What follows belongs to an exercise in optimizing a design on an open flow for a short achievable clock period and few clock cycles per item; a production flow would make more cautious choices. RTL that was checked went through simulation tests only; none was proved equivalent to the original. Some runs may be left out. An edit can pass the tests and still lose a function that they never use. No functional check of the RTL was part of runs 2 to 6.

==> design.v <==
typedef enum bit [1:0] {
    pcmux_pc_plus4  = 2'b00
    ,pcmux_alu_out  = 2'b01
    ,pcmux_alu_mod2 = 2'b10
} pcmux_sel_t;
typedef enum bit {
    marmux_pc_out = 1'b0
    ,marmux_alu_out = 1'b1
} marmux_sel_t;
typedef enum bit {
    cmpmux_rs2_out = 1'b0
    ,cmpmux_i_imm = 1'b1
} cmpmux_sel_t;
typedef enum bit {
    alumux_rs1_out = 1'b0
    ,alumux_pc_out = 1'b1
} alumux1_sel_t;
typedef enum bit [2:0] {
    alumux_i_imm    = 3'b000
    ,alumux_u_imm   = 3'b001
    ,alumux_b_imm   = 3'b010
    ,alumux_s_imm   = 3'b011
    ,alumux_j_imm   = 3'b100
    ,alumux_rs2_out = 3'b101
} alumux2_sel_t;
typedef enum bit [3:0] {
    regfilemux_alu_out   = 4'b0000
    ,regfilemux_br_en    = 4'b0001
    ,regfilemux_u_imm    = 4'b0010
    ,regfilemux_lw       = 4'b0011
    ,regfilemux_pc_plus4 = 4'b0100
    ,regfilemux_lb        = 4'b0101
    ,regfilemux_lbu       = 4'b0110   
    ,regfilemux_lh        = 4'b0111
    ,regfilemux_lhu       = 4'b1000   
} regfilemux_sel_t;
typedef logic [31:0] rv32i_word;
typedef logic [4:0] rv32i_reg;
typedef logic [3:0] rv32i_mem_wmask;
typedef enum bit [6:0] {
    op_lui   = 7'b0110111,  
    op_auipc = 7'b0010111,  
    op_jal   = 7'b1101111,  
    op_jalr  = 7'b1100111,  
    op_br    = 7'b1100011,  
    op_load  = 7'b0000011,  
    op_store = 7'b0100011,  
    op_imm   = 7'b0010011,  
    op_reg   = 7'b0110011,  
    op_csr   = 7'b1110011   
} rv32i_opcode;
typedef enum bit [2:0] {
    beq  = 3'b000,
    bne  = 3'b001,
    blt  = 3'b100,
    bge  = 3'b101,
    bltu = 3'b110,
    bgeu = 3'b111
} branch_funct3_t;
typedef enum bit [2:0] {
    lb  = 3'b000,
    lh  = 3'b001,
    lw  = 3'b010,
    lbu = 3'b100,
    lhu = 3'b101
} load_funct3_t;
typedef enum bit [2:0] {
    sb = 3'b000,
    sh = 3'b001,
    sw = 3'b010
} store_funct3_t;
typedef enum bit [2:0] {
    add  = 3'b000,  
    sll  = 3'b001,
    slt  = 3'b010,
    sltu = 3'b011,
    axor = 3'b100,
    sr   = 3'b101,  
    aor  = 3'b110,
    aand = 3'b111
} arith_funct3_t;
typedef enum bit [2:0] {
    alu_add = 3'b000,
    alu_sll = 3'b001,
    alu_sra = 3'b010,
    alu_sub = 3'b011,
    alu_xor = 3'b100,
    alu_srl = 3'b101,
    alu_or  = 3'b110,
    alu_and = 3'b111
} alu_ops;
typedef struct packed {
    rv32i_opcode opcode;
    logic [2:0] funct3;
    logic [6:0] funct7;
    alu_ops aluop;
    branch_funct3_t cmpop;
    logic alumux1_sel;
    logic [2:0] alumux2_sel;
    logic cmpmux_sel;
    logic mem_read;
    logic mem_write;
    logic load_pc;
    logic [1:0] pcmux_sel;
    logic load_regfile;
    logic [3:0] regfilemux_sel;
} rv32i_control_word;
module EX_MEM_buffer(
	input clk, 
	input rst, 
	input load,
	input logic [31:0] pc_i, 
	input rv32i_word alu_out_i,
	input logic br_en_i, 
	input logic [31:0] rs1_out_i, 
	input logic [31:0] rs2_out_i, 
	input logic [31:0] i_imm_i, 
	input logic [31:0] u_imm_i, 
	input logic [31:0] b_imm_i, 
	input logic [31:0] s_imm_i,
	input logic [31:0] j_imm_i,
	input logic [4:0] rd_i, 
	input logic [4:0] rs1_i,
	input logic [4:0] rs2_i,
	input logic [31:0] cmpmux_out_i,
	output logic [31:0] pc_o, 
	output rv32i_word alu_out_o,
	output logic br_en_o,
	output logic [31:0] rs1_out_o, 
	output logic [31:0] rs2_out_o, 
	output logic [31:0] i_imm_o, 
	output logic [31:0] u_imm_o, 
	output logic [31:0] b_imm_o, 
	output logic [31:0] s_imm_o,
	output logic [31:0] j_imm_o,
	output rv32i_reg rd_o,
	output logic [4:0] rs1_o,
	output logic [4:0] rs2_o,
	output logic [31:0] cmpmux_out_o
);
logic [31:0] pc; 
rv32i_word alu_out;
logic br_en;
logic [31:0] rs1_out; 
logic [31:0] rs2_out; 
logic [31:0] i_imm;
logic [31:0] u_imm;
logic [31:0] b_imm;
logic [31:0] s_imm;
logic [31:0] j_imm;
logic [4:0] rd;
logic [4:0] rs1;
logic [4:0] rs2;
logic [31:0] cmpmux_out;
always_ff @(posedge clk) begin 
	if(rst) begin
		pc <= 0; 
		alu_out <= 0; 
		br_en <= 0; 
		rs1_out <= 0;  
		rs2_out <= 0;  
		i_imm <= 0; 
		u_imm <= 0;  
		b_imm <= 0;  
		s_imm <= 0; 
		j_imm <= 0; 
		rd <= 0; 
		rs1 <= 0;
		rs2 <= 0;
		cmpmux_out <= 0;
	end else if(load) begin
		pc <= pc_i; 
		alu_out <= alu_out_i; 
		br_en <= br_en_i;
		rs1_out <= rs1_out_i;  
		rs2_out <= rs2_out_i;  
		i_imm <= i_imm_i; 
		u_imm <= u_imm_i;  
		b_imm <= b_imm_i;  
		s_imm <= s_imm_i; 
		j_imm <= j_imm_i; 
		rd <= rd_i; 
		rs1 <= rs1_i;
		rs2 <= rs2_i;
		cmpmux_out <= cmpmux_out_i;
	end 
end
always_comb begin 
	pc_o = pc; 
	alu_out_o = alu_out; 
	br_en_o = br_en;
	rs1_out_o = rs1_out;  
	rs2_out_o = rs2_out;  
	i_imm_o = i_imm; 
	u_imm_o = u_imm;  
	b_imm_o = b_imm;  
	s_imm_o = s_imm; 
	j_imm_o = j_imm; 
	rd_o = rd;
	rs1_o = rs1;
	rs2_o = rs2;
	cmpmux_out_o = cmpmux_out;
end
endmodule
module ID_EX_buffer(
	input clk, 
	input rst, 
	input logic flush,
	input load,
	input logic [31:0] pc_i, 
	input logic [31:0] old_pc_plus4_i,
	input logic [31:0] rs1_out_i, 
	input logic [31:0] rs2_out_i, 
	input logic [31:0] i_imm_i, 
	input logic [31:0] u_imm_i, 
	input logic [31:0] b_imm_i, 
	input logic [31:0] s_imm_i,
	input logic [31:0] j_imm_i,
	input logic [4:0] rd_i,
	input logic [4:0] rs1_i,
	input logic [4:0] rs2_i,
	output logic [31:0] pc_o, 
	output logic [31:0] old_pc_plus4_o,
	output logic [31:0] rs1_out_o, 
	output logic [31:0] rs2_out_o, 
	output logic [31:0] i_imm_o, 
	output logic [31:0] u_imm_o, 
	output logic [31:0] b_imm_o, 
	output logic [31:0] s_imm_o,
	output logic [31:0] j_imm_o,
	output rv32i_reg rd_o,
	output logic [4:0] rs1_o,
	output logic [4:0] rs2_o
);
logic [31:0] pc;
logic [31:0] rs1_out; 
logic [31:0] rs2_out; 
logic [31:0] i_imm; 
logic [31:0] u_imm; 
logic [31:0] b_imm;
logic [31:0] s_imm;
logic [31:0] j_imm;
logic [4:0] rd;
logic [4:0] rs1;
logic [4:0] rs2;
logic [31:0] old_pc_plus4; 
always_ff @(posedge clk) begin 
	if(rst) begin
		pc_o <= 32'h00000000; 
		rs1_out_o <= 0;  
		rs2_out_o <= 0;  
		i_imm_o <= 0; 
		u_imm_o <= 0;  
		b_imm_o <= 0;  
		s_imm_o <= 0; 
		j_imm_o <= 0; 
		rd_o <= 0; 
		rs1_o <= 0;
		rs2_o <= 0;
		old_pc_plus4_o <= 0; 
	end else if(load) begin
		pc_o <= pc; 
		rs1_out_o <= rs1_out;  
		rs2_out_o <= rs2_out;  
		i_imm_o <= i_imm; 
		u_imm_o <= u_imm;  
		b_imm_o <= b_imm;  
		s_imm_o <= s_imm; 
		j_imm_o <= j_imm; 
		rd_o <= rd; 
		rs1_o <= rs1;
		rs2_o <= rs2;
		old_pc_plus4_o <= old_pc_plus4;
	end 
end
always_comb begin 
	pc = pc_i; 
	rs1_out = rs1_out_i;  
	rs2_out = rs2_out_i;  
	i_imm = i_imm_i; 
	u_imm = u_imm_i;  
	b_imm = b_imm_i;  
	s_imm = s_imm_i; 
	j_imm = j_imm_i; 
	rd = rd_i;
	rs1 = rs1_i;
	rs2 = rs2_i;
	old_pc_plus4 = old_pc_plus4_i;
	if(flush) begin
		pc = 32'h00000000; 
		rs1_out = 0;  
		rs2_out = 0;  
		i_imm = 0; 
		u_imm = 0;  
		b_imm = 0;  
		s_imm = 0; 
		j_imm = 0; 
		rd = 0; 
		rs1 = 0;
		rs2 = 0;
		old_pc_plus4 = 0;
	end
end
endmodule
module IF_ID_buffer(
	input clk, 
	input rst, 
	input logic flush,
	input logic load,
	input logic [31:0] pc_i, 
	input logic [31:0] old_pc_plus4_i, 
	input rv32i_opcode opcode_i, 
	input logic [2:0] funct3_i, 
	input logic [6:0] funct7_i,
	input rv32i_reg rs1_i, 
	input rv32i_reg rs2_i, 
	input logic [31:0] i_imm_i, 
	input logic [31:0] u_imm_i, 
	input logic [31:0] b_imm_i, 
	input logic [31:0] s_imm_i,
	input logic [31:0] j_imm_i,
	input logic [4:0] rd_i, 
	output logic [31:0] pc_o, 
	output logic [31:0] old_pc_plus4_o,
	output rv32i_opcode opcode_o, 
	output logic [2:0] funct3_o, 
	output logic [6:0] funct7_o,
	output rv32i_reg rs1_o, 
	output rv32i_reg rs2_o, 
	output logic [31:0] i_imm_o, 
	output logic [31:0] u_imm_o, 
	output logic [31:0] b_imm_o, 
	output logic [31:0] s_imm_o,
	output logic [31:0] j_imm_o,
	output rv32i_reg rd_o
);
logic [31:0] pc;
rv32i_opcode opcode;
logic [2:0] funct3;
logic [6:0] funct7;
rv32i_reg rs1; 
rv32i_reg rs2;
logic [31:0] i_imm; 
logic [31:0] u_imm;
logic [31:0] b_imm;
logic [31:0] s_imm;
logic [31:0] j_imm;
logic [4:0] rd;
logic [31:0] old_pc_plus4;
always_ff @(posedge clk) begin 
	if(rst) begin
		pc_o <= 32'h00000000;
		opcode_o <= rv32i_opcode'(0);
		funct3_o <= 0;
		funct7_o <= 0;
		rs1_o <= 0;  
		rs2_o <= 0;  
		i_imm_o <= 0; 
		u_imm_o <= 0;  
		b_imm_o <= 0;  
		s_imm_o <= 0; 
		j_imm_o <= 0; 
		rd_o <= 0; 
		old_pc_plus4_o <= 0; 
	end else if(load) begin
		pc_o <= pc; 
		opcode_o <= opcode;
		funct3_o <= funct3;
		funct7_o <= funct7;
		rs1_o <= rs1;  
		rs2_o <= rs2;  
		old_pc_plus4_o <= old_pc_plus4; 
		i_imm_o <= i_imm; 
		u_imm_o <= u_imm;  
		b_imm_o <= b_imm;  
		s_imm_o <= s_imm; 
		j_imm_o <= j_imm; 
		rd_o <= rd; 
	end 
end
always_comb begin 
	pc = pc_i; 
	old_pc_plus4 = old_pc_plus4_i;
	opcode = opcode_i;
	funct3 = funct3_i;
	funct7 = funct7_i;
	rs1 = rs1_i;  
	rs2 = rs2_i;  
	i_imm = i_imm_i; 
	u_imm = u_imm_i;  
	b_imm = b_imm_i;  
	s_imm = s_imm_i; 
	j_imm = j_imm_i; 
	rd = rd_i;
	if(flush) begin
		pc = 32'h00000000;
		opcode = rv32i_opcode'(0);
		funct3 = 0;
		funct7 = 0;
		rs1 = 0;  
		rs2 = 0;  
		i_imm = 0; 
		u_imm = 0;  
		b_imm = 0;  
		s_imm = 0; 
		j_imm = 0; 
		rd = 0;
		old_pc_plus4 = 0;
	end
end
endmodule
module MEM_WB_buffer(
	input clk, 
	input rst, 
	input load,
	input logic [31:0] pc_i, 
	input rv32i_word alu_out_i,
	input logic br_en_i, 
	input logic [31:0] rs1_out_i, 
	input logic [31:0] rs2_out_i, 
	input logic [31:0] i_imm_i, 
	input logic [31:0] u_imm_i, 
	input logic [31:0] b_imm_i, 
	input logic [31:0] s_imm_i,
	input logic [31:0] j_imm_i,
	input logic [4:0] rd_i, 
	input logic [4:0] rs1_i,
	input logic [4:0] rs2_i,
	input rv32i_word read_data_i,
	input logic [31:0] cmpmux_out_i,
	output logic [31:0] pc_o, 
	output rv32i_word alu_out_o,
	output logic br_en_o,
	output logic [31:0] rs1_out_o, 
	output logic [31:0] rs2_out_o, 
	output logic [31:0] i_imm_o, 
	output logic [31:0] u_imm_o, 
	output logic [31:0] b_imm_o, 
	output logic [31:0] s_imm_o,
	output logic [31:0] j_imm_o,
	output rv32i_reg rd_o,
	output rv32i_word read_data_o,
	output logic [4:0] rs1_o,
	output logic [4:0] rs2_o,
	output logic [31:0] cmpmux_out_o
);
logic [31:0] pc; 
rv32i_word alu_out;
logic br_en;
logic [31:0] rs1_out;
logic [31:0] rs2_out;
logic [31:0] i_imm;
logic [31:0] u_imm; 
logic [31:0] b_imm; 
logic [31:0] s_imm;
logic [31:0] j_imm;
logic [4:0] rd;
logic [4:0] rs1;
logic [4:0] rs2;
rv32i_word read_data;
logic [31:0] cmpmux_out;
always_ff @(posedge clk) begin 
	if(rst) begin
		pc <= 0; 
		alu_out <= 0; 
		br_en <= 0; 
		rs1_out <= 0;  
		rs2_out <= 0;  
		i_imm <= 0; 
		u_imm <= 0;  
		b_imm <= 0;  
		s_imm <= 0; 
		j_imm <= 0; 
		rd <= 0; 
		rs1 <= 0;
		rs2 <= 0;
		read_data <= 0;
		cmpmux_out <= 0;
	end else if(load) begin
		pc <= pc_i; 
		alu_out <= alu_out_i; 
		br_en <= br_en_i;
		rs1_out <= rs1_out_i;  
		rs2_out <= rs2_out_i;  
		i_imm <= i_imm_i; 
		u_imm <= u_imm_i;  
		b_imm <= b_imm_i;  
		s_imm <= s_imm_i; 
		j_imm <= j_imm_i; 
		rd <= rd_i; 
		rs1 <= rs1_i;
		rs2 <= rs2_i;
		read_data <= read_data_i;
		cmpmux_out <= cmpmux_out_i;
	end 
end
always_comb begin 
	pc_o = pc; 
	alu_out_o = alu_out; 
	br_en_o = br_en;
	rs1_out_o = rs1_out;  
	rs2_out_o = rs2_out;  
	i_imm_o = i_imm; 
	u_imm_o = u_imm;  
	b_imm_o = b_imm;  
	s_imm_o = s_imm; 
	j_imm_o = j_imm; 
	rd_o = rd;
	rs1_o = rs1;
	rs2_o = rs2;
	read_data_o = read_data;
	cmpmux_out_o = cmpmux_out;
end
endmodule
module alu
(
    input alu_ops aluop,
    input [31:0] a, b,
    output logic [31:0] f
);
always_comb
begin
    unique case (aluop)
        alu_add:  f = a + b;
        alu_sll:  f = a << b[4:0];
        alu_sra:  f = $signed(a) >>> b[4:0];
        alu_sub:  f = a - b;
        alu_xor:  f = a ^ b;
        alu_srl:  f = a >> b[4:0];
        alu_or:   f = a | b;
        alu_and:  f = a & b;
    endcase
end
endmodule
module cmp
(
    input branch_funct3_t cmpop,
    input rv32i_word a, 
	 input rv32i_word b,
    output logic br_en
);
logic [32:0] a_unsigned;
logic [32:0] b_unsigned;
assign a_unsigned = {1'b0,a};
assign b_unsigned = {1'b0,b};
logic signed [31:0] signed_a;
logic signed [31:0] signed_b;
assign signed_a = a;
assign signed_b = b;
always_comb
begin
	 br_en = 1'b0;
    unique case (cmpop)
        beq:  
		  begin
			if(a==b)
				br_en = 1'b1;
		  end
        bne:  
		  begin
			if(a!=b)
				br_en = 1'b1;
		  end
        blt:
		  begin
			if(signed_a < signed_b)
				br_en = 1'b1;
		  end
        bge:
		  begin
			if(signed_a >= signed_b)
				br_en = 1'b1;
		  end
        bltu:  
		  begin
			if(a_unsigned<b_unsigned)
				br_en = 1'b1;
		  end
        bgeu:  
		  begin
			if(a_unsigned>=b_unsigned)
				br_en = 1'b1;
		  end
    endcase
end
endmodule
module control_rom
(
    input rv32i_opcode opcode,
	input logic [6:0] funct7,
    input logic [2:0] funct3,
    output rv32i_control_word ctrl
);
rv32i_opcode opcode_funct7;
arith_funct3_t arith_funct3;
branch_funct3_t branch_funct3;
load_funct3_t load_funct3;
store_funct3_t store_funct3;
alu_ops alu_funct3;
assign opcode_funct7 = rv32i_opcode'(funct7);
assign arith_funct3 = arith_funct3_t'(funct3);
assign branch_funct3 = branch_funct3_t'(funct3);
assign load_funct3 = load_funct3_t'(funct3);
assign store_funct3 = store_funct3_t'(funct3);
assign alu_funct3 = alu_ops'(funct3);
function void loadPC(logic [1:0] sel);
    ctrl.load_pc = 1'b1;
    ctrl.pcmux_sel = sel;
endfunction
function void loadRegfile(logic [3:0] sel);
	ctrl.load_regfile = 1'b1;
	ctrl.regfilemux_sel = sel;
endfunction
function void setALU(logic sel1,
                     logic [2:0] sel2,
                     logic setop, 
                     alu_ops op);
    ctrl.alumux1_sel = sel1;
    ctrl.alumux2_sel = sel2;
    if (setop)
        ctrl.aluop = op;
endfunction
function automatic void setCMP(logic sel, branch_funct3_t op);
	ctrl.cmpmux_sel = sel;
	ctrl.cmpop = op;
endfunction
always_comb
begin
    ctrl.opcode = opcode;
    ctrl.funct3 = funct3;
    ctrl.funct7 = funct7;
    ctrl.aluop = alu_funct3;
    ctrl.cmpop = branch_funct3;
    ctrl.alumux1_sel = alumux_rs1_out;
    ctrl.alumux2_sel = alumux_i_imm;
    ctrl.cmpmux_sel = cmpmux_rs2_out;
    ctrl.mem_read = 1'b0;
    ctrl.mem_write = 1'b0;
    ctrl.load_pc = 1'b0;
    ctrl.pcmux_sel = pcmux_pc_plus4;
    ctrl.load_regfile = 1'b0;
    ctrl.regfilemux_sel = regfilemux_alu_out;
    case(opcode)
        op_auipc: begin
            loadPC(pcmux_pc_plus4);
            setALU(alumux_pc_out, alumux_u_imm, 1'b1, alu_add);
			loadRegfile(regfilemux_alu_out);
        end
        op_lui: begin
            loadPC(pcmux_pc_plus4);
			loadRegfile(regfilemux_u_imm);
        end
        op_br: begin
            loadPC(pcmux_pc_plus4);  
			setALU(alumux_pc_out, alumux_b_imm, 1'b1, alu_add);
        end
        op_imm: begin
            loadPC(pcmux_pc_plus4);
			unique case (arith_funct3)
				add:
				begin
					setALU(alumux_rs1_out, alumux_i_imm, 1'b1, alu_funct3);
					loadRegfile(regfilemux_alu_out);
				end
				sll:
				begin
					setALU(alumux_rs1_out, alumux_i_imm, 1'b1, alu_funct3);
					loadRegfile(regfilemux_alu_out);
				end
				slt:
				begin
					loadRegfile(regfilemux_br_en);
					setCMP(cmpmux_i_imm, blt);
				end
				sltu:
				begin
					loadRegfile(regfilemux_br_en);
					setCMP(cmpmux_i_imm, bltu);
				end
				axor:
				begin
					setALU(alumux_rs1_out, alumux_i_imm, 1'b1, alu_funct3);
					loadRegfile(regfilemux_alu_out);
				end
				sr:
				begin
					loadRegfile(regfilemux_alu_out);
					if(opcode_funct7 == 7'b0)
						setALU(alumux_rs1_out, alumux_i_imm, 1'b1, alu_srl);
					else
						setALU(alumux_rs1_out, alumux_i_imm, 1'b1, alu_sra);
				end
				aor:
				begin
					setALU(alumux_rs1_out, alumux_i_imm, 1'b1, alu_funct3);
					loadRegfile(regfilemux_alu_out);
				end
				aand:
				begin
					setALU(alumux_rs1_out, alumux_i_imm, 1'b1, alu_funct3);
					loadRegfile(regfilemux_alu_out);
				end
			endcase
        end
        op_load: begin
            loadPC(pcmux_pc_plus4);
            setALU(alumux_rs1_out, alumux_i_imm, 1'b1, alu_add);
            ctrl.mem_read = 1'b1;
            unique case (load_funct3)
				lb  : loadRegfile(regfilemux_lb);
				lh  : loadRegfile(regfilemux_lh);
				lw  : loadRegfile(regfilemux_lw);
				lbu : loadRegfile(regfilemux_lbu);
				lhu : loadRegfile(regfilemux_lhu);
			endcase
        end
        op_store: begin
			loadPC(pcmux_pc_plus4);
            setALU(alumux_rs1_out, alumux_s_imm, 1'b1, alu_add);
            ctrl.mem_write = 1'b1;
        end
        op_reg: begin
            loadPC(pcmux_pc_plus4);
			unique case (arith_funct3)
				add:
				begin
					if(opcode_funct7 == 7'b0)
						setALU(alumux_rs1_out, alumux_rs2_out, 1'b1, alu_add);
					else
						setALU(alumux_rs1_out, alumux_rs2_out, 1'b1, alu_sub);
					loadRegfile(regfilemux_alu_out);
				end
				sll:
				begin
					setALU(alumux_rs1_out, alumux_rs2_out, 1'b1, alu_funct3);
					loadRegfile(regfilemux_alu_out);
				end
				slt:
				begin
					loadRegfile(regfilemux_br_en);
					setCMP(cmpmux_rs2_out, blt);
				end
				sltu:
				begin
					loadRegfile(regfilemux_br_en);
					setCMP(cmpmux_rs2_out, bltu);
				end
				axor:
				begin
					setALU(alumux_rs1_out, alumux_rs2_out, 1'b1, alu_funct3);
					loadRegfile(regfilemux_alu_out);
				end
				sr:
				begin
					loadRegfile(regfilemux_alu_out);
					if(opcode_funct7 == 7'b0)
						setALU(alumux_rs1_out, alumux_rs2_out, 1'b1, alu_srl);
					else
						setALU(alumux_rs1_out, alumux_rs2_out, 1'b1, alu_sra);
				end
				aor:
				begin
					setALU(alumux_rs1_out, alumux_rs2_out, 1'b1, alu_funct3);
					loadRegfile(regfilemux_alu_out);
				end
				aand:
				begin
					setALU(alumux_rs1_out, alumux_rs2_out, 1'b1, alu_funct3);
					loadRegfile(regfilemux_alu_out);
				end
			endcase
        end
        op_jal: begin
            loadRegfile(regfilemux_pc_plus4);
			setALU(alumux_pc_out, alumux_j_imm, 1'b1, alu_add);
			loadPC(pcmux_alu_out);
        end
        op_jalr: begin
            loadRegfile(regfilemux_pc_plus4);
			setALU(alumux_rs1_out, alumux_i_imm, 1'b1, alu_add);
			loadPC(pcmux_alu_mod2);
        end
        default: begin
            ctrl = 0;    
        end
    endcase
end
endmodule
module control_word_reg(
    input clk,
    input rst,
    input load,
    input sel,
    input rv32i_control_word in,
    output rv32i_control_word out
);
rv32i_control_word data;
rv32i_control_word data_in;
always_ff @(posedge clk)
begin
    if (rst)
    begin
        data <= 0;
    end
    else if (load)
    begin
        data <= data_in;
    end
    else
    begin
        data <= data;
    end
end
always_comb
begin
    unique case(sel)
        1'b0:   data_in = in;
        1'b1:   data_in = 0;
    endcase
	 out = data;
end
endmodule
module cpu_datapath(
    input clk,
    input rst,
    input [31:0] instruction,
	input i_mem_resp,
	input d_mem_resp,
	input [31:0] d_rdata,
	output rv32i_word pc,
	output logic i_read,
	output logic d_mem_read,
	output logic d_mem_write,
	output rv32i_word d_mem_address,
	output rv32i_word d_wdata,
	output rv32i_mem_wmask d_wmask
);
logic load_IF_ID;
logic flush_IF_ID;
logic [31:0] if_pc;
logic [31:0] if_old_pc_plus4;
logic [2:0] if_funct3;
logic [6:0] if_funct7;
rv32i_opcode if_opcode;
rv32i_reg if_rs1, if_rs2; 
logic [31:0] if_i_imm, if_u_imm, if_b_imm, if_s_imm, if_j_imm;
rv32i_reg if_rd;
logic flush_ID_EX;
logic [31:0] id_pc;
logic [31:0] id_old_pc_plus4;
logic [2:0] id_funct3;
logic [6:0] id_funct7;
rv32i_opcode id_opcode;
rv32i_reg id_rs1, id_rs2; 
logic [31:0] id_i_imm, id_u_imm, id_b_imm, id_s_imm, id_j_imm;
rv32i_reg id_rd;
logic [31:0] id_rs1_out, id_rs2_out;
rv32i_control_word ctrl_word_out;
logic load_ID_EX;
logic [31:0] ex_pc;
logic [31:0] ex_old_pc_plus4;
logic [31:0] ex_i_imm, ex_u_imm, ex_b_imm, ex_s_imm, ex_j_imm;
rv32i_reg ex_rd;
rv32i_word ex_cmpmux_out;
logic[31:0] ex_rs1_out, ex_rs2_out;
rv32i_reg ex_rs1, ex_rs2; 
logic ex_br_en;
rv32i_word ex_alu_out;
rv32i_control_word ex_ctrl_word;
logic ex_ctrl_mux_sel;
logic [1:0] forwardA, forwardB;
logic hazard_load_pc_out;
logic load_EX_ctrl;
logic load_EX_MEM;
rv32i_word forwardA_out;
rv32i_word forwardB_out;
logic [31:0] mem_pc;
logic [31:0] mem_i_imm, mem_u_imm, mem_b_imm, mem_s_imm, mem_j_imm;
rv32i_reg mem_rd;
rv32i_word mem_cmpmux_out;
logic[31:0] mem_rs1_out, mem_rs2_out;
rv32i_reg mem_rs1, mem_rs2; 
logic mem_br_en;
rv32i_word mem_alu_out;
rv32i_word mem_read_data;
rv32i_control_word mem_ctrl_word;
logic mem_ctrl_mux_sel;
logic load_MEM_ctrl;
logic load_MEM_WB;
logic [31:0] wb_pc;
logic [31:0] wb_i_imm, wb_u_imm, wb_b_imm, wb_s_imm, wb_j_imm;
rv32i_reg wb_rd;
rv32i_word wb_cmpmux_out;
logic[31:0] wb_rs1_out, wb_rs2_out;
rv32i_reg wb_rs1, wb_rs2; 
logic wb_br_en;
rv32i_word wb_alu_out;
rv32i_word regfilemux_out;
rv32i_word wb_read_data;
rv32i_control_word wb_ctrl_word;
logic wb_ctrl_mux_sel;
logic load_WB_ctrl;
logic br_out;
rv32i_word pc_target;
assign br_out = 1'b0;
assign pc_target = '0;
assign mem_read_data = d_rdata;  
assign pc = if_pc;
assign i_read = 1'b1;  
IF_ID_buffer IF_ID(
    .*,
	.flush(flush_IF_ID),
	.load(load_IF_ID),
	.pc_i(if_pc), 
	.old_pc_plus4_i(if_old_pc_plus4),
    .opcode_i(if_opcode), 
	.funct3_i(if_funct3), 
	.funct7_i(if_funct7),
    .rs1_i(if_rs1), 
	.rs2_i(if_rs2), 
	.i_imm_i(if_i_imm), 
	.u_imm_i(if_u_imm), 
	.b_imm_i(if_b_imm), 
	.s_imm_i(if_s_imm),
	.j_imm_i(if_j_imm),
	.rd_i(if_rd), 
	.pc_o(id_pc), 
	.old_pc_plus4_o(id_old_pc_plus4),
  	.opcode_o(id_opcode), 
	.funct3_o(id_funct3), 
	.funct7_o(id_funct7),
	.rs1_o(id_rs1), 
	.rs2_o(id_rs2), 
	.i_imm_o(id_i_imm), 
	.u_imm_o(id_u_imm), 
	.b_imm_o(id_b_imm), 
	.s_imm_o(id_s_imm),
	.j_imm_o(id_j_imm),
	.rd_o(id_rd)
);
ID_EX_buffer ID_EX(
    .*,
	.flush(flush_ID_EX),
	.load(load_ID_EX),
    .pc_i(id_pc),
	 .old_pc_plus4_i(id_old_pc_plus4),
	.rs1_out_i(id_rs1_out), 
	.rs2_out_i(id_rs2_out),
	.rs1_i(id_rs1),
	.rs2_i(id_rs2),
	.i_imm_i(id_i_imm), 
	.u_imm_i(id_u_imm), 
	.b_imm_i(id_b_imm), 
	.s_imm_i(id_s_imm),
	.j_imm_i(id_j_imm),
	.rd_i(id_rd),
   .pc_o(ex_pc), 
	.old_pc_plus4_o(ex_old_pc_plus4),	
	.rs1_out_o(ex_rs1_out), 
	.rs2_out_o(ex_rs2_out), 
	.rs1_o(ex_rs1),
	.rs2_o(ex_rs2),
	.i_imm_o(ex_i_imm), 
	.u_imm_o(ex_u_imm), 
	.b_imm_o(ex_b_imm), 
	.s_imm_o(ex_s_imm),
	.j_imm_o(ex_j_imm),
	.rd_o(ex_rd)
);
EX_MEM_buffer EX_MEM(
    .*,
	.load(load_EX_MEM),
    .pc_i(ex_pc), 
	.alu_out_i(ex_alu_out),
    .br_en_i(ex_br_en), 
	.rs1_out_i(forwardA_out), 
	.rs2_out_i(forwardB_out), 
	.rs1_i(ex_rs1),
	.rs2_i(ex_rs2),
	.i_imm_i(ex_i_imm), 
	.u_imm_i(ex_u_imm), 
	.b_imm_i(ex_b_imm), 
	.s_imm_i(ex_s_imm),
	.j_imm_i(ex_j_imm),
	.rd_i(ex_rd), 
	.cmpmux_out_i(ex_cmpmux_out),
    .pc_o(mem_pc), 
	.alu_out_o(mem_alu_out),
	.br_en_o(mem_br_en),
	.rs1_out_o(mem_rs1_out), 
	.rs2_out_o(mem_rs2_out), 
	.rs1_o(mem_rs1),
	.rs2_o(mem_rs2),
	.i_imm_o(mem_i_imm), 
	.u_imm_o(mem_u_imm), 
	.b_imm_o(mem_b_imm), 
	.s_imm_o(mem_s_imm),
	.j_imm_o(mem_j_imm),
	.rd_o(mem_rd),
	.cmpmux_out_o(mem_cmpmux_out)
);
MEM_WB_buffer MEM_WB(
	.*,
	.load(load_MEM_WB),
	.pc_i(mem_pc), 
	.alu_out_i(mem_alu_out),
	.br_en_i(mem_br_en), 
	.rs1_out_i(mem_rs1_out), 
	.rs2_out_i(mem_rs2_out), 
	.rs1_i(mem_rs1),
	.rs2_i(mem_rs2),
	.i_imm_i(mem_i_imm), 
	.u_imm_i(mem_u_imm), 
	.b_imm_i(mem_b_imm), 
	.s_imm_i(mem_s_imm),
	.j_imm_i(mem_j_imm),
	.rd_i(mem_rd),
	.cmpmux_out_i(mem_cmpmux_out),
	.read_data_i(mem_read_data),
	.pc_o(wb_pc), 
	.alu_out_o(wb_alu_out),
	.br_en_o(wb_br_en),
	.rs1_out_o(wb_rs1_out), 
	.rs2_out_o(wb_rs2_out), 
	.rs1_o(wb_rs1),
	.rs2_o(wb_rs2),
	.i_imm_o(wb_i_imm), 
	.u_imm_o(wb_u_imm), 
	.b_imm_o(wb_b_imm), 
	.s_imm_o(wb_s_imm),
	.j_imm_o(wb_j_imm),
	.rd_o(wb_rd),
	.cmpmux_out_o(wb_cmpmux_out),
	.read_data_o(wb_read_data)
);
fetch_stage IF(
    .*,
	.flush(flush_IF_ID),
	.instruction(instruction),
	.alu_out(ex_alu_out),
	.ex_opcode(ex_ctrl_word.opcode),
	.br_en(ex_br_en),
	.ex_old_pc_plus4(ex_old_pc_plus4),
	.br_out(br_out),
	.pcmux_sel(ex_ctrl_word.pcmux_sel), 
	.load_pc(hazard_load_pc_out),
	.pc_i(ex_pc),
	.pc_target(pc_target),
    .pc(if_pc),
	.opcode(if_opcode), 
	.old_pc_plus4(if_old_pc_plus4),
	.funct3(if_funct3), 
	.funct7(if_funct7),
	.rs1(if_rs1),
	.rs2(if_rs2),
	.i_imm(if_i_imm),
	.u_imm(if_u_imm),
	.b_imm(if_b_imm),
	.s_imm(if_s_imm),
	.j_imm(if_j_imm),
	.rd(if_rd)
);
decode_stage ID(
    .*,
    .funct3(id_funct3),
    .funct7(id_funct7),
    .opcode(id_opcode),
    .regfilemux_out(regfilemux_out),
    .load_regfile(wb_ctrl_word.load_regfile),
    .rs1(id_rs1),
    .rs2(id_rs2),
    .rd(wb_rd),
    .rs1_out(id_rs1_out),
    .rs2_out(id_rs2_out),
    .ctrl(ctrl_word_out)
);
execute_stage EX(
	.ex_alu_out(mem_alu_out),
	.regfilemux_out(regfilemux_out),
    .i_imm(ex_i_imm),
    .u_imm(ex_u_imm),
    .b_imm(ex_b_imm),
    .s_imm(ex_s_imm),
    .j_imm(ex_j_imm),
    .rs1_out(ex_rs1_out),
    .rs2_out(ex_rs2_out),
	.mem_rs1_out(mem_rs1_out),
	.wb_rs1_out(wb_rs1_out),
	.mem_cmpmux_out(mem_cmpmux_out),
	.wb_cmpmux_out(wb_cmpmux_out),
    .pc(ex_pc),
    .alumux1_sel(ex_ctrl_word.alumux1_sel),
    .alumux2_sel(ex_ctrl_word.alumux2_sel),
    .cmpmux_sel(ex_ctrl_word.cmpmux_sel),
    .cmpop(ex_ctrl_word.cmpop),
    .aluop(ex_ctrl_word.aluop),
	.forwardA(forwardA),
	.forwardB(forwardB),
    .br_en(ex_br_en),
    .alu_out(ex_alu_out),
	.cmpmux_out(ex_cmpmux_out),
	.forwardA_out,
	.forwardB_out
);
mem_stage MEM(
    .ALU_out(mem_alu_out),
    .rs2_out(mem_rs2_out),
    .mem_read_i(mem_ctrl_word.mem_read),
    .mem_write_i(mem_ctrl_word.mem_write),
    .funct3(mem_ctrl_word.funct3),
    .opcode(mem_ctrl_word.opcode),
    .mem_read(d_mem_read),
    .mem_write(d_mem_write),
    .mem_address(d_mem_address),
    .write_data(d_wdata),
    .mem_byte_enable(d_wmask)
);
wb_stage WB(
    .read_data(wb_read_data),
    .alu_out(wb_alu_out),
    .pc(wb_pc),
    .br_en(wb_br_en),
    .u_imm(wb_u_imm),
    .regfilemux_sel(wb_ctrl_word.regfilemux_sel),
    .regfilemux_out(regfilemux_out)
);
control_word_reg EX_ctrl(
	.*,
	.sel(ex_ctrl_mux_sel),
	.load(load_EX_ctrl),
	.in(ctrl_word_out),
	.out(ex_ctrl_word)
);
control_word_reg MEM_ctrl(
	.*,
	.sel(mem_ctrl_mux_sel),
	.load(load_MEM_ctrl),			 
    .in(ex_ctrl_word),
    .out(mem_ctrl_word)
);
control_word_reg WB_ctrl(
	.*,
	.sel(wb_ctrl_mux_sel),
	.load(load_WB_ctrl),			 
    .in(mem_ctrl_word),
    .out(wb_ctrl_word)
);
hazard hazard(
	.clk(clk),
	.rst(rst),
	.br_en(ex_br_en),
	.br_out(br_out),
	.decode_opcode(ctrl_word_out.opcode),
	.ex_ctrl_opcode(ex_ctrl_word.opcode),
	.ex_ctrl_funct3(ex_ctrl_word.funct3),
	.mem_ctrl_dwrite(mem_ctrl_word.mem_write),
	.mem_ctrl_dread(mem_ctrl_word.mem_read),
	.data_mem_resp(d_mem_resp),
	.inst_mem_resp(i_mem_resp),
	.load_pc_i(1'b1),
	.if_id_rs1(id_rs1),
	.if_id_rs2(id_rs2),
	.id_ex_rd(ex_rd),
	.flush_IF_ID(flush_IF_ID),
	.flush_ID_EX(flush_ID_EX),
	.load_IF_ID(load_IF_ID),
	.load_ID_EX,
	.load_EX_MEM,
	.load_MEM_WB,
	.load_EX_ctrl,
	.load_MEM_ctrl,
	.load_WB_ctrl,
	.load_pc_o(hazard_load_pc_out),
	.ex_ctrl_mux_sel(ex_ctrl_mux_sel),
	.mem_ctrl_mux_sel(mem_ctrl_mux_sel),
	.wb_ctrl_mux_sel(wb_ctrl_mux_sel)
);
forwarding forwarding(
	.clk(clk),
	.rst(rst),
	.ex_mem_rd(mem_rd), 
	.id_ex_rs1(ex_rs1),
	.id_ex_rs2(ex_rs2),
	.mem_wb_rd(wb_rd),
	.id_ex_rd(ex_rd),
	.ex_ctrl_opcode(ex_ctrl_word.opcode),
	.ex_mem_write(mem_ctrl_word.load_regfile),
	.mem_wb_write(wb_ctrl_word.load_regfile),
	.forwardA(forwardA), 
	.forwardB(forwardB)
); 
endmodule
module decode_stage(
    input clk,
    input rst,
    input logic [2:0] funct3,
    input logic [6:0] funct7,
    input rv32i_opcode opcode,
    input [31:0] regfilemux_out,
    input load_regfile,
    input [4:0] rs1,
    input [4:0] rs2,
    input [4:0] rd,
    output rv32i_word rs1_out,
    output rv32i_word rs2_out,
    output rv32i_control_word ctrl
);
logic load_regfile_in;
always_comb begin
    if (rd == 0)
        load_regfile_in = 0;
    else
        load_regfile_in = load_regfile;
	if (rd == 0)
		load_regfile_in = 0;
	else
		load_regfile_in = load_regfile;
end
regfile regile(
    .*,
    .load(load_regfile_in),
    .in(regfilemux_out),
    .src_a(rs1),
    .src_b(rs2),
    .dest(rd),
    .reg_a(rs1_out),
    .reg_b(rs2_out)
);
control_rom control_rom(
    .*
);
endmodule
module execute_stage(
	input rv32i_word ex_alu_out,
	input rv32i_word regfilemux_out,
    input [31:0] i_imm,
    input [31:0] u_imm,
    input [31:0] b_imm,
    input [31:0] s_imm,
    input [31:0] j_imm,
    input [31:0] rs1_out,
    input [31:0] rs2_out,
    input [31:0] pc,
    input logic alumux1_sel,
    input logic [2:0] alumux2_sel,
    input logic cmpmux_sel,
    input branch_funct3_t cmpop,
    input alu_ops aluop,
	input logic [1:0] forwardA,
	input logic [1:0] forwardB,
	 input [31:0] mem_rs1_out,
	 input [31:0] wb_rs1_out,
	 input [31:0] mem_cmpmux_out,
	 input [31:0] wb_cmpmux_out,
    output logic br_en,
    output rv32i_word alu_out,
	 output rv32i_word cmpmux_out,
	 output rv32i_word forwardA_out,
	 output rv32i_word forwardB_out
);
rv32i_word alumux1_out;
rv32i_word alumux2_out;
rv32i_word cmp_forwardA_out;
rv32i_word cmp_forwardB_out;
branch_funct3_t cmpop_in;
always_comb begin
	unique case (cmpop)
		beq: cmpop_in = cmpop;
		bne: cmpop_in = cmpop;
		blt: cmpop_in = cmpop;
		bge: cmpop_in = cmpop;
		bltu: cmpop_in = cmpop;
		bgeu: cmpop_in = cmpop;
		default: cmpop_in = beq;
    endcase
end
alu ALU(
	.aluop,
	.a(alumux1_out),
	.b(alumux2_out),
	.f(alu_out)
);
cmp CMP(
	.cmpop(cmpop_in),
	.a(cmp_forwardA_out),
	.b(cmpmux_out),
	.br_en
);
always_comb begin : MUXES
	unique case(forwardA)
		2'b00: cmp_forwardA_out = rs1_out;
		2'b01: cmp_forwardA_out = regfilemux_out;
		2'b10: cmp_forwardA_out = ex_alu_out;
		default: cmp_forwardA_out = rs1_out;
	endcase
	unique case(forwardA)
		2'b00: forwardA_out = rs1_out;
		2'b01: forwardA_out = regfilemux_out;
		2'b10: forwardA_out = ex_alu_out;
		default: forwardA_out = rs1_out;
	endcase
	unique case(forwardB)
		2'b00: forwardB_out = rs2_out;
		2'b01: forwardB_out = regfilemux_out;
		2'b10: forwardB_out = ex_alu_out;
		default: forwardB_out = rs2_out;
	endcase
    unique case (cmpmux_sel)
		cmpmux_rs2_out: cmpmux_out = forwardB_out;
		cmpmux_i_imm: cmpmux_out = i_imm;
		default: cmpmux_out = forwardB_out;
	endcase
	unique case (alumux1_sel)
		alumux_rs1_out: alumux1_out = forwardA_out;
		alumux_pc_out: alumux1_out = pc;
		default: alumux1_out = forwardA_out;
	endcase
	unique case (alumux2_sel)
		alumux_i_imm: alumux2_out = i_imm;
		alumux_u_imm: alumux2_out = u_imm;
		alumux_b_imm: alumux2_out = b_imm;
		alumux_s_imm: alumux2_out = s_imm;
		alumux_j_imm: alumux2_out = j_imm;
		alumux_rs2_out: alumux2_out = forwardB_out;
		default: alumux2_out = i_imm;
	endcase
end
endmodule
module fetch_stage(
	input clk, 
	input rst,
	input logic flush,
	input rv32i_word instruction,
	input rv32i_word alu_out, 
	input rv32i_opcode ex_opcode,
	input logic br_en,
	input [31:0] pc_i,
	input [31:0] ex_old_pc_plus4,
	input logic br_out,
	input logic [1:0] pcmux_sel, 
	input logic load_pc,
	input rv32i_word pc_target,
	output logic [31:0] pc,
	output logic [31:0] old_pc_plus4,
	output rv32i_opcode opcode, 
	output logic [2:0] funct3, 
	output logic [6:0] funct7,
	output rv32i_reg rs1,
	output rv32i_reg rs2,
	output logic [31:0] i_imm,
	output logic [31:0] u_imm,
	output logic [31:0] b_imm,
	output logic [31:0] s_imm,
	output logic [31:0] j_imm,
	output rv32i_reg rd
); 
logic [31:0] pc_temp;
logic [1:0] branch_mux_out;
logic [31:0] pc_plus4_in;
rv32i_word pcmux_out;
logic [1:0] br_temp; 
assign br_temp = {1'b0, br_en};
assign old_pc_plus4 = pc + 4;
pc_register PC(
	.clk(clk),
	.rst(rst),
	.load(load_pc),
	.in(pcmux_out),
	.out(pc)
); 
always_comb begin: MUXES 
	unique case(ex_opcode == op_br)
		1'b0: branch_mux_out = pcmux_sel; 
		1'b1: branch_mux_out = br_temp; 
		default: branch_mux_out = pcmux_sel; 
	endcase
	unique case(branch_mux_out)
		pcmux_pc_plus4: pcmux_out = pc + 4;
		pcmux_alu_out: pcmux_out = alu_out; 
		pcmux_alu_mod2: pcmux_out = {alu_out[31:1],1'b0};
		default: pcmux_out = pc + 4;  
	endcase 
end
assign opcode = rv32i_opcode'(instruction[6:0]);
assign funct3 = instruction[14:12];
assign funct7 = instruction[31:25];
assign rs1 = instruction[19:15];
assign rs2 = instruction[24:20];
assign i_imm = {{21{instruction[31]}}, instruction[30:20]};
assign u_imm = {instruction[31:12], 12'b000000000000};
assign b_imm = {{20{instruction[31]}}, instruction[7], instruction[30:25], instruction[11:8], 1'b0};
assign s_imm = {{21{instruction[31]}}, instruction[30:25], instruction[11:7]};
assign j_imm = {{12{instruction[31]}}, instruction[19:12], instruction[20], instruction[30:21], 1'b0};
assign rd = instruction[11:7];
endmodule
module forwarding(
	input clk,
	input rst,
	input rv32i_reg ex_mem_rd, 
	input rv32i_reg id_ex_rs1,
	input rv32i_reg id_ex_rs2,
	input rv32i_reg mem_wb_rd,
	input rv32i_reg id_ex_rd,
	input rv32i_opcode ex_ctrl_opcode,
	input logic ex_mem_write,
	input logic mem_wb_write,
	output logic [1:0] forwardA, 
	output logic [1:0] forwardB
); 
logic uses_rs1;
logic uses_rs2;
logic ex_hazard_A;
logic ex_hazard_B;
logic mem_hazard_A;
logic mem_hazard_B;
always_comb begin
	uses_rs1 = (ex_ctrl_opcode != op_lui)&(ex_ctrl_opcode != op_auipc)&(ex_ctrl_opcode != op_jal);
	uses_rs2 = (ex_ctrl_opcode == op_reg)|(ex_ctrl_opcode == op_br)|(ex_ctrl_opcode == op_store);
	ex_hazard_A = ex_mem_write & (ex_mem_rd != 0) & (ex_mem_rd == id_ex_rs1) & uses_rs1;
	mem_hazard_A = mem_wb_write & (mem_wb_rd != 0) & (mem_wb_rd == id_ex_rs1) & uses_rs1;
	ex_hazard_B = ex_mem_write & (ex_mem_rd != 0) & (ex_mem_rd == id_ex_rs2) & uses_rs2;
	mem_hazard_B = mem_wb_write & (mem_wb_rd != 0) & (mem_wb_rd == id_ex_rs2) & uses_rs2;
	if(ex_hazard_A)
		forwardA = 2'b10;
	else if(mem_hazard_A)
		forwardA = 2'b01; 
	else
		forwardA = 2'b00; 
	if(ex_hazard_B)
		forwardB = 2'b10; 
	else if(mem_hazard_B)
		forwardB = 2'b01; 
	else
		forwardB = 2'b00;
end
endmodule
module hazard(
	input clk,
	input rst,
	input br_en,
	input rv32i_opcode decode_opcode,
	input rv32i_opcode ex_ctrl_opcode,
	input [2:0] ex_ctrl_funct3,
	input logic mem_ctrl_dwrite,
	input logic mem_ctrl_dread,
	input logic data_mem_resp, 
	input logic inst_mem_resp,
	input logic load_pc_i,
	input [4:0] if_id_rs1,
   input [4:0] if_id_rs2,
   input [4:0] id_ex_rd,
	input br_out,
	output logic flush_IF_ID,
	output logic flush_ID_EX,
	output logic load_IF_ID,
	output logic load_ID_EX,
	output logic load_EX_MEM,
	output logic load_MEM_WB,
	output logic load_EX_ctrl,
	output logic load_MEM_ctrl,
	output logic load_WB_ctrl,
	output logic load_pc_o,
	output logic ex_ctrl_mux_sel,
	output logic mem_ctrl_mux_sel,
	output logic wb_ctrl_mux_sel
);
logic load_conflict;
logic rs1_conflict;
logic rs2_conflict;
logic all_conflict;
arith_funct3_t arith_funct3;
function void set_defaults ();
	flush_IF_ID = 1'b0;
	flush_ID_EX = 1'b0;
	load_IF_ID = 1'b1;
	load_ID_EX = 1'b1;
	load_EX_MEM = 1'b1;
	load_MEM_WB = 1'b1;
	load_EX_ctrl = 1'b1;
	load_MEM_ctrl = 1'b1;
	load_WB_ctrl = 1'b1;
	load_pc_o = load_pc_i;
	ex_ctrl_mux_sel = 1'b0;
	mem_ctrl_mux_sel = 1'b0;
	wb_ctrl_mux_sel = 1'b0;
endfunction
always_comb begin
	set_defaults();
	arith_funct3 = arith_funct3_t'(ex_ctrl_funct3);
	rs1_conflict = ((if_id_rs1 == id_ex_rd)&(if_id_rs1 != 0)&(decode_opcode != op_lui)&(decode_opcode != op_auipc)&(decode_opcode != op_jal));
	rs2_conflict = ((if_id_rs2 == id_ex_rd)&((decode_opcode == op_reg)|(decode_opcode == op_br)|(decode_opcode == op_store))&(if_id_rs2 != 0));
	load_conflict = ((ex_ctrl_opcode == op_load)|(ex_ctrl_opcode == op_lui)|(arith_funct3 == slt)|(arith_funct3 == sltu))&(rs1_conflict|rs2_conflict);
	if(br_en & (ex_ctrl_opcode == op_br))
	begin 
		flush_IF_ID = 1'b1;
		flush_ID_EX = 1'b1;
		ex_ctrl_mux_sel = 1'b1;
	end
	if((ex_ctrl_opcode == op_jal) | (ex_ctrl_opcode == op_jalr))
	begin
		flush_IF_ID = 1'b1;
		flush_ID_EX = 1'b1;
		ex_ctrl_mux_sel = 1'b1;
	end
	if(load_conflict)
	begin
		if(!flush_IF_ID) begin
			load_IF_ID = 1'b0; 
			load_pc_o = 1'b0; 
		end
		ex_ctrl_mux_sel = 1'b1;
	end
	if((mem_ctrl_dwrite | mem_ctrl_dread) & !data_mem_resp)
	begin
		if(!flush_IF_ID) begin
			load_IF_ID = 1'b0;
			load_pc_o = 1'b0;
		end	
		load_ID_EX = 1'b0;
		load_EX_MEM = 1'b0;
		load_MEM_WB = 1'b0;
		load_EX_ctrl = 1'b0;
		load_MEM_ctrl = 1'b0;
		load_WB_ctrl = 1'b0;
	end
	if(!inst_mem_resp) begin
		if(!flush_IF_ID) begin
			load_IF_ID = 1'b0; 
			load_pc_o = 1'b0; 
		end
		ex_ctrl_mux_sel = 1'b1; 
	end
	all_conflict = (mem_ctrl_dwrite | mem_ctrl_dread) & !data_mem_resp & !inst_mem_resp & flush_IF_ID;
end
endmodule
module mem_stage(
    input [31:0] ALU_out,
    input [31:0] rs2_out,
    input mem_read_i,
    input mem_write_i,
    input [2:0] funct3,
    input rv32i_opcode opcode,
    output logic mem_read,
    output logic mem_write,
    output rv32i_word mem_address,
    output rv32i_word write_data,
    output logic [3:0] mem_byte_enable
);
logic [1:0] address_offset;
store_funct3_t store_funct3;
assign store_funct3 = store_funct3_t'(funct3);
always_comb begin
	 address_offset = ALU_out[1:0];
    mem_address = {ALU_out[31:2], 2'b0};
    mem_read = mem_read_i;
    mem_write = mem_write_i;
    write_data = rs2_out;
    mem_byte_enable = 4'b1111;
    unique case (store_funct3)
        sw: mem_byte_enable = 4'b1111;
        sh: begin
            if(address_offset == 2'b10) begin
                mem_byte_enable = 4'b1100;
                write_data = (rs2_out & 32'h0000FFFF) << 16;
            end
            else begin
                mem_byte_enable = 4'b0011;
                write_data = rs2_out & 32'h0000FFFF;
            end
        end
        sb: begin
            mem_byte_enable = (4'b0001) << address_offset;
            unique case(address_offset)
                2'b00: begin
                    write_data = rs2_out & 32'h000000FF;
                end
                2'b01: begin
                    write_data = (rs2_out & 32'h000000FF) << 8;
                end
                2'b10: begin
                    write_data = (rs2_out & 32'h000000FF) << 16;
                end
                2'b11: begin
                    write_data = (rs2_out & 32'h000000FF) << 24;
                end
					 default: begin
					 end
            endcase
        end 
		  default: begin
		  end
    endcase
end
endmodule
module pc_register #(parameter width = 32)
(
    input clk,
    input rst,
    input load,
    input [width-1:0] in,
    output logic [width-1:0] out
);
logic [width-1:0] data;
always_ff @(posedge clk)
begin
    if (rst)
    begin
        data <= 32'h00000060;
    end
    else if (load)
    begin
        data <= in;
    end
    else
    begin
        data <= data;
    end
end
always_comb
begin
    out = data;
end
endmodule
module regfile
(
    input clk,
    input rst,
    input load,
    input [31:0] in,
    input [4:0] src_a, src_b, dest,
    output logic [31:0] reg_a, reg_b
);
logic [31:0] data [32];
always_ff @(posedge clk)
begin
    if (rst)
    begin
        for (int i=0; i<32; i=i+1) begin
            data[i] <= '0;
        end
    end
    else if (load && dest)
    begin
        data[dest] <= in;
    end
end
always_comb
begin
    reg_a = src_a ? data[src_a] : 0;
    reg_b = src_b ? data[src_b] : 0;
	 if (load && dest) begin
		if(src_a == dest)
			reg_a = in;
		if(src_b == dest)
			reg_b = in;
	 end
end
endmodule
module wb_stage(
    input [31:0] read_data,
    input [31:0] alu_out,
    input [31:0] pc,
    input br_en,
    input [31:0] u_imm,
    input logic [3:0] regfilemux_sel,
    output rv32i_word regfilemux_out
);
logic [1:0] address_offset;
rv32i_word lb_out;
rv32i_word lbu_out;
rv32i_word lh_out;
rv32i_word lhu_out;
always_comb begin
    address_offset = alu_out[1:0];
    if(address_offset == 2'b10) begin
		lhu_out = (read_data & 32'hFFFF0000) >> 16;
		lh_out = {{16{read_data[31]}}, read_data[31:16]};
	end
	else begin
		lhu_out = read_data & 32'h0000FFFF;
		lh_out = {{16{read_data[15]}}, read_data[15:0]};
	end
	unique case(address_offset)
		2'b00: begin
			lbu_out = read_data & 32'h000000FF;
			lb_out = {{24{read_data[7]}}, read_data[7:0]};
		end
		2'b01: begin
			lbu_out = (read_data & 32'h0000FF00) >> 8;
			lb_out = {{24{read_data[15]}}, read_data[15:8]};
		end
		2'b10: begin
			lbu_out = (read_data & 32'h00FF0000) >> 16;
			lb_out = {{24{read_data[23]}}, read_data[23:16]};
		end
		2'b11: begin
			lbu_out = (read_data & 32'hFF000000) >> 24;
			lb_out = {{24{read_data[31]}}, read_data[31:24]};
		end
		default: begin
			lbu_out = '0;
			lb_out = '0;
		end
	endcase
    unique case (regfilemux_sel)
		regfilemux_alu_out: regfilemux_out = alu_out;
		regfilemux_br_en: regfilemux_out = {31'b0, br_en};
		regfilemux_u_imm: regfilemux_out = u_imm;
		regfilemux_lw: regfilemux_out = read_data;
		regfilemux_pc_plus4: regfilemux_out = pc + 4;
		regfilemux_lb: regfilemux_out = lb_out;
		regfilemux_lbu: regfilemux_out = lbu_out;
		regfilemux_lh: regfilemux_out = lh_out;
		regfilemux_lhu: regfilemux_out = lhu_out;
		default: regfilemux_out = alu_out;
	endcase
end
endmodule
==> run.sh <==
#!/bin/bash
# synth_recipe.tcl (not shown) runs the flow's synth.tcl, then flattens the netlist and writes it again
# the make line also repeats each setting of config.mk as NAME=value (left out here)
make -C /OpenROAD-flow-scripts/flow DESIGN_CONFIG=/design/flow/config.mk WORK_HOME=/design/flow/orfs CLKGATE_MAP_FILE= SYNTH_SCRIPT=/design/flow/synth_recipe.tcl finish
==> config.mk <==
export PLATFORM = sky130hd
export DESIGN_NAME = cpu_datapath
export DESIGN_NICKNAME = cpu_datapath
export VERILOG_FILES = /design/flow/design.v
export SDC_FILE = /design/flow/constraint.sdc
export NUM_CORES = 4
export LEC_CHECK = 0
export CAP_MARGIN = 20
export CORE_MARGIN = 2
export CORE_UTILIZATION = 40
export PLACE_DENSITY = 0.6
export SLEW_MARGIN = 20
==> constraint.sdc <==
create_clock -name core_clock -period 10.0 [get_ports {clk}]
set_input_delay 2.0000 -clock core_clock [delete_from_list [all_inputs] [get_ports {clk}]]
set_output_delay 2.0000 -clock core_clock [all_outputs]
set_load 0.01 [all_outputs]
run_1/metal_stack.png
Bar = 100 microns. Two of the layers only.
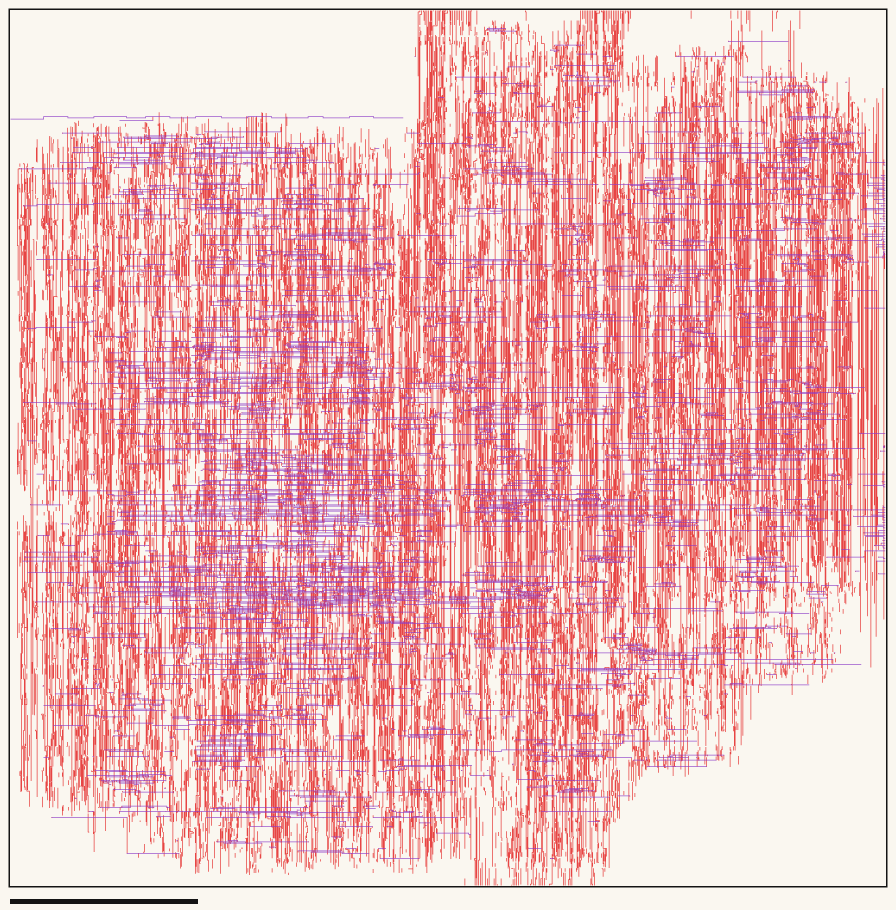
| color | layer | wire length |
|---|---|---|
| purple | met3 | 34.0 mm |
| red | met2 | 178 mm |
final WL: 381 mm
post-DR wirelength/cell: 35.9 microns
Tot GR Track Use: 34.6%
via count: 68.1k

run_1/clock_map.png
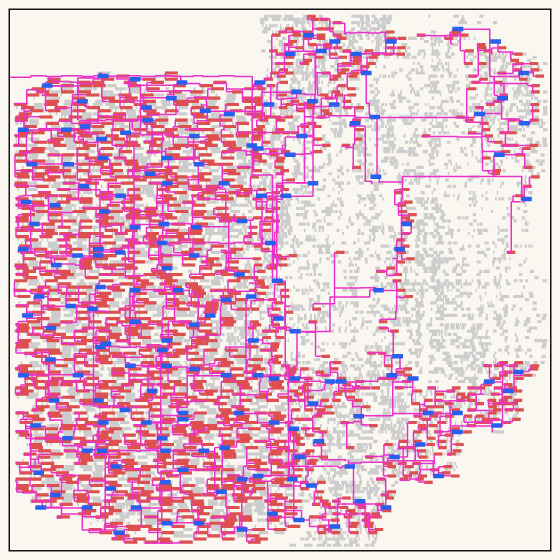
[red] flip-flops | count: 1540
[blue] cells driving clock nets | count: 171
[magenta] clock wires | length: 21.0 mm
routed clock nets: 172
flops lie: all over the die
clock latency on the worst-skew pair: 0.88 ns
Layout Skew: 0.0600 ns

==> impl_metrics.json, run 1 <==
{
  "dr.pass1.iters": 6,
  "layout_worst_path_cycle_share_pct": 89.7,
  "start_kind": "flop",
  "synthFlopType": "edfxtp_1",
  "async_flop_share_pct": 0,
  "rsz0062_at_grt": "no",
  "r2r_start": "WB_ctrl.data[0]",
  "ys_top_cells_by_count": "1333 x nor2_1, 1024 x edfxtp_1, 897 x nand2_1",
  "whs_path_depth": 2,
  "cts.sinks": 1540,
  "cp_data_required_time_ns": 10.72,
  "hold_slack_ns": 0.444,
  "fmaxAchievable_mhz": 111,
  "crit_cells": 26,
  "final_nets": 7853,
  "crit_path_frequent_cell": "o21ai_0",
  "grt_pass1_vias": 66979,
  "die_width_microns": 466,
  "crit_slowest_cell": "dfxtp_1",
  "synth_cell_types": 101,
  "critical_path_class": "reg2reg",
  "portBuffers": 167,
  "critPathTopFamily": "compound AO/OA/AOI/OAI gates",
  "largest_reg_flops": 1024,
  "ant_nets": 0,
  "die-area_sq_um": 218000,
  "r2r_slack_ns": 1.03,
  "regMostFlops": "ID.regile.data",
  "startpoint": "WB_ctrl.data[0]",
  "antenna_found_initial": 12,
  "drive_above_1_share_pct": 17.4,
  "mostFrequentLayoutCell": "nor2_1",
  "die_y_microns": 466,
  "synth-edff-count": 1024,
  "clk_pin_slew_ns": 0.06,
  "grt_pass1_wl_mm": 528,
  "syn_to_final_growth_pct": 12.7,
  "post-route-worst-setup-slack_ns": 1.03,
  "final_cell_area_sq_um": 96400,
  "r2r-end": "IF.PC.data[23]",
  "hold_path.class": "reg2reg",
  "cp-end-kind": "flop",
  "setup_violations": 0,
  "min-delay-start": "EX_MEM.pc[31]",
  "num-fill-cells": 19663,
  "min_to": "MEM_WB.pc[31]",
  "cts_setup_buffers": 0,
  "maxCapViolCount": 0,
  "mappedNetlistArea_sq_um": 85600,
  "dpl.cell_count": 10299,
  "clk_path_buf_depth": 3,
  "max_slew_margin_pct": 18.6,
  "arrival_ns": 9.69,
  "rr_worst_depth": 26,
  "critPathMaxFanout": 27,
  "cts_root_buffer": "clkbuf_16",
  "io_pins": 171,
  "regArea_sq_um": 41100,
  "cts_hold_buffers": 0,
  "multi_input_area_sq_um": 41700,
  "ys_ff_latch": 1540,
  "tightest_slew_ns": 1.19,
  "rows": 169,
  "start_util_pct": 40.3,
  "yosysWarnings": 17,
  "cts_inserted_buffers": 171,
  "coreArea_sq_um": 212000,
  "worst-path-buf-inv": 3,
  "grt_max_degree": 189,
  "yosysTopAreaCell": "edfxtp_1",
  "synth_area_leaders": "edfxtp_1 36%, mux4_2 17%, dfxtp_1 12%, nor2_1 5.8%, nand2_1 3.9%",
  "grt_overflow": 0,
  "ys_seq_area_share_pct": 48.0,
  "h-tree-depth": 4,
  "dp_hpwl_mm": 259,
  "synth.most_common_cell": "nor2_1",
  "outcome": "finished clean",
  "maxSlewViolCount": 0,
  "syn_inst": 7742,
  "viasPerCell": 6.41,
  "final_cell_mix": "1329 x nor2_1, 1024 x edfxtp_1, 833 x nand2_1, 648 x mux4_2, 505 x dfxtp_1",
  "cts-resized-gates": 0,
  "finalSetupTns_ns": 0,
  "pre_cts_slack_ns": 1.36,
  "gp_congestion": 1.05,
  "placed_cell_area_sq_um": 90700,
  "avgSynthCellArea_sq_um": 11.1,
  "synth_top_area_share_pct": 35.9,
  "drt_iter0_markers": 8798,
  "hold_violations": 0,
  "tritoncts": "built",
  "crit_end": "IF.PC.data[23]",
  "critPathMaxStageDelay_ns": 0.96,
  "drc": 0
}
Testbench counts for the RTL of run 1, summed over its fixed seeds: cycles 22,901, instrs 13,749.
run_1/final_worst_path.png
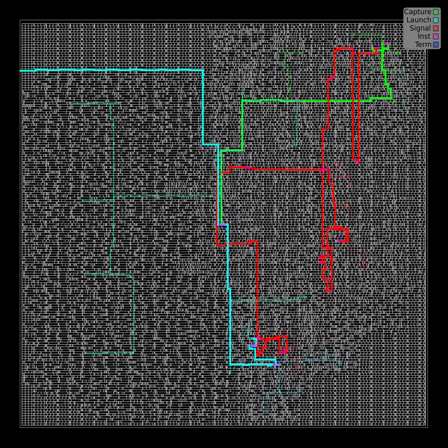
final core occ: 45.4%
Layout Cells excl Fill: 10.6k
fin crit period: 8.97 ns

## run 1: layer usage
metal  up-vias  routed length [microns]  global-route usage (%)
li1      28608                        -                       -
met1     34320                   131000                    40.0
met2      4105                   178000                    55.5
met3      1074                    34000                    6.66
met4         6                    38000                    29.0
met5         -                       36                       0
## run 1: kinds of logic after synthesis
logic type,Yosys count,share of synthesized area [%]
compound gates,1446,11.2
xor+xnor,104,1.06
fa+ha+maj,134,1.97
buf+inv,878,4.08
flops,1540,48.0
mux,946,20.6
other cells,2,0.00878
simple gates,2692,13.1
## run 1: final cells by class
type	instances	area share (%)
Tap cell	2821	3.66
Timing Repair Buffer	446	4.06
Inverter	135	0.526
Antenna cell	6	0.0156
Clock buffer	212	4.68
Sequential cell	1540	42.7
Clock inverter	103	1.18
Multi-Input combinational cell	5357	43.2
run_1/drive_strength.png
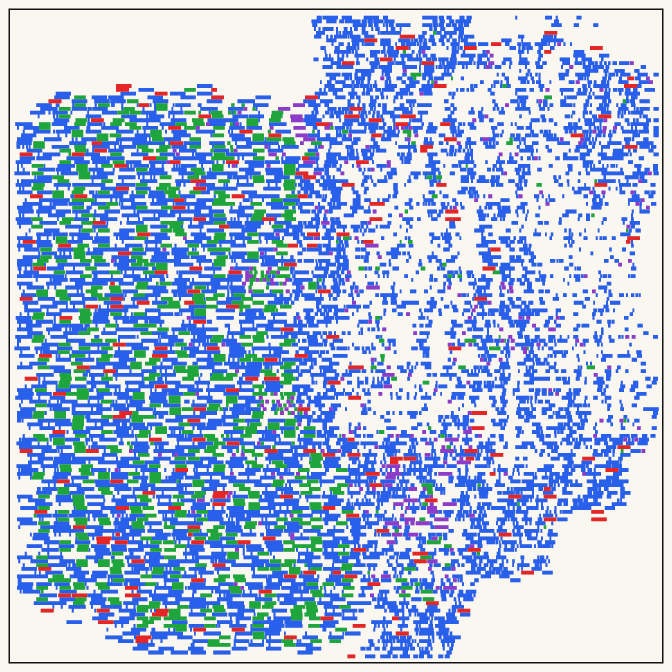

## Run 2: files that changed since run 1, shown whole
==> design.v <==
module cpu_datapath(
    input clk,
    input rst,
    input [31:0] instruction,
    input i_mem_resp,
    input d_mem_resp,
    input [31:0] d_rdata,
    output logic [31:0] pc,
    output logic i_read,
    output logic d_mem_read,
    output logic d_mem_write,
    output logic [31:0] d_mem_address,
    output logic [31:0] d_wdata,
    output logic [3:0] d_wmask
);
localparam logic [6:0] OP_LUI   = 7'b0110111;
localparam logic [6:0] OP_AUIPC = 7'b0010111;
localparam logic [6:0] OP_JAL   = 7'b1101111;
localparam logic [6:0] OP_JALR  = 7'b1100111;
localparam logic [6:0] OP_BR    = 7'b1100011;
localparam logic [6:0] OP_LOAD  = 7'b0000011;
localparam logic [6:0] OP_STORE = 7'b0100011;
localparam logic [6:0] OP_IMM   = 7'b0010011;
localparam logic [6:0] OP_REG   = 7'b0110011;
assign i_read = 1'b1;
logic [31:0] f_pc;
logic        d_valid;
logic [31:0] d_instr;
logic [31:0] d_pc;
logic        e_valid;
logic [31:0] e_rs1v, e_rs2v, e_imm, e_pre, e_fix;
logic        e_fa_m, e_fa_w, e_fb_m, e_fb_w;
logic        e_b_imm;
logic        e_op_add, e_op_sub, e_op_sll, e_op_slt, e_op_sltu, e_op_xor;
logic        e_op_sr, e_op_or, e_op_and, e_op_pre, e_sra;
logic        e_br, e_pred, e_jalr, e_load, e_store, e_wen;
logic        e_c_eq, e_c_lts, e_c_ltu, e_c_inv;
logic [2:0]  e_f3;
logic [4:0]  e_rd;
logic        m_read, m_write, m_wen;
logic [31:0] m_res, m_wdata;
logic [3:0]  m_wmask;
logic [2:0]  m_f3;
logic [4:0]  m_rd;
logic        w_wen;
logic [4:0]  w_rd;
logic [31:0] w_res;
logic [31:0] rf [1:31];
assign pc = f_pc;
assign d_mem_read = m_read;
assign d_mem_write = m_write;
assign d_mem_address = {m_res[31:2], 2'b00};
assign d_wdata = m_wdata;
assign d_wmask = m_wmask;
logic [6:0] d_op;
logic [2:0] d_f3;
logic [4:0] d_rs1, d_rs2, d_rd;
logic d_lui, d_auipc, d_jal, d_jalr, d_brn, d_load, d_store, d_opimm, d_opreg;
logic d_use1, d_use2, d_wen;
logic [31:0] i_imm, s_imm, b_imm, u_imm, j_imm, d_imm, d_tadd, d_target, d_pc4;
logic d_pred, d_redirect, stall_d;
logic [31:0] rf1, rf2, d_rs1v, d_rs2v;
assign d_op  = d_instr[6:0];
assign d_f3  = d_instr[14:12];
assign d_rs1 = d_instr[19:15];
assign d_rs2 = d_instr[24:20];
assign d_rd  = d_instr[11:7];
assign d_lui   = d_op == OP_LUI;
assign d_auipc = d_op == OP_AUIPC;
assign d_jal   = d_op == OP_JAL;
assign d_jalr  = d_op == OP_JALR;
assign d_brn   = d_op == OP_BR;
assign d_load  = d_op == OP_LOAD;
assign d_store = d_op == OP_STORE;
assign d_opimm = d_op == OP_IMM;
assign d_opreg = d_op == OP_REG;
assign d_use1 = d_jalr | d_brn | d_load | d_store | d_opimm | d_opreg;
assign d_use2 = d_brn | d_store | d_opreg;
assign d_wen  = (d_lui | d_auipc | d_jal | d_jalr | d_load | d_opimm | d_opreg) & (d_rd != 5'd0);
assign i_imm = {{21{d_instr[31]}}, d_instr[30:20]};
assign s_imm = {{21{d_instr[31]}}, d_instr[30:25], d_instr[11:7]};
assign b_imm = {{20{d_instr[31]}}, d_instr[7], d_instr[30:25], d_instr[11:8], 1'b0};
assign u_imm = {d_instr[31:12], 12'b0};
assign j_imm = {{12{d_instr[31]}}, d_instr[19:12], d_instr[20], d_instr[30:21], 1'b0};
assign d_imm  = d_store ? s_imm : (d_lui | d_auipc) ? u_imm : i_imm;
assign d_tadd = d_jal ? j_imm : d_brn ? b_imm : u_imm;
assign d_target = d_pc + d_tadd;
assign d_pc4 = d_pc + 32'd4;
assign d_pred = d_brn & d_instr[31];
assign d_redirect = d_valid & (d_jal | d_pred);
assign rf1 = (d_rs1 == 5'd0) ? 32'd0 : rf[d_rs1];
assign rf2 = (d_rs2 == 5'd0) ? 32'd0 : rf[d_rs2];
assign d_rs1v = (w_wen && w_rd == d_rs1) ? w_res : rf1;
assign d_rs2v = (w_wen && w_rd == d_rs2) ? w_res : rf2;
assign stall_d = d_valid & e_load & e_wen &
                 ((d_use1 & (e_rd == d_rs1)) | (d_use2 & (e_rd == d_rs2)));
logic [31:0] fa, fb, ab, sum, sll_r, sr_r, res;
logic eq, ltu, lts, taken, e_redirect;
logic [31:0] e_target;
assign fa = e_fa_m ? m_res : e_fa_w ? w_res : e_rs1v;
assign fb = e_fb_m ? m_res : e_fb_w ? w_res : e_rs2v;
assign ab = e_b_imm ? e_imm : fb;
assign sum = e_op_sub ? (fa - ab) : (fa + ab);
assign sll_r = fa << ab[4:0];
assign sr_r = 32'($signed({e_sra & fa[31], fa}) >>> ab[4:0]);
assign eq = fa == ab;
assign ltu = fa < ab;
assign lts = (fa[31] ^ ab[31]) ? fa[31] : ltu;
assign res = ({32{e_op_add | e_op_sub}} & sum)
           | ({32{e_op_sll}} & sll_r)
           | ({32{e_op_sr}} & sr_r)
           | ({32{e_op_slt}} & {31'd0, lts})
           | ({32{e_op_sltu}} & {31'd0, ltu})
           | ({32{e_op_xor}} & (fa ^ ab))
           | ({32{e_op_or}} & (fa | ab))
           | ({32{e_op_and}} & (fa & ab))
           | ({32{e_op_pre}} & e_pre);
assign taken = ((e_c_eq & eq) | (e_c_lts & lts) | (e_c_ltu & ltu)) ^ e_c_inv;
assign e_redirect = (e_br & (taken ^ e_pred)) | e_jalr;
assign e_target = e_jalr ? {sum[31:1], 1'b0} : e_fix;
logic [31:0] st_data;
logic [3:0] st_mask;
always_comb begin
    case (e_f3[1:0])
        2'b00: begin
            st_data = {4{fb[7:0]}};
            st_mask = 4'b0001 << sum[1:0];
        end
        2'b01: begin
            st_data = {2{fb[15:0]}};
            st_mask = sum[1] ? 4'b1100 : 4'b0011;
        end
        default: begin
            st_data = fb;
            st_mask = 4'b1111;
        end
    endcase
end
logic freeze;
assign freeze = (m_read | m_write) & ~d_mem_resp;
logic [7:0] ld_b;
logic [15:0] ld_h;
logic [31:0] ld_v;
always_comb begin
    case (m_res[1:0])
        2'b00: ld_b = d_rdata[7:0];
        2'b01: ld_b = d_rdata[15:8];
        2'b10: ld_b = d_rdata[23:16];
        default: ld_b = d_rdata[31:24];
    endcase
    ld_h = m_res[1] ? d_rdata[31:16] : d_rdata[15:0];
    case (m_f3)
        3'b000: ld_v = {{24{ld_b[7]}}, ld_b};
        3'b001: ld_v = {{16{ld_h[15]}}, ld_h};
        3'b100: ld_v = {24'd0, ld_b};
        3'b101: ld_v = {16'd0, ld_h};
        default: ld_v = d_rdata;
    endcase
end
always_ff @(posedge clk) begin
    if (rst)
        f_pc <= 32'h00000060;
    else if (!freeze) begin
        if (e_redirect)
            f_pc <= e_target;
        else if (!stall_d) begin
            if (d_redirect)
                f_pc <= d_target;
            else if (i_mem_resp)
                f_pc <= f_pc + 32'd4;
        end
    end
end
always_ff @(posedge clk) begin
    if (rst)
        d_valid <= 1'b0;
    else if (!freeze) begin
        if (e_redirect)
            d_valid <= 1'b0;
        else if (!stall_d)
            d_valid <= i_mem_resp & ~d_redirect;
    end
end
always_ff @(posedge clk) begin
    if (!freeze && !stall_d) begin
        d_instr <= instruction;
        d_pc <= f_pc;
    end
end
logic d_go;
assign d_go = d_valid & ~stall_d & ~e_redirect;
always_ff @(posedge clk) begin
    if (rst) begin
        e_valid <= 1'b0;
        e_br <= 1'b0;
        e_jalr <= 1'b0;
        e_load <= 1'b0;
        e_store <= 1'b0;
        e_wen <= 1'b0;
    end else if (!freeze) begin
        e_valid <= d_go;
        e_br <= d_go & d_brn;
        e_jalr <= d_go & d_jalr;
        e_load <= d_go & d_load;
        e_store <= d_go & d_store;
        e_wen <= d_go & d_wen;
    end
end
always_ff @(posedge clk) begin
    if (!freeze) begin
        e_rd <= d_rd;
        e_f3 <= d_f3;
        e_rs1v <= d_rs1v;
        e_rs2v <= d_rs2v;
        e_imm <= d_imm;
        e_pre <= d_lui ? u_imm : d_auipc ? d_target : d_pc4;
        e_fix <= d_pred ? d_pc4 : d_target;
        e_pred <= d_pred;
        e_fa_m <= e_wen & (e_rd == d_rs1);
        e_fa_w <= m_wen & (m_rd == d_rs1);
        e_fb_m <= e_wen & (e_rd == d_rs2);
        e_fb_w <= m_wen & (m_rd == d_rs2);
        e_b_imm <= ~(d_opreg | d_brn);
        e_op_add  <= (d_load | d_store) |
                     ((d_opimm | d_opreg) & d_f3 == 3'b000 & ~(d_opreg & d_instr[30]));
        e_op_sub  <= d_opreg & d_f3 == 3'b000 & d_instr[30];
        e_op_sll  <= (d_opimm | d_opreg) & d_f3 == 3'b001;
        e_op_slt  <= (d_opimm | d_opreg) & d_f3 == 3'b010;
        e_op_sltu <= (d_opimm | d_opreg) & d_f3 == 3'b011;
        e_op_xor  <= (d_opimm | d_opreg) & d_f3 == 3'b100;
        e_op_sr   <= (d_opimm | d_opreg) & d_f3 == 3'b101;
        e_op_or   <= (d_opimm | d_opreg) & d_f3 == 3'b110;
        e_op_and  <= (d_opimm | d_opreg) & d_f3 == 3'b111;
        e_op_pre  <= d_lui | d_auipc | d_jal | d_jalr;
        e_sra     <= d_instr[30];
        e_c_eq  <= d_f3[2:1] == 2'b00;
        e_c_lts <= d_f3[2:1] == 2'b10;
        e_c_ltu <= d_f3[2:1] == 2'b11;
        e_c_inv <= d_f3[0];
    end
end
always_ff @(posedge clk) begin
    if (rst) begin
        m_read <= 1'b0;
        m_write <= 1'b0;
        m_wen <= 1'b0;
    end else if (!freeze) begin
        m_read <= e_load;
        m_write <= e_store;
        m_wen <= e_wen;
    end
end
always_ff @(posedge clk) begin
    if (!freeze) begin
        m_res <= res;
        m_wdata <= st_data;
        m_wmask <= st_mask;
        m_f3 <= e_f3;
        m_rd <= e_rd;
    end
end
always_ff @(posedge clk) begin
    if (rst)
        w_wen <= 1'b0;
    else if (!freeze)
        w_wen <= m_wen;
end
always_ff @(posedge clk) begin
    if (!freeze) begin
        w_rd <= m_rd;
        w_res <= m_read ? ld_v : m_res;
    end
end
always_ff @(posedge clk) begin
    if (w_wen)
        rf[w_rd] <= w_res;
end
endmodule
run_2/drive_strength.png
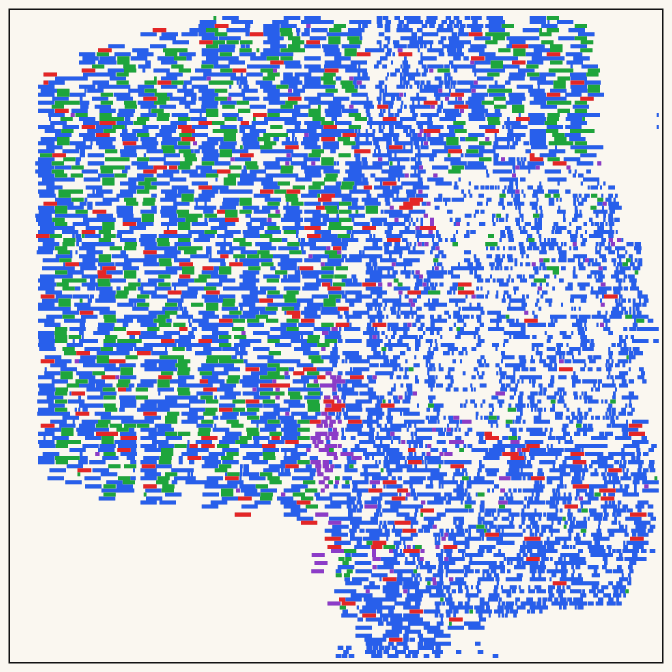
| color | size | cells |
|---|---|---|
| green | drive 2 | 656 |
| blue | drive 1 or less | 4595 |
| red | drive 6 and up | 214 |
| purple | drive 3 to 4 | 217 |
Plain + repair buffers: 339
post-route cell area: 85800 sq um
synthesis-to-layout area growth: 13.2%
Setup WS post-layout: 3.42 ns

==> run 2 against run 1 <==
Die area decreased by 11%; synthesized area decreased by 11%; largest cell class is now sequential cells; sequential share of layout area increased by 6.1 points; maximum frequency increased by 36%; critical path depth decreased by 7; critical endpoint is now m_res[31].
==> impl_metrics.json, run 2 <==
{
  "wl_met3_mm": 24.6,
  "layout_worst_path_cycle_share_pct": 65.8,
  "dpl.cell_count": 7873,
  "cp_data_required_time_ns": 10.62,
  "dp_hpwl_mm": 178,
  "grt_pass1_wl_mm": 382,
  "final_cell_mix": "1357 x edfxtp_1, 564 x mux4_2, 419 x nand2_1, 383 x nor2_1, 318 x a21oi_1",
  "critPathTopFamily": "compound AO/OA/AOI/OAI gates",
  "mappedNetlistArea_sq_um": 75800,
  "crit_slowest_cell": "a2111oi_1",
  "finalSetupTns_ns": 0,
  "coreArea_sq_um": 188000,
  "synthFlopType": "edfxtp_1",
  "synth_area_leaders": "edfxtp_1 54%, mux4_2 17%, mux2i_1 4.2%, ha_1 2.1%, a21oi_1 2.1%",
  "dr_total_vias": 51828,
  "clk_pin_slew_ns": 0.06,
  "crit_end": "m_res[31]",
  "finalWirelength_mm": 274,
  "drt_iter0_markers": 6814,
  "rsz0062_at_grt": "no",
  "largest_reg_flops": 992,
  "met2_usage_pct": 44.6,
  "use_met3_pct": 5.19,
  "critPathMaxFanout": 41,
  "final.min_clock_period_ns": 6.58,
  "layout.cells.non_filler": 8183,
  "crit_path_frequent_cell": "o211ai_1",
  "drive_above_1_share_pct": 19.1,
  "max_slew_margin_pct": 28.0,
  "met1Wirelength_mm": 102,
  "whs_path_depth": 0,
  "clk_path_buf_depth": 3,
  "num-fill-cells": 16476,
  "cts_root_buffer": "clkbuf_16",
  "synth_cell_types": 96,
  "ys_seq_area_share_pct": 55.2,
  "grt_pass1_vias": 50231,
  "drc": 0,
  "met2_wirelength_mm": 129,
  "rows": 159,
  "maxSlewViolCount": 0,
  "use_met1_pct": 35.7,
  "die_width_microns": 439,
  "outcome": "finished clean",
  "synth-edff-count": 1357,
  "r2r_slack_ns": 3.42,
  "final_nets": 5749,
  "r2r-end": "m_res[31]",
  "pre_cts_slack_ns": 3.55,
  "async_flop_share_pct": 0,
  "rr_worst_depth": 19,
  "hold_slack_ns": 0.423,
  "grt_max_degree": 138,
  "yosysTopAreaCell": "edfxtp_1",
  "min-delay-start": "e_f3[2]",
  "cts_inserted_buffers": 157,
  "multi_input_area_sq_um": 31800,
  "dr.pass1.iters": 6,
  "avgSynthCellArea_sq_um": 13.8,
  "ant_nets": 0,
  "start_kind": "flop",
  "h-tree-depth": 4,
  "startpoint": "e_fb_w",
  "placed_cell_area_sq_um": 80300,
  "die-area_sq_um": 193000,
  "setup_violations": 0,
  "regMostFlops": "rf",
  "cts_setup_buffers": 0,
  "cp-end-kind": "flop",
  "regArea_sq_um": 41800,
  "r2r_start": "e_fb_w",
  "fmaxAchievable_mhz": 152,
  "track_usage_pct": 27.9,
  "cts_hold_buffers": 0,
  "hold_path.class": "reg2reg",
  "io_pins": 171,
  "maxUsedRoutingLayer": "met5",
  "tritoncts": "built",
  "arrival_ns": 7.19,
  "syn_inst": 5493,
  "cts-resized-gates": 0,
  "clk_latency_ns": 0.84,
  "ys_ff_latch": 1409,
  "crit_cells": 19,
  "gp_congestion": 0.983,
  "critPathMaxStageDelay_ns": 0.87,
  "tightest_slew_ns": 1.07,
  "routedWlPerCell_microns": 33.5,
  "mostFrequentLayoutCell": "edfxtp_1",
  "hold_violations": 0,
  "start_util_pct": 40.3,
  "grt_overflow": 0,
  "antenna_found_initial": 10,
  "portBuffers": 167,
  "cts.sinks": 1409,
  "busiest_layer": "met2",
  "synth_top_area_share_pct": 53.8,
  "critical_path_class": "reg2reg",
  "maxCapViolCount": 0,
  "min_to": "m_f3[2]",
  "die_y_microns": 439,
  "final_core_util_pct": 45.6,
  "ys_top_cells_by_count": "1357 x edfxtp_1, 564 x mux4_2, 420 x nand2_1",
  "synth.most_common_cell": "edfxtp_1",
  "yosysWarnings": 1
}
run_2/clock_map.png
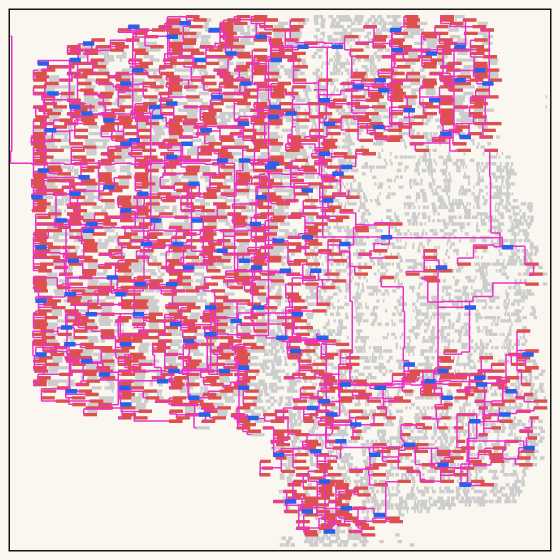
[red] flip-flops | count: 1409
[blue] cells driving clock nets | count: 157
[magenta] clock wires | length: 18700 microns
routed clock nets: 158
Layout Skew: 0.0597 ns

==> run 2: changes by cell type after synthesis, sizes merged, moves of 59 or more <==
cell	delta
o21ai	+90
nor2	-920
a21oi	-184
o22ai	-87
clkbuf	-341
edfxtp	+333
nand2	-478
dfxtp	-464
a22o	-127
a211oi	+59
mux4	-84
==> run 2: cells by family after synthesis <==
| kind of cell | Yosys count | synth area share, % |
|---|---|---|
| xor gates and xnor gates | 139 | 1.61 |
| AOI/OAI and AO/OA | 1162 | 9.86 |
| muxes | 904 | 21.3 |
| other | 2 | 0.00991 |
| and+or+nand+nor | 1155 | 6.67 |
| buffers and inverters | 590 | 3.19 |
| adders and majority gates | 132 | 2.21 |
| DFF | 1409 | 55.2 |
==> run 2: area by class of cell <==
class	count	share of cell area, %
clock buffer	194	4.80
sequential	1409	48.7
timing repair buffer	339	3.67
inverter	147	0.662
clock inverter	98	1.35
multi-input combinational	3495	37.1
tap	2495	3.64
antenna	6	0.0175
run_2/final_worst_path.png
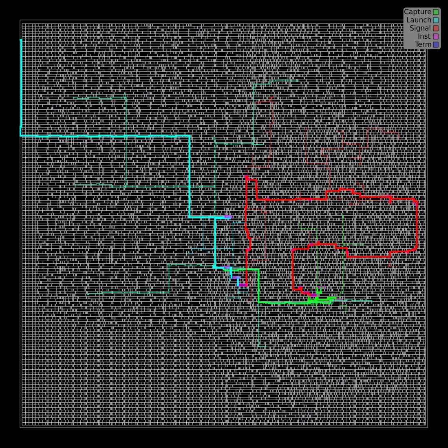

## Run 3: what changed since run 2
--- a/design.v
+++ b/design.v
@@ -27,6 +27,11 @@
 logic        d_valid;
 logic [31:0] d_instr;
 logic [31:0] d_pc;
+logic        d_redir_done;
+logic [1:0]  fb_n;
+logic [31:0] fb_i0, fb_i1, fb_p0, fb_p1;
+logic [2:0]  fb_b0, fb_b1;       
+logic [2:0]  d_bp;
 logic        e_valid;
 logic [31:0] e_rs1v, e_rs2v, e_imm, e_pre, e_fix;
 logic        e_fa_m, e_fa_w, e_fb_m, e_fb_w;
@@ -34,6 +39,9 @@
 logic        e_op_add, e_op_sub, e_op_sll, e_op_slt, e_op_sltu, e_op_xor;
 logic        e_op_sr, e_op_or, e_op_and, e_op_pre, e_sra;
 logic        e_br, e_pred, e_jalr, e_load, e_store, e_wen;
+logic        e_isbr, e_isjal;
+logic [2:0]  e_bp;
+logic [31:0] e_pc, e_btgt;
 logic        e_c_eq, e_c_lts, e_c_ltu, e_c_inv;
 logic [2:0]  e_f3;
 logic [4:0]  e_rd;
@@ -86,8 +94,13 @@
 assign d_tadd = d_jal ? j_imm : d_brn ? b_imm : u_imm;
 assign d_target = d_pc + d_tadd;
 assign d_pc4 = d_pc + 32'd4;
-assign d_pred = d_brn & d_instr[31];
-assign d_redirect = d_valid & (d_jal | d_pred);
+logic d_fpt, d_bad;
+logic [31:0] d_rtarget;
+assign d_fpt = d_bp[2] & d_bp[1];            
+assign d_pred = d_jal | (d_brn & (d_bp[2] ? d_bp[1] : d_instr[31]));
+assign d_bad = d_fpt & ~(d_jal | d_brn);
+assign d_redirect = d_valid & ((d_pred & ~d_fpt) | d_bad);
+assign d_rtarget = d_bad ? d_pc4 : d_target;
 assign rf1 = (d_rs1 == 5'd0) ? 32'd0 : rf[d_rs1];
 assign rf2 = (d_rs2 == 5'd0) ? 32'd0 : rf[d_rs2];
 assign d_rs1v = (w_wen && w_rd == d_rs1) ? w_res : rf1;
@@ -157,34 +170,120 @@
         default: ld_v = d_rdata;
     endcase
 end
+localparam int BB = 2;
+localparam int NB = 1 << BB;
+logic [NB-1:0] btb_v;
+logic [29-BB:0] btb_tag [NB];
+logic [29:0] btb_tgt [NB];
+logic [1:0] btb_ctr [NB];
+logic [BB-1:0] f_idx;
+logic f_hit, f_bpt;
+logic [1:0] f_ctr;
+logic [31:0] f_next;
+assign f_idx = f_pc[BB+1:2];
+assign f_hit = btb_v[f_idx] & (btb_tag[f_idx] == f_pc[31:BB+2]);
+assign f_ctr = btb_ctr[f_idx];
+assign f_bpt = f_hit & f_ctr[1];
+assign f_next = f_bpt ? {btb_tgt[f_idx], 2'b00} : f_pc + 32'd4;
+logic u_we;
+logic [BB-1:0] u_idx;
+logic [29-BB:0] u_tag;
+logic [29:0] u_tgt;
+logic [1:0] u_ctr;
+logic e_tk;
+assign e_tk = e_isjal | taken;
+always_ff @(posedge clk) begin
+    if (rst)
+        u_we <= 1'b0;
+    else
+        u_we <= ~freeze & (e_isjal | (e_isbr & (taken | e_bp[2])));
+    u_idx <= e_pc[BB+1:2];
+    u_tag <= e_pc[31:BB+2];
+    u_tgt <= e_btgt[31:2];
+    if (!e_bp[2])
+        u_ctr <= 2'b10;
+    else if (e_tk)
+        u_ctr <= (e_bp[1:0] == 2'b11) ? 2'b11 : e_bp[1:0] + 2'd1;
+    else
+        u_ctr <= (e_bp[1:0] == 2'b00) ? 2'b00 : e_bp[1:0] - 2'd1;
+end
+always_ff @(posedge clk) begin
+    if (rst)
+        btb_v <= '0;
+    else if (u_we)
+        btb_v[u_idx] <= 1'b1;
+end
+always_ff @(posedge clk) begin
+    if (u_we) begin
+        btb_tag[u_idx] <= u_tag;
+        btb_tgt[u_idx] <= u_tgt;
+        btb_ctr[u_idx] <= u_ctr;
+    end
+end
+logic fetched, d_take, d_redir_go;
+assign fetched = i_mem_resp & ~fb_n[1] & ~e_redirect & ~d_redir_go;
+assign d_take = ~freeze & ~stall_d;
+assign d_redir_go = d_redirect & ~d_redir_done & ~e_redirect;
 always_ff @(posedge clk) begin
     if (rst)
         f_pc <= 32'h00000060;
-    else if (!freeze) begin
-        if (e_redirect)
-            f_pc <= e_target;
-        else if (!stall_d) begin
-            if (d_redirect)
-                f_pc <= d_target;
-            else if (i_mem_resp)
-                f_pc <= f_pc + 32'd4;
+    else if (e_redirect)
+        f_pc <= e_target;
+    else if (d_redir_go)
+        f_pc <= d_rtarget;
+    else if (fetched)
+        f_pc <= f_next;
+end
+always_ff @(posedge clk) begin
+    if (rst || e_redirect || d_redir_go)
+        fb_n <= 2'd0;
+    else if (d_take && fb_n != 2'd0)
+        fb_n <= fb_n - 2'd1 + {1'b0, fetched};
+    else if (fetched && !d_take)
+        fb_n <= fb_n + 2'd1;
+end
+always_ff @(posedge clk) begin
+    if (d_take) begin
+        if (fb_n == 2'd2) begin
+            fb_i0 <= fb_i1;
+            fb_p0 <= fb_p1;
+            fb_b0 <= fb_b1;
+        end
+        if (fb_n == 2'd1) begin
+            fb_i0 <= instruction;
+            fb_p0 <= f_pc;
+            fb_b0 <= {f_hit, f_ctr};
+        end
+    end else begin
+        if (fb_n == 2'd0) begin
+            fb_i0 <= instruction;
+            fb_p0 <= f_pc;
+            fb_b0 <= {f_hit, f_ctr};
+        end
+        if (fb_n == 2'd1) begin
+            fb_i1 <= instruction;
+            fb_p1 <= f_pc;
+            fb_b1 <= {f_hit, f_ctr};
         end
     end
 end
 always_ff @(posedge clk) begin
-    if (rst)
+    if (rst || e_redirect)
         d_valid <= 1'b0;
-    else if (!freeze) begin
-        if (e_redirect)
-            d_valid <= 1'b0;
-        else if (!stall_d)
-            d_valid <= i_mem_resp & ~d_redirect;
-    end
+    else if (d_take)
+        d_valid <= ((fb_n != 2'd0) | fetched) & ~d_redir_go;
+end
+always_ff @(posedge clk) begin
+    if (rst || d_take)
+        d_redir_done <= 1'b0;
+    else if (d_redir_go)
+        d_redir_done <= 1'b1;
 end
 always_ff @(posedge clk) begin
-    if (!freeze && !stall_d) begin
-        d_instr <= instruction;
-        d_pc <= f_pc;
+    if (d_take) begin
+        d_instr <= (fb_n != 2'd0) ? fb_i0 : instruction;
+        d_pc <= (fb_n != 2'd0) ? fb_p0 : f_pc;
+        d_bp <= (fb_n != 2'd0) ? fb_b0 : {f_hit, f_ctr};
     end
 end
 logic d_go;
@@ -192,13 +291,20 @@
 always_ff @(posedge clk) begin
     if (rst) begin
         e_valid <= 1'b0;
+        e_isbr <= 1'b0;
+        e_isjal <= 1'b0;
         e_br <= 1'b0;
         e_jalr <= 1'b0;
         e_load <= 1'b0;
         e_store <= 1'b0;
         e_wen <= 1'b0;
-    end else if (!freeze) begin
+    end else if (freeze) begin
+        e_br <= e_br & ~e_redirect;
+        e_jalr <= e_jalr & ~e_redirect;
+    end else begin
         e_valid <= d_go;
+        e_isbr <= d_go & d_brn;
+        e_isjal <= d_go & d_jal;
         e_br <= d_go & d_brn;
         e_jalr <= d_go & d_jalr;
         e_load <= d_go & d_load;
@@ -216,6 +322,9 @@
         e_pre <= d_lui ? u_imm : d_auipc ? d_target : d_pc4;
         e_fix <= d_pred ? d_pc4 : d_target;
         e_pred <= d_pred;
+        e_bp <= d_bp;
+        e_pc <= d_pc;
+        e_btgt <= d_target;
         e_fa_m <= e_wen & (e_rd == d_rs1);
         e_fa_w <= m_wen & (m_rd == d_rs1);
         e_fb_m <= e_wen & (e_rd == d_rs2);
--- a/config.mk
+++ b/config.mk
@@ -7,6 +7,7 @@
 export LEC_CHECK = 0
 export CAP_MARGIN = 20
 export CORE_MARGIN = 2
-export CORE_UTILIZATION = 40
-export PLACE_DENSITY = 0.6
+export CORE_UTILIZATION = 55
+export PLACE_DENSITY = 0.65
+export SETUP_SLACK_MARGIN = 5
 export SLEW_MARGIN = 20
run_3/final_worst_path.png
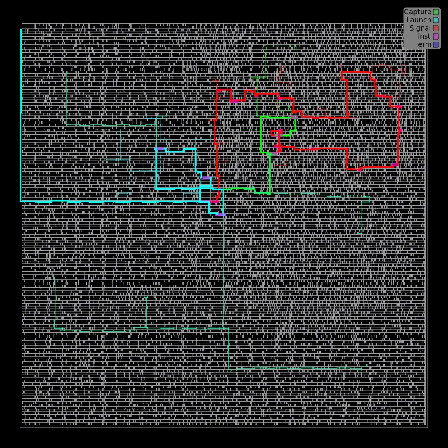
fin crit period: 5.02 ns
Setup WS post-layout: 4.98 ns

run_3/met3.png
Bar = 100 microns.
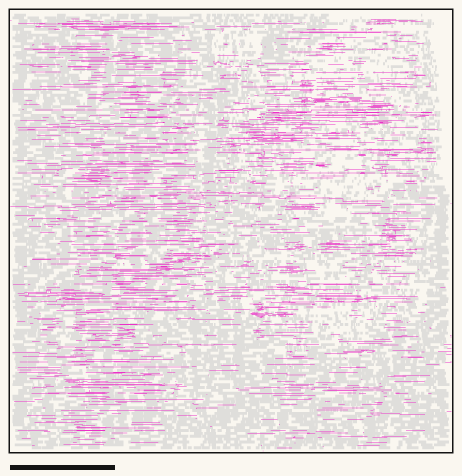
main direction: horizontal
nets with wire on the layer: 901
share of all routed wire: 8.4%
longest straight run: 169 microns
wire length on this layer: 27.1 mm
final WL: 323 mm
met3 Usage GRT: 6.33%
via count: 61.8k

==> run 3 against run 2 <==
Still clean on timing, DRC and antenna; synthesized area up 25%; maximum frequency up 31%; core utilization up 17 points; clock-buffer cell count up 57; worst setup slack better by 1.6 ns; sequential cell count up 514.
==> impl_metrics.json, run 3 <==
{
  "grt_pass1_vias": 59567,
  "drc": 0,
  "async_flop_share_pct": 0,
  "syn_inst": 6467,
  "critical_path_class": "reg2reg",
  "nFlopsAndLatches": 1923,
  "cts_hold_buffers": 0,
  "cp_data_required_time_ns": 10.57,
  "start_kind": "flop",
  "die_y_microns": 420,
  "diodes": 5,
  "startpoint": "e_fb_w",
  "track_usage_pct": 36.5,
  "cts_inserted_buffers": 192,
  "pre_cts_slack_ns": 3.71,
  "placed_cell_area_sq_um": 99300,
  "nNonClkBuffers": 432,
  "ys_seq_area_share_pct": 59.5,
  "ys_ff_latch": 1923,
  "multi_input_gates": 3878,
  "multi_input_area_share_pct": 34.1,
  "yosysTopAreaCell": "edfxtp_1",
  "cp-end-kind": "flop",
  "final_core_util_pct": 62.4,
  "clk_share_pct": 6.06,
  "synthFlopType": "edfxtp_1",
  "cts.sinks": 1923,
  "outcome": "finished clean",
  "hold_path.class": "reg2reg",
  "r2r_slack_ns": 4.98,
  "synth_cell_types": 100,
  "whs_path_depth": 0,
  "fmaxAchievable_mhz": 199,
  "layout.cells.non_filler": 9065,
  "routedWlPerCell_microns": 35.6,
  "max_slew_margin_pct": 20.4,
  "layout.nonclk_buf_share_pct": 3.75,
  "clk_pin_slew_ns": 0.06,
  "avgSynthCellArea_sq_um": 14.7,
  "drive_above_1_share_pct": 21.9,
  "tritoncts": "built",
  "die_width_microns": 420,
  "layout_worst_path_cycle_share_pct": 50.2,
  "synth.most_common_cell": "edfxtp_1",
  "largest_reg_flops": 992,
  "maxSlewViolCount": 0,
  "ys_top_cells_by_count": "1797 x edfxtp_1, 615 x mux4_2, 447 x nand2_1",
  "setup_violations": 0,
  "finalSetupTns_ns": 0,
  "taps": 2310,
  "tightest_slew_ns": 1.17,
  "rr_worst_depth": 17,
  "inv_count": 160,
  "synth_area_leaders": "edfxtp_1 57%, mux4_2 15%, mux2i_1 3.9%, dfxtp_1 2.7%, mux2_2 1.8%",
  "h-tree-depth": 4,
  "arrival_ns": 5.59,
  "regMostFlops": "rf",
  "critPathTopFamily": "compound AO/OA/AOI/OAI gates",
  "mappedNetlistArea_sq_um": 95000,
  "final_cell_area_sq_um": 107000,
  "synth_top_area_share_pct": 56.8,
  "hold_slack_ns": 0.316,
  "antenna_found_initial": 10,
  "dr.pass1.iters": 6,
  "cts_root_buffer": "clkbuf_16",
  "clk_latency_ns": 0.86,
  "yosysWarnings": 1,
  "synth-edff-count": 1797,
  "clk_path_buf_depth": 3,
  "rsz0062_at_grt": "yes",
  "hold_violations": 0,
  "dpl.cell_count": 8620,
  "min-delay-start": "e_btgt[2]",
  "crit_cells": 17,
  "die-area_sq_um": 176000,
  "critPathMaxStageDelay_ns": 0.46,
  "io_pins": 171,
  "start_util_pct": 55.4,
  "rows": 152,
  "maxCapViolCount": 0,
  "grt_max_degree": 132,
  "r2r_start": "e_fb_w"
}
-- run 3: cell families (layout without fill, tap and decap cells) --
kind of cell	count (synthesis)	after routing	share of synthesized area [%]
xor+xnor	171	171	1.60
other cells	2	8	0.00790
mux	1137	1137	20.3
fa+ha+maj	138	138	1.84
flops	1923	1923	59.5
buf+inv	668	949	2.89
simple gates	1208	1208	5.64
compound gates	1220	1221	8.30
-- run 3: timing repair --
action,in CTS,in global routing
gates resized for setup,45,52
setup endpoints to repair,87,80
gates cloned,2,0
pin swaps,9,11
buffers inserted,42,34
-- run 3: final timing paths --
check	end
min	u_tgt[0]
min reg2reg	u_tgt[0]
max reg2reg	m_res[29]
max	m_res[29]
-- run 3: metal layers --
metal | part of all wire (%) | vias to the layer above | track usage (%)
li1 | - | 25777 | -
met5 | 0.012 | - | 0
met1 | 37 | 31734 | 47.8
met4 | 6.1 | 6 | 18.6
met2 | 48 | 3485 | 59.2
met3 | 8.4 | 753 | 6.33
run_3/final_congestion.png
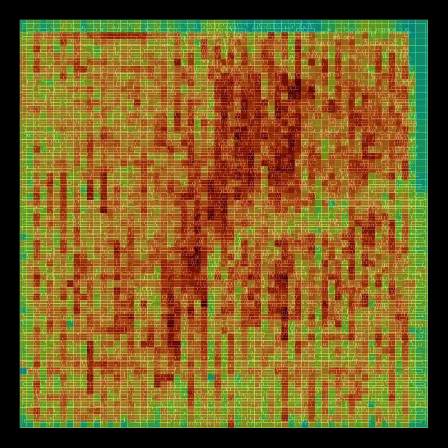

## Run 4: what changed since run 3
==> flow/run.sh (new file) <==
#!/bin/bash
# Standard layout, with repair_timing aiming well past the clock period
# (setup margin 6.5 ns); the clock and constraints are unchanged.
set -euo pipefail
bash standard.sh SETUP_SLACK_MARGIN=6.5 finish > standard_flow.log 2>&1
==> standard.sh (new file) <==
#!/bin/bash
# synth_recipe.tcl (not shown) runs the flow's synth.tcl, then flattens the netlist and writes it again
# the make line also repeats each setting of config.mk as NAME=value (left out here)
make -C /OpenROAD-flow-scripts/flow DESIGN_CONFIG=/design/flow/config.mk WORK_HOME=/design/flow/orfs CLKGATE_MAP_FILE= SYNTH_SCRIPT=/design/flow/synth_recipe.tcl "${@:-finish}"
--- a/config.mk
+++ b/config.mk
@@ -9,5 +9,5 @@
 export CORE_MARGIN = 2
 export CORE_UTILIZATION = 55
 export PLACE_DENSITY = 0.65
-export SETUP_SLACK_MARGIN = 5
 export SLEW_MARGIN = 20
+export TNS_END_PERCENT = 20
removed: run.sh
run_4/final_congestion.png
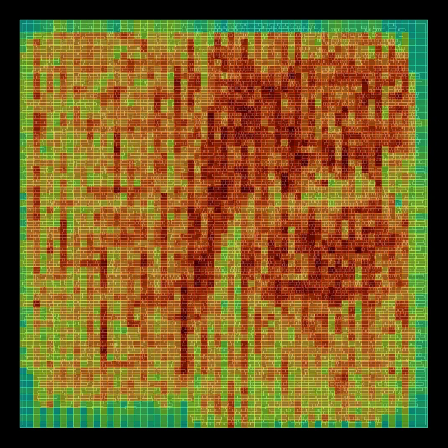
post-DR wirelength/cell: 35.2 microns
met2 Resource Use GR: 57.1%
Tot GR Track Use: 36.8%

run_4/clock_map.png
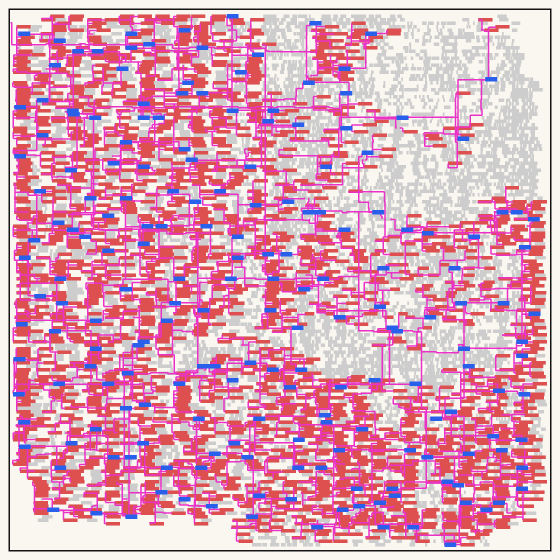
[red] flip-flops | count: 1923
[magenta] clock wires | length: 22.8 mm
[blue] cells driving clock nets | count: 194
flops lie: all over the die
routed clock nets: 195
clock latency on the worst-skew pair: 0.89 ns

==> run 4 against run 3 <==
Synthesized cell count stayed put; first-iteration DRC count is 17% higher; clock skew is 0.011 ns higher; die area stayed put; critical path type unchanged; highest routed layer unchanged.
==> impl_metrics.json, run 4 <==
{
  "finalWirelength_mm": 331,
  "num-fill-cells": 12104,
  "die_width_microns": 420,
  "grt_overflow": 0,
  "whs_path_depth": 0,
  "ant_nets": 0,
  "synth_cell_types": 100,
  "gp_congestion": 1.02,
  "synth_compound_area_share_pct": 8.30,
  "layout_worst_path_cycle_share_pct": 45.1,
  "fin_skew_ns": 0.0607,
  "syn_to_final_growth_pct": 19.6,
  "post-route-worst-setup-slack_ns": 5.49,
  "tritoncts": "built",
  "cts_hold_buffers": 0,
  "final_nets": 7117,
  "dr_total_vias": 64418,
  "rows": 152,
  "synthFlopType": "edfxtp_1",
  "critPathMaxStageDelay_ns": 0.44,
  "die_y_microns": 420,
  "layout.cells.non_filler": 9400,
  "grt_max_degree": 114,
  "crit_slowest_cell": "edfxtp_1",
  "synth_top_family_by_area": "multiplexers",
  "final_core_util_pct": 66.3,
  "largest_reg_flops": 992,
  "cp-end-kind": "flop",
  "die-area_sq_um": 176000,
  "pre_cts_slack_ns": 3.37,
  "final_cell_mix": "1797 x edfxtp_1, 615 x mux4_2, 437 x nand2_1, 416 x buf_4, 346 x nor2_1",
  "clk_path_buf_depth": 3,
  "mostFrequentLayoutCell": "edfxtp_1",
  "worst-path-buf-inv": 5,
  "viasPerCell": 6.85,
  "rr_worst_depth": 19,
  "start_kind": "flop",
  "clk_pin_slew_ns": 0.07,
  "io_pins": 171,
  "synth_area_leaders": "edfxtp_1 57%, mux4_2 15%, mux2i_1 3.9%, dfxtp_1 2.7%, mux2_2 1.8%",
  "cts_inserted_buffers": 194,
  "antenna_found_initial": 17,
  "crit_cells": 19,
  "hold_path.class": "reg2reg",
  "cp_data_required_time_ns": 10.54,
  "start_util_pct": 55.4,
  "grt_pass1_wl_mm": 455,
  "mappedNetlistArea_sq_um": 95000,
  "crit_chain": "buf_4, buf_6, mux2_4, mux2i_4, o21a_4, buf_12, inv_16, ha_4, or2_4, o211ai_1, nand4_1, a41oi_2, o21ai_2, a221o_1, buf_4, a211oi_2, a21oi_2, xnor2_1, o221ai_1",
  "ys_ff_latch": 1923,
  "avgSynthCellArea_sq_um": 14.7,
  "final_cell_area_sq_um": 114000,
  "synth_top_area_share_pct": 56.8,
  "drt_iter0_markers": 9399,
  "synth-simple-area-share_pct": 5.64,
  "cts_setup_buffers": 233,
  "finalSetupTns_ns": 0,
  "hold_slack_ns": 0.314,
  "final.min_clock_period_ns": 4.51,
  "drc": 0,
  "yosysWarnings": 1,
  "synth-edff-count": 1797,
  "tightest_slew_ns": 1.16,
  "cts_root_buffer": "clkbuf_16",
  "maxCapViolCount": 0,
  "cts-resized-gates": 711,
  "arrival_ns": 5.05,
  "dp_hpwl_mm": 199,
  "critPathTopFamily": "compound AO/OA/AOI/OAI gates",
  "async_flop_share_pct": 0,
  "max_slew_margin_pct": 22.5,
  "yosysTopAreaCell": "edfxtp_1",
  "dr.pass1.iters": 7,
  "ys_top_cells_by_count": "1797 x edfxtp_1, 615 x mux4_2, 447 x nand2_1",
  "coreArea_sq_um": 172000,
  "h-tree-depth": 4,
  "rsz0062_at_grt": "yes",
  "hold_violations": 0,
  "maxSlewViolCount": 0,
  "synth.most_common_cell": "edfxtp_1",
  "syn_inst": 6467,
  "regMostFlops": "rf",
  "portBuffers": 167,
  "dpl.cell_count": 8617,
  "fmaxAchievable_mhz": 222,
  "grt_pass1_vias": 61682,
  "ys_seq_area_share_pct": 59.5,
  "muxShareOfSynthArea_pct": 20.3,
  "outcome": "finished clean",
  "placed_cell_area_sq_um": 99300,
  "drive_above_1_share_pct": 31.9,
  "synth_xor_area_share_pct": 1.60,
  "crit_path_frequent_cell": "buf_4",
  "setup_violations": 0,
  "critPathMaxFanout": 4,
  "top_regs": "rf (992), btb_tgt (120), btb_tag (112)",
  "synth-adder-area-share_pct": 1.84,
  "cts.sinks": 1923,
  "critical_path_class": "reg2reg"
}
==> run 4: cell counts after synthesis <==
Identical to the previous run, type by type.
==> run 4: worst paths after layout <==
| kind | start | to | slack [ns] |
|---|---|---|---|
| max | e_fb_w | m_res[25] | 5.49 |
| min | e_btgt[5] | u_tgt[3] | 0.31 |
| max reg2reg | e_fb_w | m_res[25] | 5.49 |
| min reg2reg | e_btgt[5] | u_tgt[3] | 0.31 |
==> run 4: per-layer routing <==
metal | up-vias | global-route usage [%] | share of wire, %
met5 | - | 0 | 0.020
met4 | 10 | 22.7 | 7.4
li1 | 26428 | - | -
met2 | 4065 | 57.1 | 47
met1 | 32941 | 47.5 | 36
met3 | 974 | 8.09 | 10
==> run 4: layout make-up <==
class | count | area (sq um) | area share, %
diodes | 9 | 22.5 | 0.0198
inverters | 160 | 648 | 0.570
repair inverters | 3 | 26.3 | 0.0231
clock buffers | 247 | 5270 | 4.64
well taps | 2310 | 2890 | 2.54
repair buffers | 752 | 7730 | 6.80
clock inverters | 117 | 1160 | 1.02
multi-input cells | 3879 | 39300 | 34.6
flip-flops and latches | 1923 | 56600 | 49.8
run_4/met3.png
Bar = 100 microns.
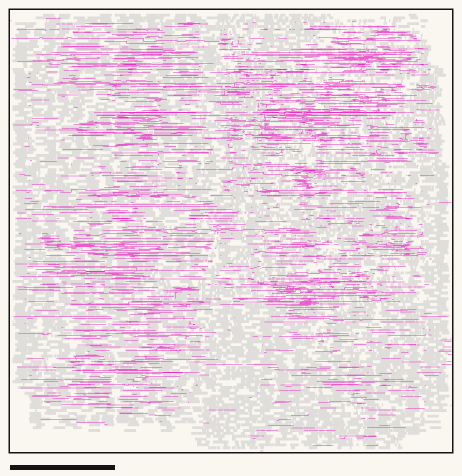

==> run 5: too many edits to list; what changed since run 4 <==
design.v: 387 -> 411 lines; modules unchanged: 0
  cpu_datapath: edited, 387 -> 411 lines
run_5/met3.png
Bar = 100 microns.
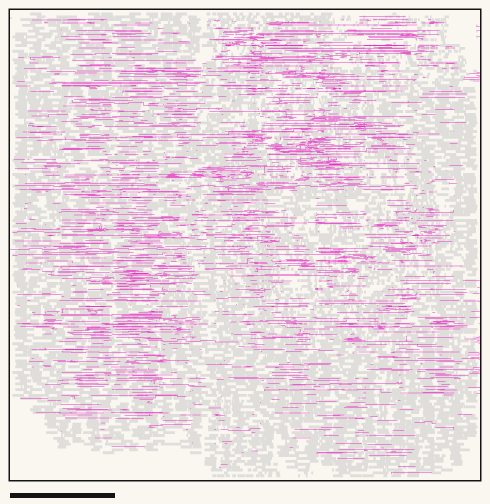
longest straight run: 146 microns
share of all routed wire: 9.5%
wire length on this layer: 34.3 mm
via count: 69.8k
met3 Usage GRT: 6.13%
final WL: 361 mm

==> run 5 against run 4 <==
Synthesized cell count rose by 9.0%; final cell count up 8.4%; critical path depth grew 1; routed wire length up 9.3%; non-clock buffer count is 80 lower; core utilization fell by 1.4 points; sequential cell count increased by 310; clock-buffer cell count grew 18; via count up 8.4%; clock skew increased by 0.0088 ns; worst setup slack improved by 0.24 ns; critical endpoint is now e_pre[29]; highest routed layer unchanged.
==> impl_metrics.json, run 5 <==
{
  "outcome": "finished clean",
  "drive_above_1_share_pct": 29.5,
  "synth_top_area_share_pct": 57.8,
  "multi_input_area_sq_um": 42300,
  "cts_inserted_buffers": 222,
  "drt_iter0_markers": 9797,
  "layout.cells.non_filler": 10192,
  "rows": 162,
  "finalSetupTns_ns": 0,
  "grt_max_degree": 123,
  "hold_path.class": "reg2reg",
  "clk_share_pct": 6.19,
  "num-fill-cells": 13645,
  "cts_setup_buffers": 204,
  "dr.pass1.iters": 5,
  "rr_worst_depth": 20,
  "use_met1_pct": 48.3,
  "tritoncts": "built",
  "synthFlopType": "edfxtp_1",
  "routedWlPerCell_microns": 35.5,
  "synth_area_leaders": "edfxtp_1 58%, mux4_2 15%, mux2i_1 3.5%, dfxtp_1 3.1%, mux2_2 2.0%",
  "cp-end-kind": "flop",
  "busiest_layer": "met2",
  "start_util_pct": 55.2,
  "arrival_ns": 4.84,
  "critPathTopFamily": "compound AO/OA/AOI/OAI gates",
  "largest_reg_flops": 992,
  "clk_path_buf_depth": 3,
  "final_nets": 7682,
  "final.min_clock_period_ns": 4.26,
  "met2_wirelength_mm": 170,
  "maxCapViolCount": 0,
  "ys_top_cells_by_count": "2067 x edfxtp_1, 694 x mux4_2, 430 x nor2_1",
  "drc": 0,
  "pre_cts_slack_ns": 4.15,
  "nFlopsAndLatches": 2233,
  "track_usage_pct": 35.9,
  "inv_count": 147,
  "synth_cell_types": 81,
  "yosysWarnings": 2,
  "r2r_slack_ns": 5.74,
  "top_regs": "rf (992), btb_tgt (240), btb_tag (216)",
  "multi_input_gates": 4167,
  "dp_hpwl_mm": 221,
  "yosysTopAreaCell": "edfxtp_1",
  "cp_data_required_time_ns": 10.58,
  "cts.sinks": 2233,
  "met1Wirelength_mm": 134,
  "multi_input_area_share_pct": 33.5,
  "diodes": 10,
  "synth-edff-count": 2067,
  "avgSynthCellArea_sq_um": 15.2,
  "crit_path_frequent_cell": "buf_6",
  "maxUsedRoutingLayer": "met5",
  "clk_pin_slew_ns": 0.07,
  "ys_ff_latch": 2233,
  "start_kind": "flop",
  "syn_inst": 7050,
  "r2r-end": "e_pre[29]",
  "layout.nonclk_buf_share_pct": 5.33,
  "clkbuf_count": 265,
  "ys_seq_area_share_pct": 60.9,
  "cts-resized-gates": 501,
  "hold_slack_ns": 0.336,
  "maxSlewViolCount": 0,
  "antenna_found_initial": 17,
  "crit_slowest_cell": "edfxtp_1",
  "regArea_sq_um": 65500,
  "portBuffers": 167,
  "critPathMaxFanout": 4,
  "critPathMaxStageDelay_ns": 0.44,
  "final_core_util_pct": 64.8,
  "grt_pass1_vias": 67158,
  "r2r_start": "d_instr[6]",
  "min-delay-start": "e_btgt[26]",
  "syn_to_final_growth_pct": 17.4,
  "largest_class": "sequential cells",
  "gp_congestion": 1.01,
  "cts_hold_buffers": 0,
  "synth.most_common_cell": "edfxtp_1",
  "met2_usage_pct": 56.4,
  "clk_latency_ns": 0.89,
  "final_cell_mix": "2067 x edfxtp_1, 694 x mux4_2, 403 x nand2_1, 368 x nor2_1, 366 x buf_4",
  "nNonClkBuffers": 672,
  "setup_violations": 0,
  "async_flop_share_pct": 0,
  "grt_pass1_wl_mm": 502,
  "ant_nets": 0,
  "taps": 2542,
  "min_to": "u_tgt[24]",
  "viasPerCell": 6.85,
  "tightest_slew_ns": 1.10,
  "h-tree-depth": 4
}
run_5/clock_map.png
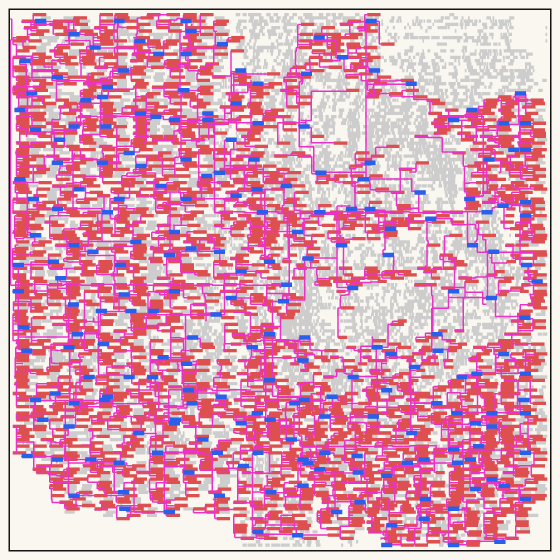
[blue] cells driving clock nets | count: 222
[magenta] clock wires | length: 25.9 mm
[red] flip-flops | count: 2233
flops lie: all over the die
routed clock nets: 223
Layout Skew: 0.0695 ns

==> run 5: changes by cell type after synthesis, moves of 24 or more <==
cell	delta
a21oi_1	+118
buf_2	-29
dfxtp_1	+40
edfxtp_1	+270
ha_1	+35
mux2_2	+37
mux4_2	+79
nand2_1	-35
nor2_1	+26
nor2b_1	+24
o21ai_1	-40
xnor2_1	+25
==> run 5: worst max-delay path by stage <==
stage	start	slack (ns)	to	cells after the start
after floorplan	d_mem_resp	1.33	e_b_imm	2
after global placement	d_mem_resp	4.14	fbq[1][29]	8
after detailed placement	d_mem_resp	4.15	fbq[1][28]	8
after CTS	m_res[30]	5.81	d_mem_address[30]	1
after global routing	e_fb_w	5.64	m_res[29]	20
final	d_instr[6]	5.74	e_pre[29]	20
==> run 5: cell families after synthesis <==
| group | count (synthesis) | synth area share (%) |
|---|---|---|
| flops | 2233 | 60.9 |
| simple gates | 1227 | 5.16 |
| other cells | 2 | 0.00700 |
| buf+inv | 653 | 2.48 |
| fa+ha+maj | 173 | 2.03 |
| xor+xnor | 213 | 1.74 |
| mux | 1256 | 20.0 |
| compound gates | 1293 | 7.63 |
run_5/metal_stack.png
Bar = 100 microns. Two of the layers only.
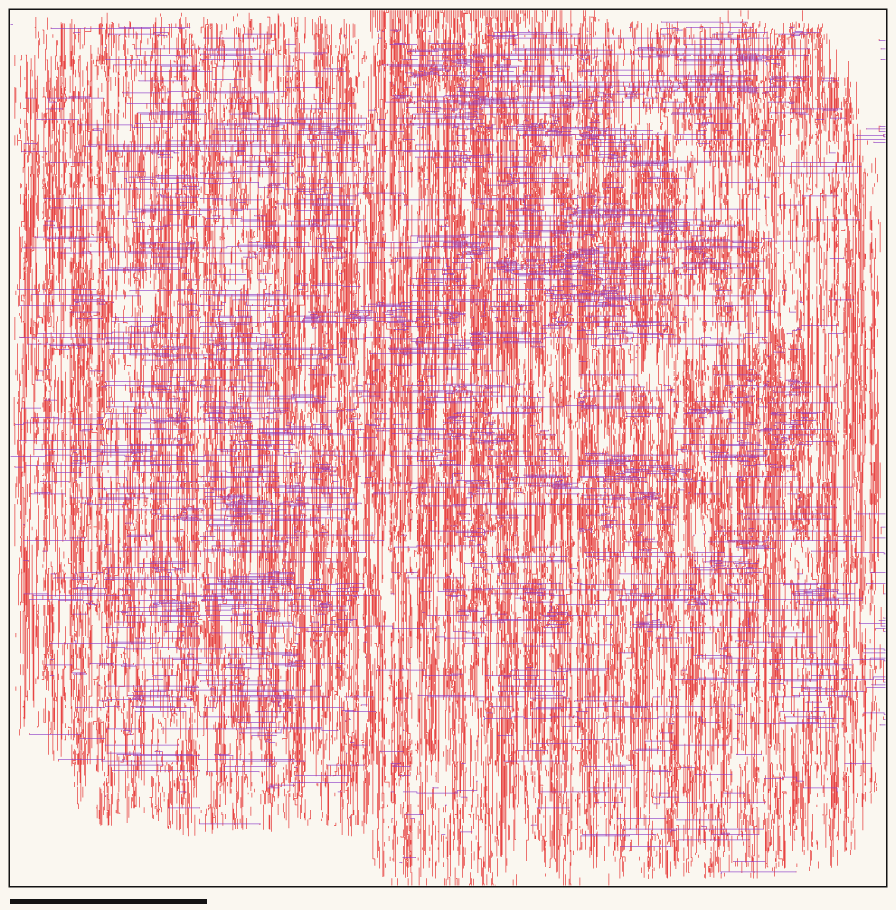

## Run 6: what changed since run 5
--- a/design.v
+++ b/design.v
@@ -35,9 +35,9 @@
 logic [2:0]  d_bp;
 logic        d_redir_done;
 logic        e_valid;
-logic [31:0] e_rs1v, e_rs2v, e_imm, e_pre, e_fix, e_pc, e_btgt;
-logic        e_fa_m, e_fa_w, e_fb_m, e_fb_w;
-logic        e_b_imm, e_sub;
+logic [31:0] e_rs1v, e_rs2x, e_sd, e_pre, e_fix, e_pc, e_btgt;
+logic        e_fa_m, e_fb_m, e_sd_m;
+logic        e_sub;
 logic        e_op_add, e_op_slt, e_op_sltu, e_op_xor, e_op_or, e_op_and, e_op_pre;
 logic        e_sh, e_sra, e_sl;
 logic        e_br, e_pred, e_jalr, e_load, e_store, e_wen;
@@ -70,7 +70,7 @@
 logic [2:0] d_f3;
 logic [4:0] d_rs1, d_rs2, d_rd;
 logic d_lui, d_auipc, d_jal, d_jalr, d_brn, d_load, d_store, d_opimm, d_opreg, d_alu;
-logic d_use1, d_use2, d_wen, d_shift;
+logic d_use1, d_use2, d_wen, d_shift, d_sub;
 logic [31:0] i_imm, s_imm, b_imm, u_imm, j_imm, d_imm, d_tadd, d_target, d_pc4, d_jtgt;
 logic d_fpt, d_bad, d_pred, d_jfast, d_redirect, stall_d;
 logic [31:0] d_rtarget;
@@ -91,6 +91,7 @@
 assign d_opreg = d_op == OP_REG;
 assign d_alu   = d_opimm | d_opreg;
 assign d_shift = d_alu & (d_f3[1:0] == 2'b01);
+assign d_sub = d_brn | (d_alu & (d_f3[2:1] == 2'b01)) | (d_opreg & d_f3 == 3'b000 & d_instr[30]);
 assign d_use1 = d_jalr | d_brn | d_load | d_store | d_opimm | d_opreg;
 assign d_use2 = d_brn | d_store | d_opreg;
 assign d_wen  = (d_lui | d_auipc | d_jal | d_jalr | d_load | d_opimm | d_opreg) & (d_rd != 5'd0);
@@ -110,18 +111,18 @@
 assign d_bad = d_fpt & ~(d_jal | d_brn);
 assign d_redirect = d_valid & ((d_pred & ~d_fpt) | d_bad | d_jfast);
 assign d_rtarget = d_bad ? d_pc4 : d_jfast ? {d_jtgt[31:1], 1'b0} : d_target;
+logic [31:0] w_next;
 assign rf1 = (d_rs1 == 5'd0) ? 32'd0 : rf[d_rs1];
 assign rf2 = (d_rs2 == 5'd0) ? 32'd0 : rf[d_rs2];
-assign d_rs1v = (w_wen && w_rd == d_rs1) ? w_res : rf1;
-assign d_rs2v = (w_wen && w_rd == d_rs2) ? w_res : rf2;
+assign d_rs1v = (m_wen && m_rd == d_rs1) ? w_next : (w_wen && w_rd == d_rs1) ? w_res : rf1;
+assign d_rs2v = (m_wen && m_rd == d_rs2) ? w_next : (w_wen && w_rd == d_rs2) ? w_res : rf2;
 assign stall_d = d_valid & (e_load | e_sh) & e_wen &
                  ((d_use1 & (e_rd == d_rs1)) | (d_use2 & (e_rd == d_rs2)));
-logic [31:0] fa, fb, ab, bx, sum, res;
+logic [31:0] fa, bx, sd, sum, res;
 logic eq, ltu, lts, cout, taken, e_mis;
-assign fa = e_fa_m ? m_res : e_fa_w ? w_res : e_rs1v;
-assign fb = e_fb_m ? m_res : e_fb_w ? w_res : e_rs2v;
-assign ab = e_b_imm ? e_imm : fb;
-assign bx = ab ^ {32{e_sub}};
+assign fa = e_fa_m ? m_res : e_rs1v;
+assign bx = e_fb_m ? (m_res ^ {32{e_sub}}) : e_rs2x;
+assign sd = e_sd_m ? m_res : e_sd;
 logic [5:0][31:0] kg, kp;
 always_comb begin
     kp[0] = fa ^ bx;
@@ -141,15 +142,15 @@
 end
 assign sum = kp[0] ^ {kg[5][30:0], e_sub};
 assign cout = kg[5][31];
-assign eq = fa == ab;
+assign eq = &kp[0];
 assign ltu = ~cout;
-assign lts = (fa[31] ^ ab[31]) ? fa[31] : ltu;
+assign lts = (fa[31] ^ bx[31] ^ e_sub) ? fa[31] : ltu;
 assign res = ({32{e_op_add}} & sum)
            | ({32{e_op_slt}} & {31'd0, lts})
            | ({32{e_op_sltu}} & {31'd0, ltu})
-           | ({32{e_op_xor}} & (fa ^ ab))
-           | ({32{e_op_or}} & (fa | ab))
-           | ({32{e_op_and}} & (fa & ab))
+           | ({32{e_op_xor}} & (fa ^ bx))
+           | ({32{e_op_or}} & (fa | bx))
+           | ({32{e_op_and}} & (fa & bx))
            | ({32{e_op_pre}} & e_pre);
 assign taken = ((e_c_eq & eq) | (e_c_lts & lts) | (e_c_ltu & ltu)) ^ e_c_inv;
 assign e_mis = ((e_br & (taken ^ e_pred)) | e_jalr) & ~x_redir;
@@ -158,15 +159,15 @@
 always_comb begin
     case (e_f3[1:0])
         2'b00: begin
-            st_data = {4{fb[7:0]}};
+            st_data = {4{sd[7:0]}};
             st_mask = 4'b0001 << sum[1:0];
         end
         2'b01: begin
-            st_data = {2{fb[15:0]}};
+            st_data = {2{sd[15:0]}};
             st_mask = sum[1] ? 4'b1100 : 4'b0011;
         end
         default: begin
-            st_data = fb;
+            st_data = sd;
             st_mask = 4'b1111;
         end
     endcase
@@ -190,6 +191,7 @@
         default: ld_v = d_rdata;
     endcase
 end
+assign w_next = m_read ? ld_v : m_sh ? sh_v : m_res;
 assign sh_v = m_sl ? (m_sa << m_samt) : 32'($signed({m_sra & m_sa[31], m_sa}) >>> m_samt);
 logic [NB-1:0] btb_v;
 logic [29-BB:0] btb_tag [NB];
@@ -328,8 +330,8 @@
         e_rd <= d_rd;
         e_f3 <= d_f3;
         e_rs1v <= d_rs1v;
-        e_rs2v <= d_rs2v;
-        e_imm <= d_imm;
+        e_rs2x <= ((d_opreg | d_brn) ? d_rs2v : d_imm) ^ {32{d_sub}};
+        e_sd <= d_rs2v;
         e_pre <= d_lui ? u_imm : d_auipc ? d_target : d_pc4;
         e_fix <= d_pred ? d_pc4 : d_target;
         e_pred <= d_pred;
@@ -337,12 +339,9 @@
         e_pc <= d_pc;
         e_btgt <= d_target;
         e_fa_m <= e_wen & (e_rd == d_rs1);
-        e_fa_w <= m_wen & (m_rd == d_rs1);
-        e_fb_m <= e_wen & (e_rd == d_rs2);
-        e_fb_w <= m_wen & (m_rd == d_rs2);
-        e_b_imm <= ~(d_opreg | d_brn);
-        e_sub <= d_brn | (d_alu & (d_f3[2:1] == 2'b01)) |
-                 (d_opreg & d_f3 == 3'b000 & d_instr[30]);
+        e_fb_m <= e_wen & (e_rd == d_rs2) & (d_opreg | d_brn);
+        e_sd_m <= e_wen & (e_rd == d_rs2);
+        e_sub <= d_sub;
         e_op_add  <= d_load | d_store | (d_alu & d_f3 == 3'b000);
         e_op_slt  <= d_alu & d_f3 == 3'b010;
         e_op_sltu <= d_alu & d_f3 == 3'b011;
@@ -387,7 +386,7 @@
         m_f3 <= e_f3;
         m_rd <= e_rd;
         m_sa <= fa;
-        m_samt <= ab[4:0];
+        m_samt <= bx[4:0];
         m_sra <= e_sra;
         m_sl <= e_sl;
     end
@@ -401,7 +400,7 @@
 always_ff @(posedge clk) begin
     if (!freeze) begin
         w_rd <= m_rd;
-        w_res <= m_read ? ld_v : m_sh ? sh_v : m_res;
+        w_res <= w_next;
     end
 end
 always_ff @(posedge clk) begin
==> flow/run.sh (replaced) <==
#!/bin/bash
# Standard layout with two changes to how it is made: repair_timing aims well
# past the clock period (setup margin 7 ns), and Yosys maps adders to plain
# gates instead of the library's full-adder cells. The clock, constraints and
# register set are unchanged.
set -euo pipefail
bash standard.sh ADDER_MAP_FILE= SETUP_SLACK_MARGIN=7 finish > standard_flow.log 2>&1
run_6/metal_stack.png
Bar = 100 microns. Two of the layers only.
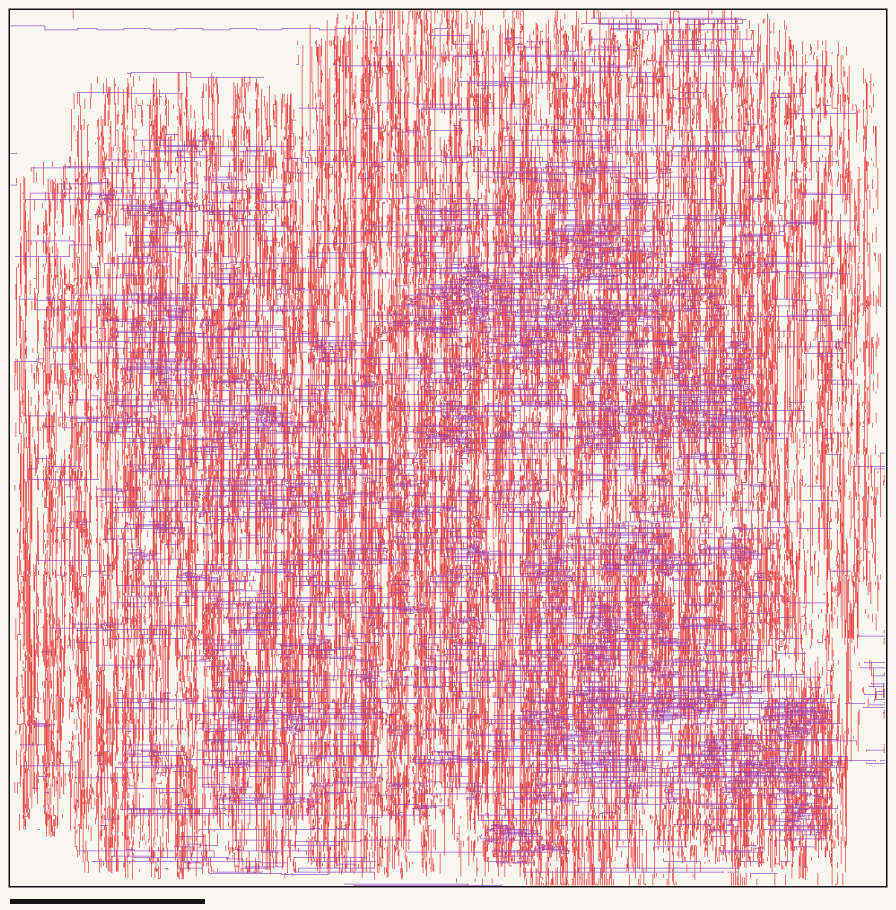
| color | layer | wire length |
|---|---|---|
| red | met2 | 183 mm |
| purple | met3 | 47.3 mm |
final WL: 403 mm
post-DR wirelength/cell: 36.9 microns
Tot GR Track Use: 38.6%
via count: 77.0k

==> run 6 against run 5 <==
Still clean; clock skew is 0.019 ns higher; routed wire length increased by 11%; critical path depth is 3 lower; hold slack worse by 0.0014 ns; critical path type unchanged.
==> impl_metrics.json, run 6 <==
{
  "outcome": "finished clean",
  "rr_worst_depth": 17,
  "hold_path.class": "reg2reg",
  "fin_skew_ns": 0.0885,
  "r2r_slack_ns": 5.94,
  "taps": 2640,
  "synthFlopType": "edfxtp_1",
  "cts_hold_buffers": 0,
  "clk_path_buf_depth": 3,
  "clk_latency_ns": 0.93,
  "grt_pass1_vias": 72043,
  "min-delay-start": "e_pc[13]",
  "maxCapViolCount": 0,
  "met2_usage_pct": 59.1,
  "layout.nonclk_buf_share_pct": 9.52,
  "cts_inserted_buffers": 223,
  "largest_reg_flops": 992,
  "grt_max_degree": 79,
  "yosysWarnings": 2,
  "maxUsedRoutingLayer": "met5",
  "regArea_sq_um": 65500,
  "cp_data_required_time_ns": 10.82,
  "r2r_start": "e_fa_m",
  "ant_nets": 0,
  "dr.pass1.iters": 9,
  "synth_area_leaders": "edfxtp_1 57%, mux4_2 15%, dfxtp_1 3.0%, mux2_2 2.5%, mux2i_1 2.4%",
  "cts.sinks": 2231,
  "critPathMaxFanout": 17,
  "num-fill-cells": 12976,
  "cp-end-kind": "flop",
  "syn_to_final_growth_pct": 24.8,
  "synth_top_area_share_pct": 56.9,
  "synth_compound_area_share_pct": 8.19,
  "drive_above_1_share_pct": 39.1,
  "avgSynthCellArea_sq_um": 14.9,
  "synth-simple-area-share_pct": 5.37,
  "start_util_pct": 55.3,
  "crit_end": "u_ctr[0]",
  "multi_input_area_sq_um": 46000,
  "rows": 163,
  "startpoint": "e_fa_m",
  "ys_seq_area_share_pct": 59.9,
  "multi_input_gates": 4358,
  "yosysTopAreaCell": "edfxtp_1",
  "viasPerCell": 7.05,
  "grt_pass1_wl_mm": 550,
  "multi_input_area_share_pct": 33.8,
  "busiest_layer": "met2",
  "clkbuf_count": 273,
  "drc": 0,
  "clk_share_pct": 5.69,
  "antenna_found_initial": 19,
  "synth.most_common_cell": "edfxtp_1",
  "top_regs": "rf (992), btb_tgt (240), btb_tag (216)",
  "nNonClkBuffers": 1129,
  "synth-adder-area-share_pct": 0.368,
  "drt_iter0_markers": 12412,
  "maxSlewViolCount": 0,
  "muxShareOfSynthArea_pct": 20.1,
  "r2r-end": "u_ctr[0]",
  "die-area_sq_um": 202000,
  "use_met1_pct": 51.8,
  "portBuffers": 167,
  "final_cell_mix": "2065 x edfxtp_1, 720 x mux4_2, 591 x buf_4, 458 x nor2_1, 325 x nand2_1",
  "nFlopsAndLatches": 2231,
  "tightest_slew_ns": 1.24,
  "syn_inst": 7299,
  "ys_top_cells_by_count": "2065 x edfxtp_1, 720 x mux4_2, 565 x nor2_1",
  "inv_count": 126,
  "use_met3_pct": 8.19,
  "setup_violations": 0,
  "min_to": "u_tag[8]",
  "start_kind": "flop",
  "hold_violations": 0,
  "async_flop_share_pct": 0
}
run_6/final_worst_path.png
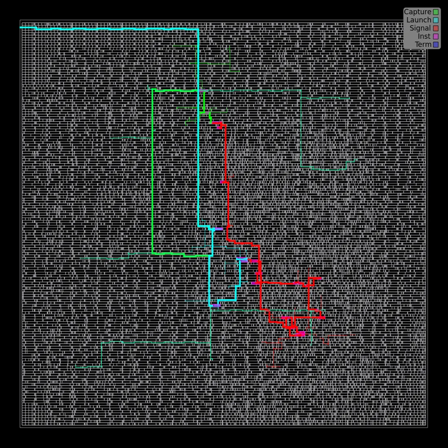
final core occ: 69.0%
fin crit period: 4.06 ns
TNS Setup: 0 ns
Setup WS post-layout: 5.94 ns
Layout Cells excl Fill: 10.9k

## run 6: cell types whose count changed after synthesis, moves of 28 or more
| cell | delta |
|---|---|
| ha_1 | -168 |
| nor2_1 | +135 |
| xnor2_1 | +124 |
| mux2i_1 | -106 |
| a221oi_1 | +62 |
| buf_2 | +57 |
| nand2_1 | -52 |
| mux2_2 | +47 |
| xor2_1 | +46 |
| a21o_1 | -36 |
| inv_1 | -32 |
| o21a_1 | -30 |
| clkbuf_1 | +28 |
| maj3_1 | +28 |
## run 6: stage by stage
stage,std cells,setup WS [ns],hold slack [ns],util (%)
floorplan,7300,1.32,0.323,-
global placement,9685,4.21,0.324,57.4
detailed placement,9685,4.18,0.327,57.4
CTS,10627,6.12,0.341,66.5
global route,10909,5.94,0.348,69.0
finish,10917,5.94,0.334,69.0
## run 6: worst max-delay path, cell delays in order (launching register included)
cell and delay, ns:
edfxtp_1 0.43, buf_12 0.18, buf_12 0.13, buf_16 0.17, mux2i_4 0.22, a211oi_4 0.29, maj3_1 0.29, a31oi_1 0.10
o21ai_0 0.48, a31o_2 0.27, nand2_1 0.08, o211a_1 0.17, a311o_2 0.38, xor2_4 0.17, buf_12 0.15, nor2_4 0.05
maj3_2 0.31, nor2b_1 0.12

[port drivers added, routing unchanged]
Ports are ideal in the flow. The routed layouts listed here were re-timed in OpenROAD. Step 1: set_driving_cell puts a clkbuf_16 on clk and a buf_2 on each other input, an assumption about the parent block. Step 2 adds t to the input delays and takes it off the output delays; t is the mean of the earliest and latest rising clock arrival at the registers after step 1. Input paths then give back, and output paths get back, about the clock's delay inside the block. Slacks: ideal / step 1 / step 2; pairs: ideal / step 1.
run	t (ns)	slack for setup (ns)	hold slack, ns	latest minus earliest clock arrival (ns)	worst data-port slew with drivers (ns)
run 1	0.934	1.031 / 1.031 / 1.031	0.444 / 0.444 / 0.444	0.060 / 0.060	0.09
run 2	0.897	3.425 / 3.425 / 3.425	0.423 / 0.423 / 0.423	0.064 / 0.065	0.07
run 3	0.922	4.981 / 4.981 / 4.511	0.316 / 0.316 / 0.316	0.056 / 0.056	0.15
run 4	0.954	5.494 / 5.494 / 5.127	0.314 / 0.314 / 0.314	0.063 / 0.063	0.16
run 5	0.941	5.737 / 5.737 / 5.123	0.336 / 0.336 / 0.336	0.071 / 0.070	0.19
run 6	0.984	5.945 / 5.945 / 5.647	0.334 / 0.334 / 0.334	0.093 / 0.093	0.33
After both steps setup and hold are still met in every run listed. The setup slack of run 5, which loses most, moves by 0.000 ns with the drivers and by -0.614 ns with both steps.
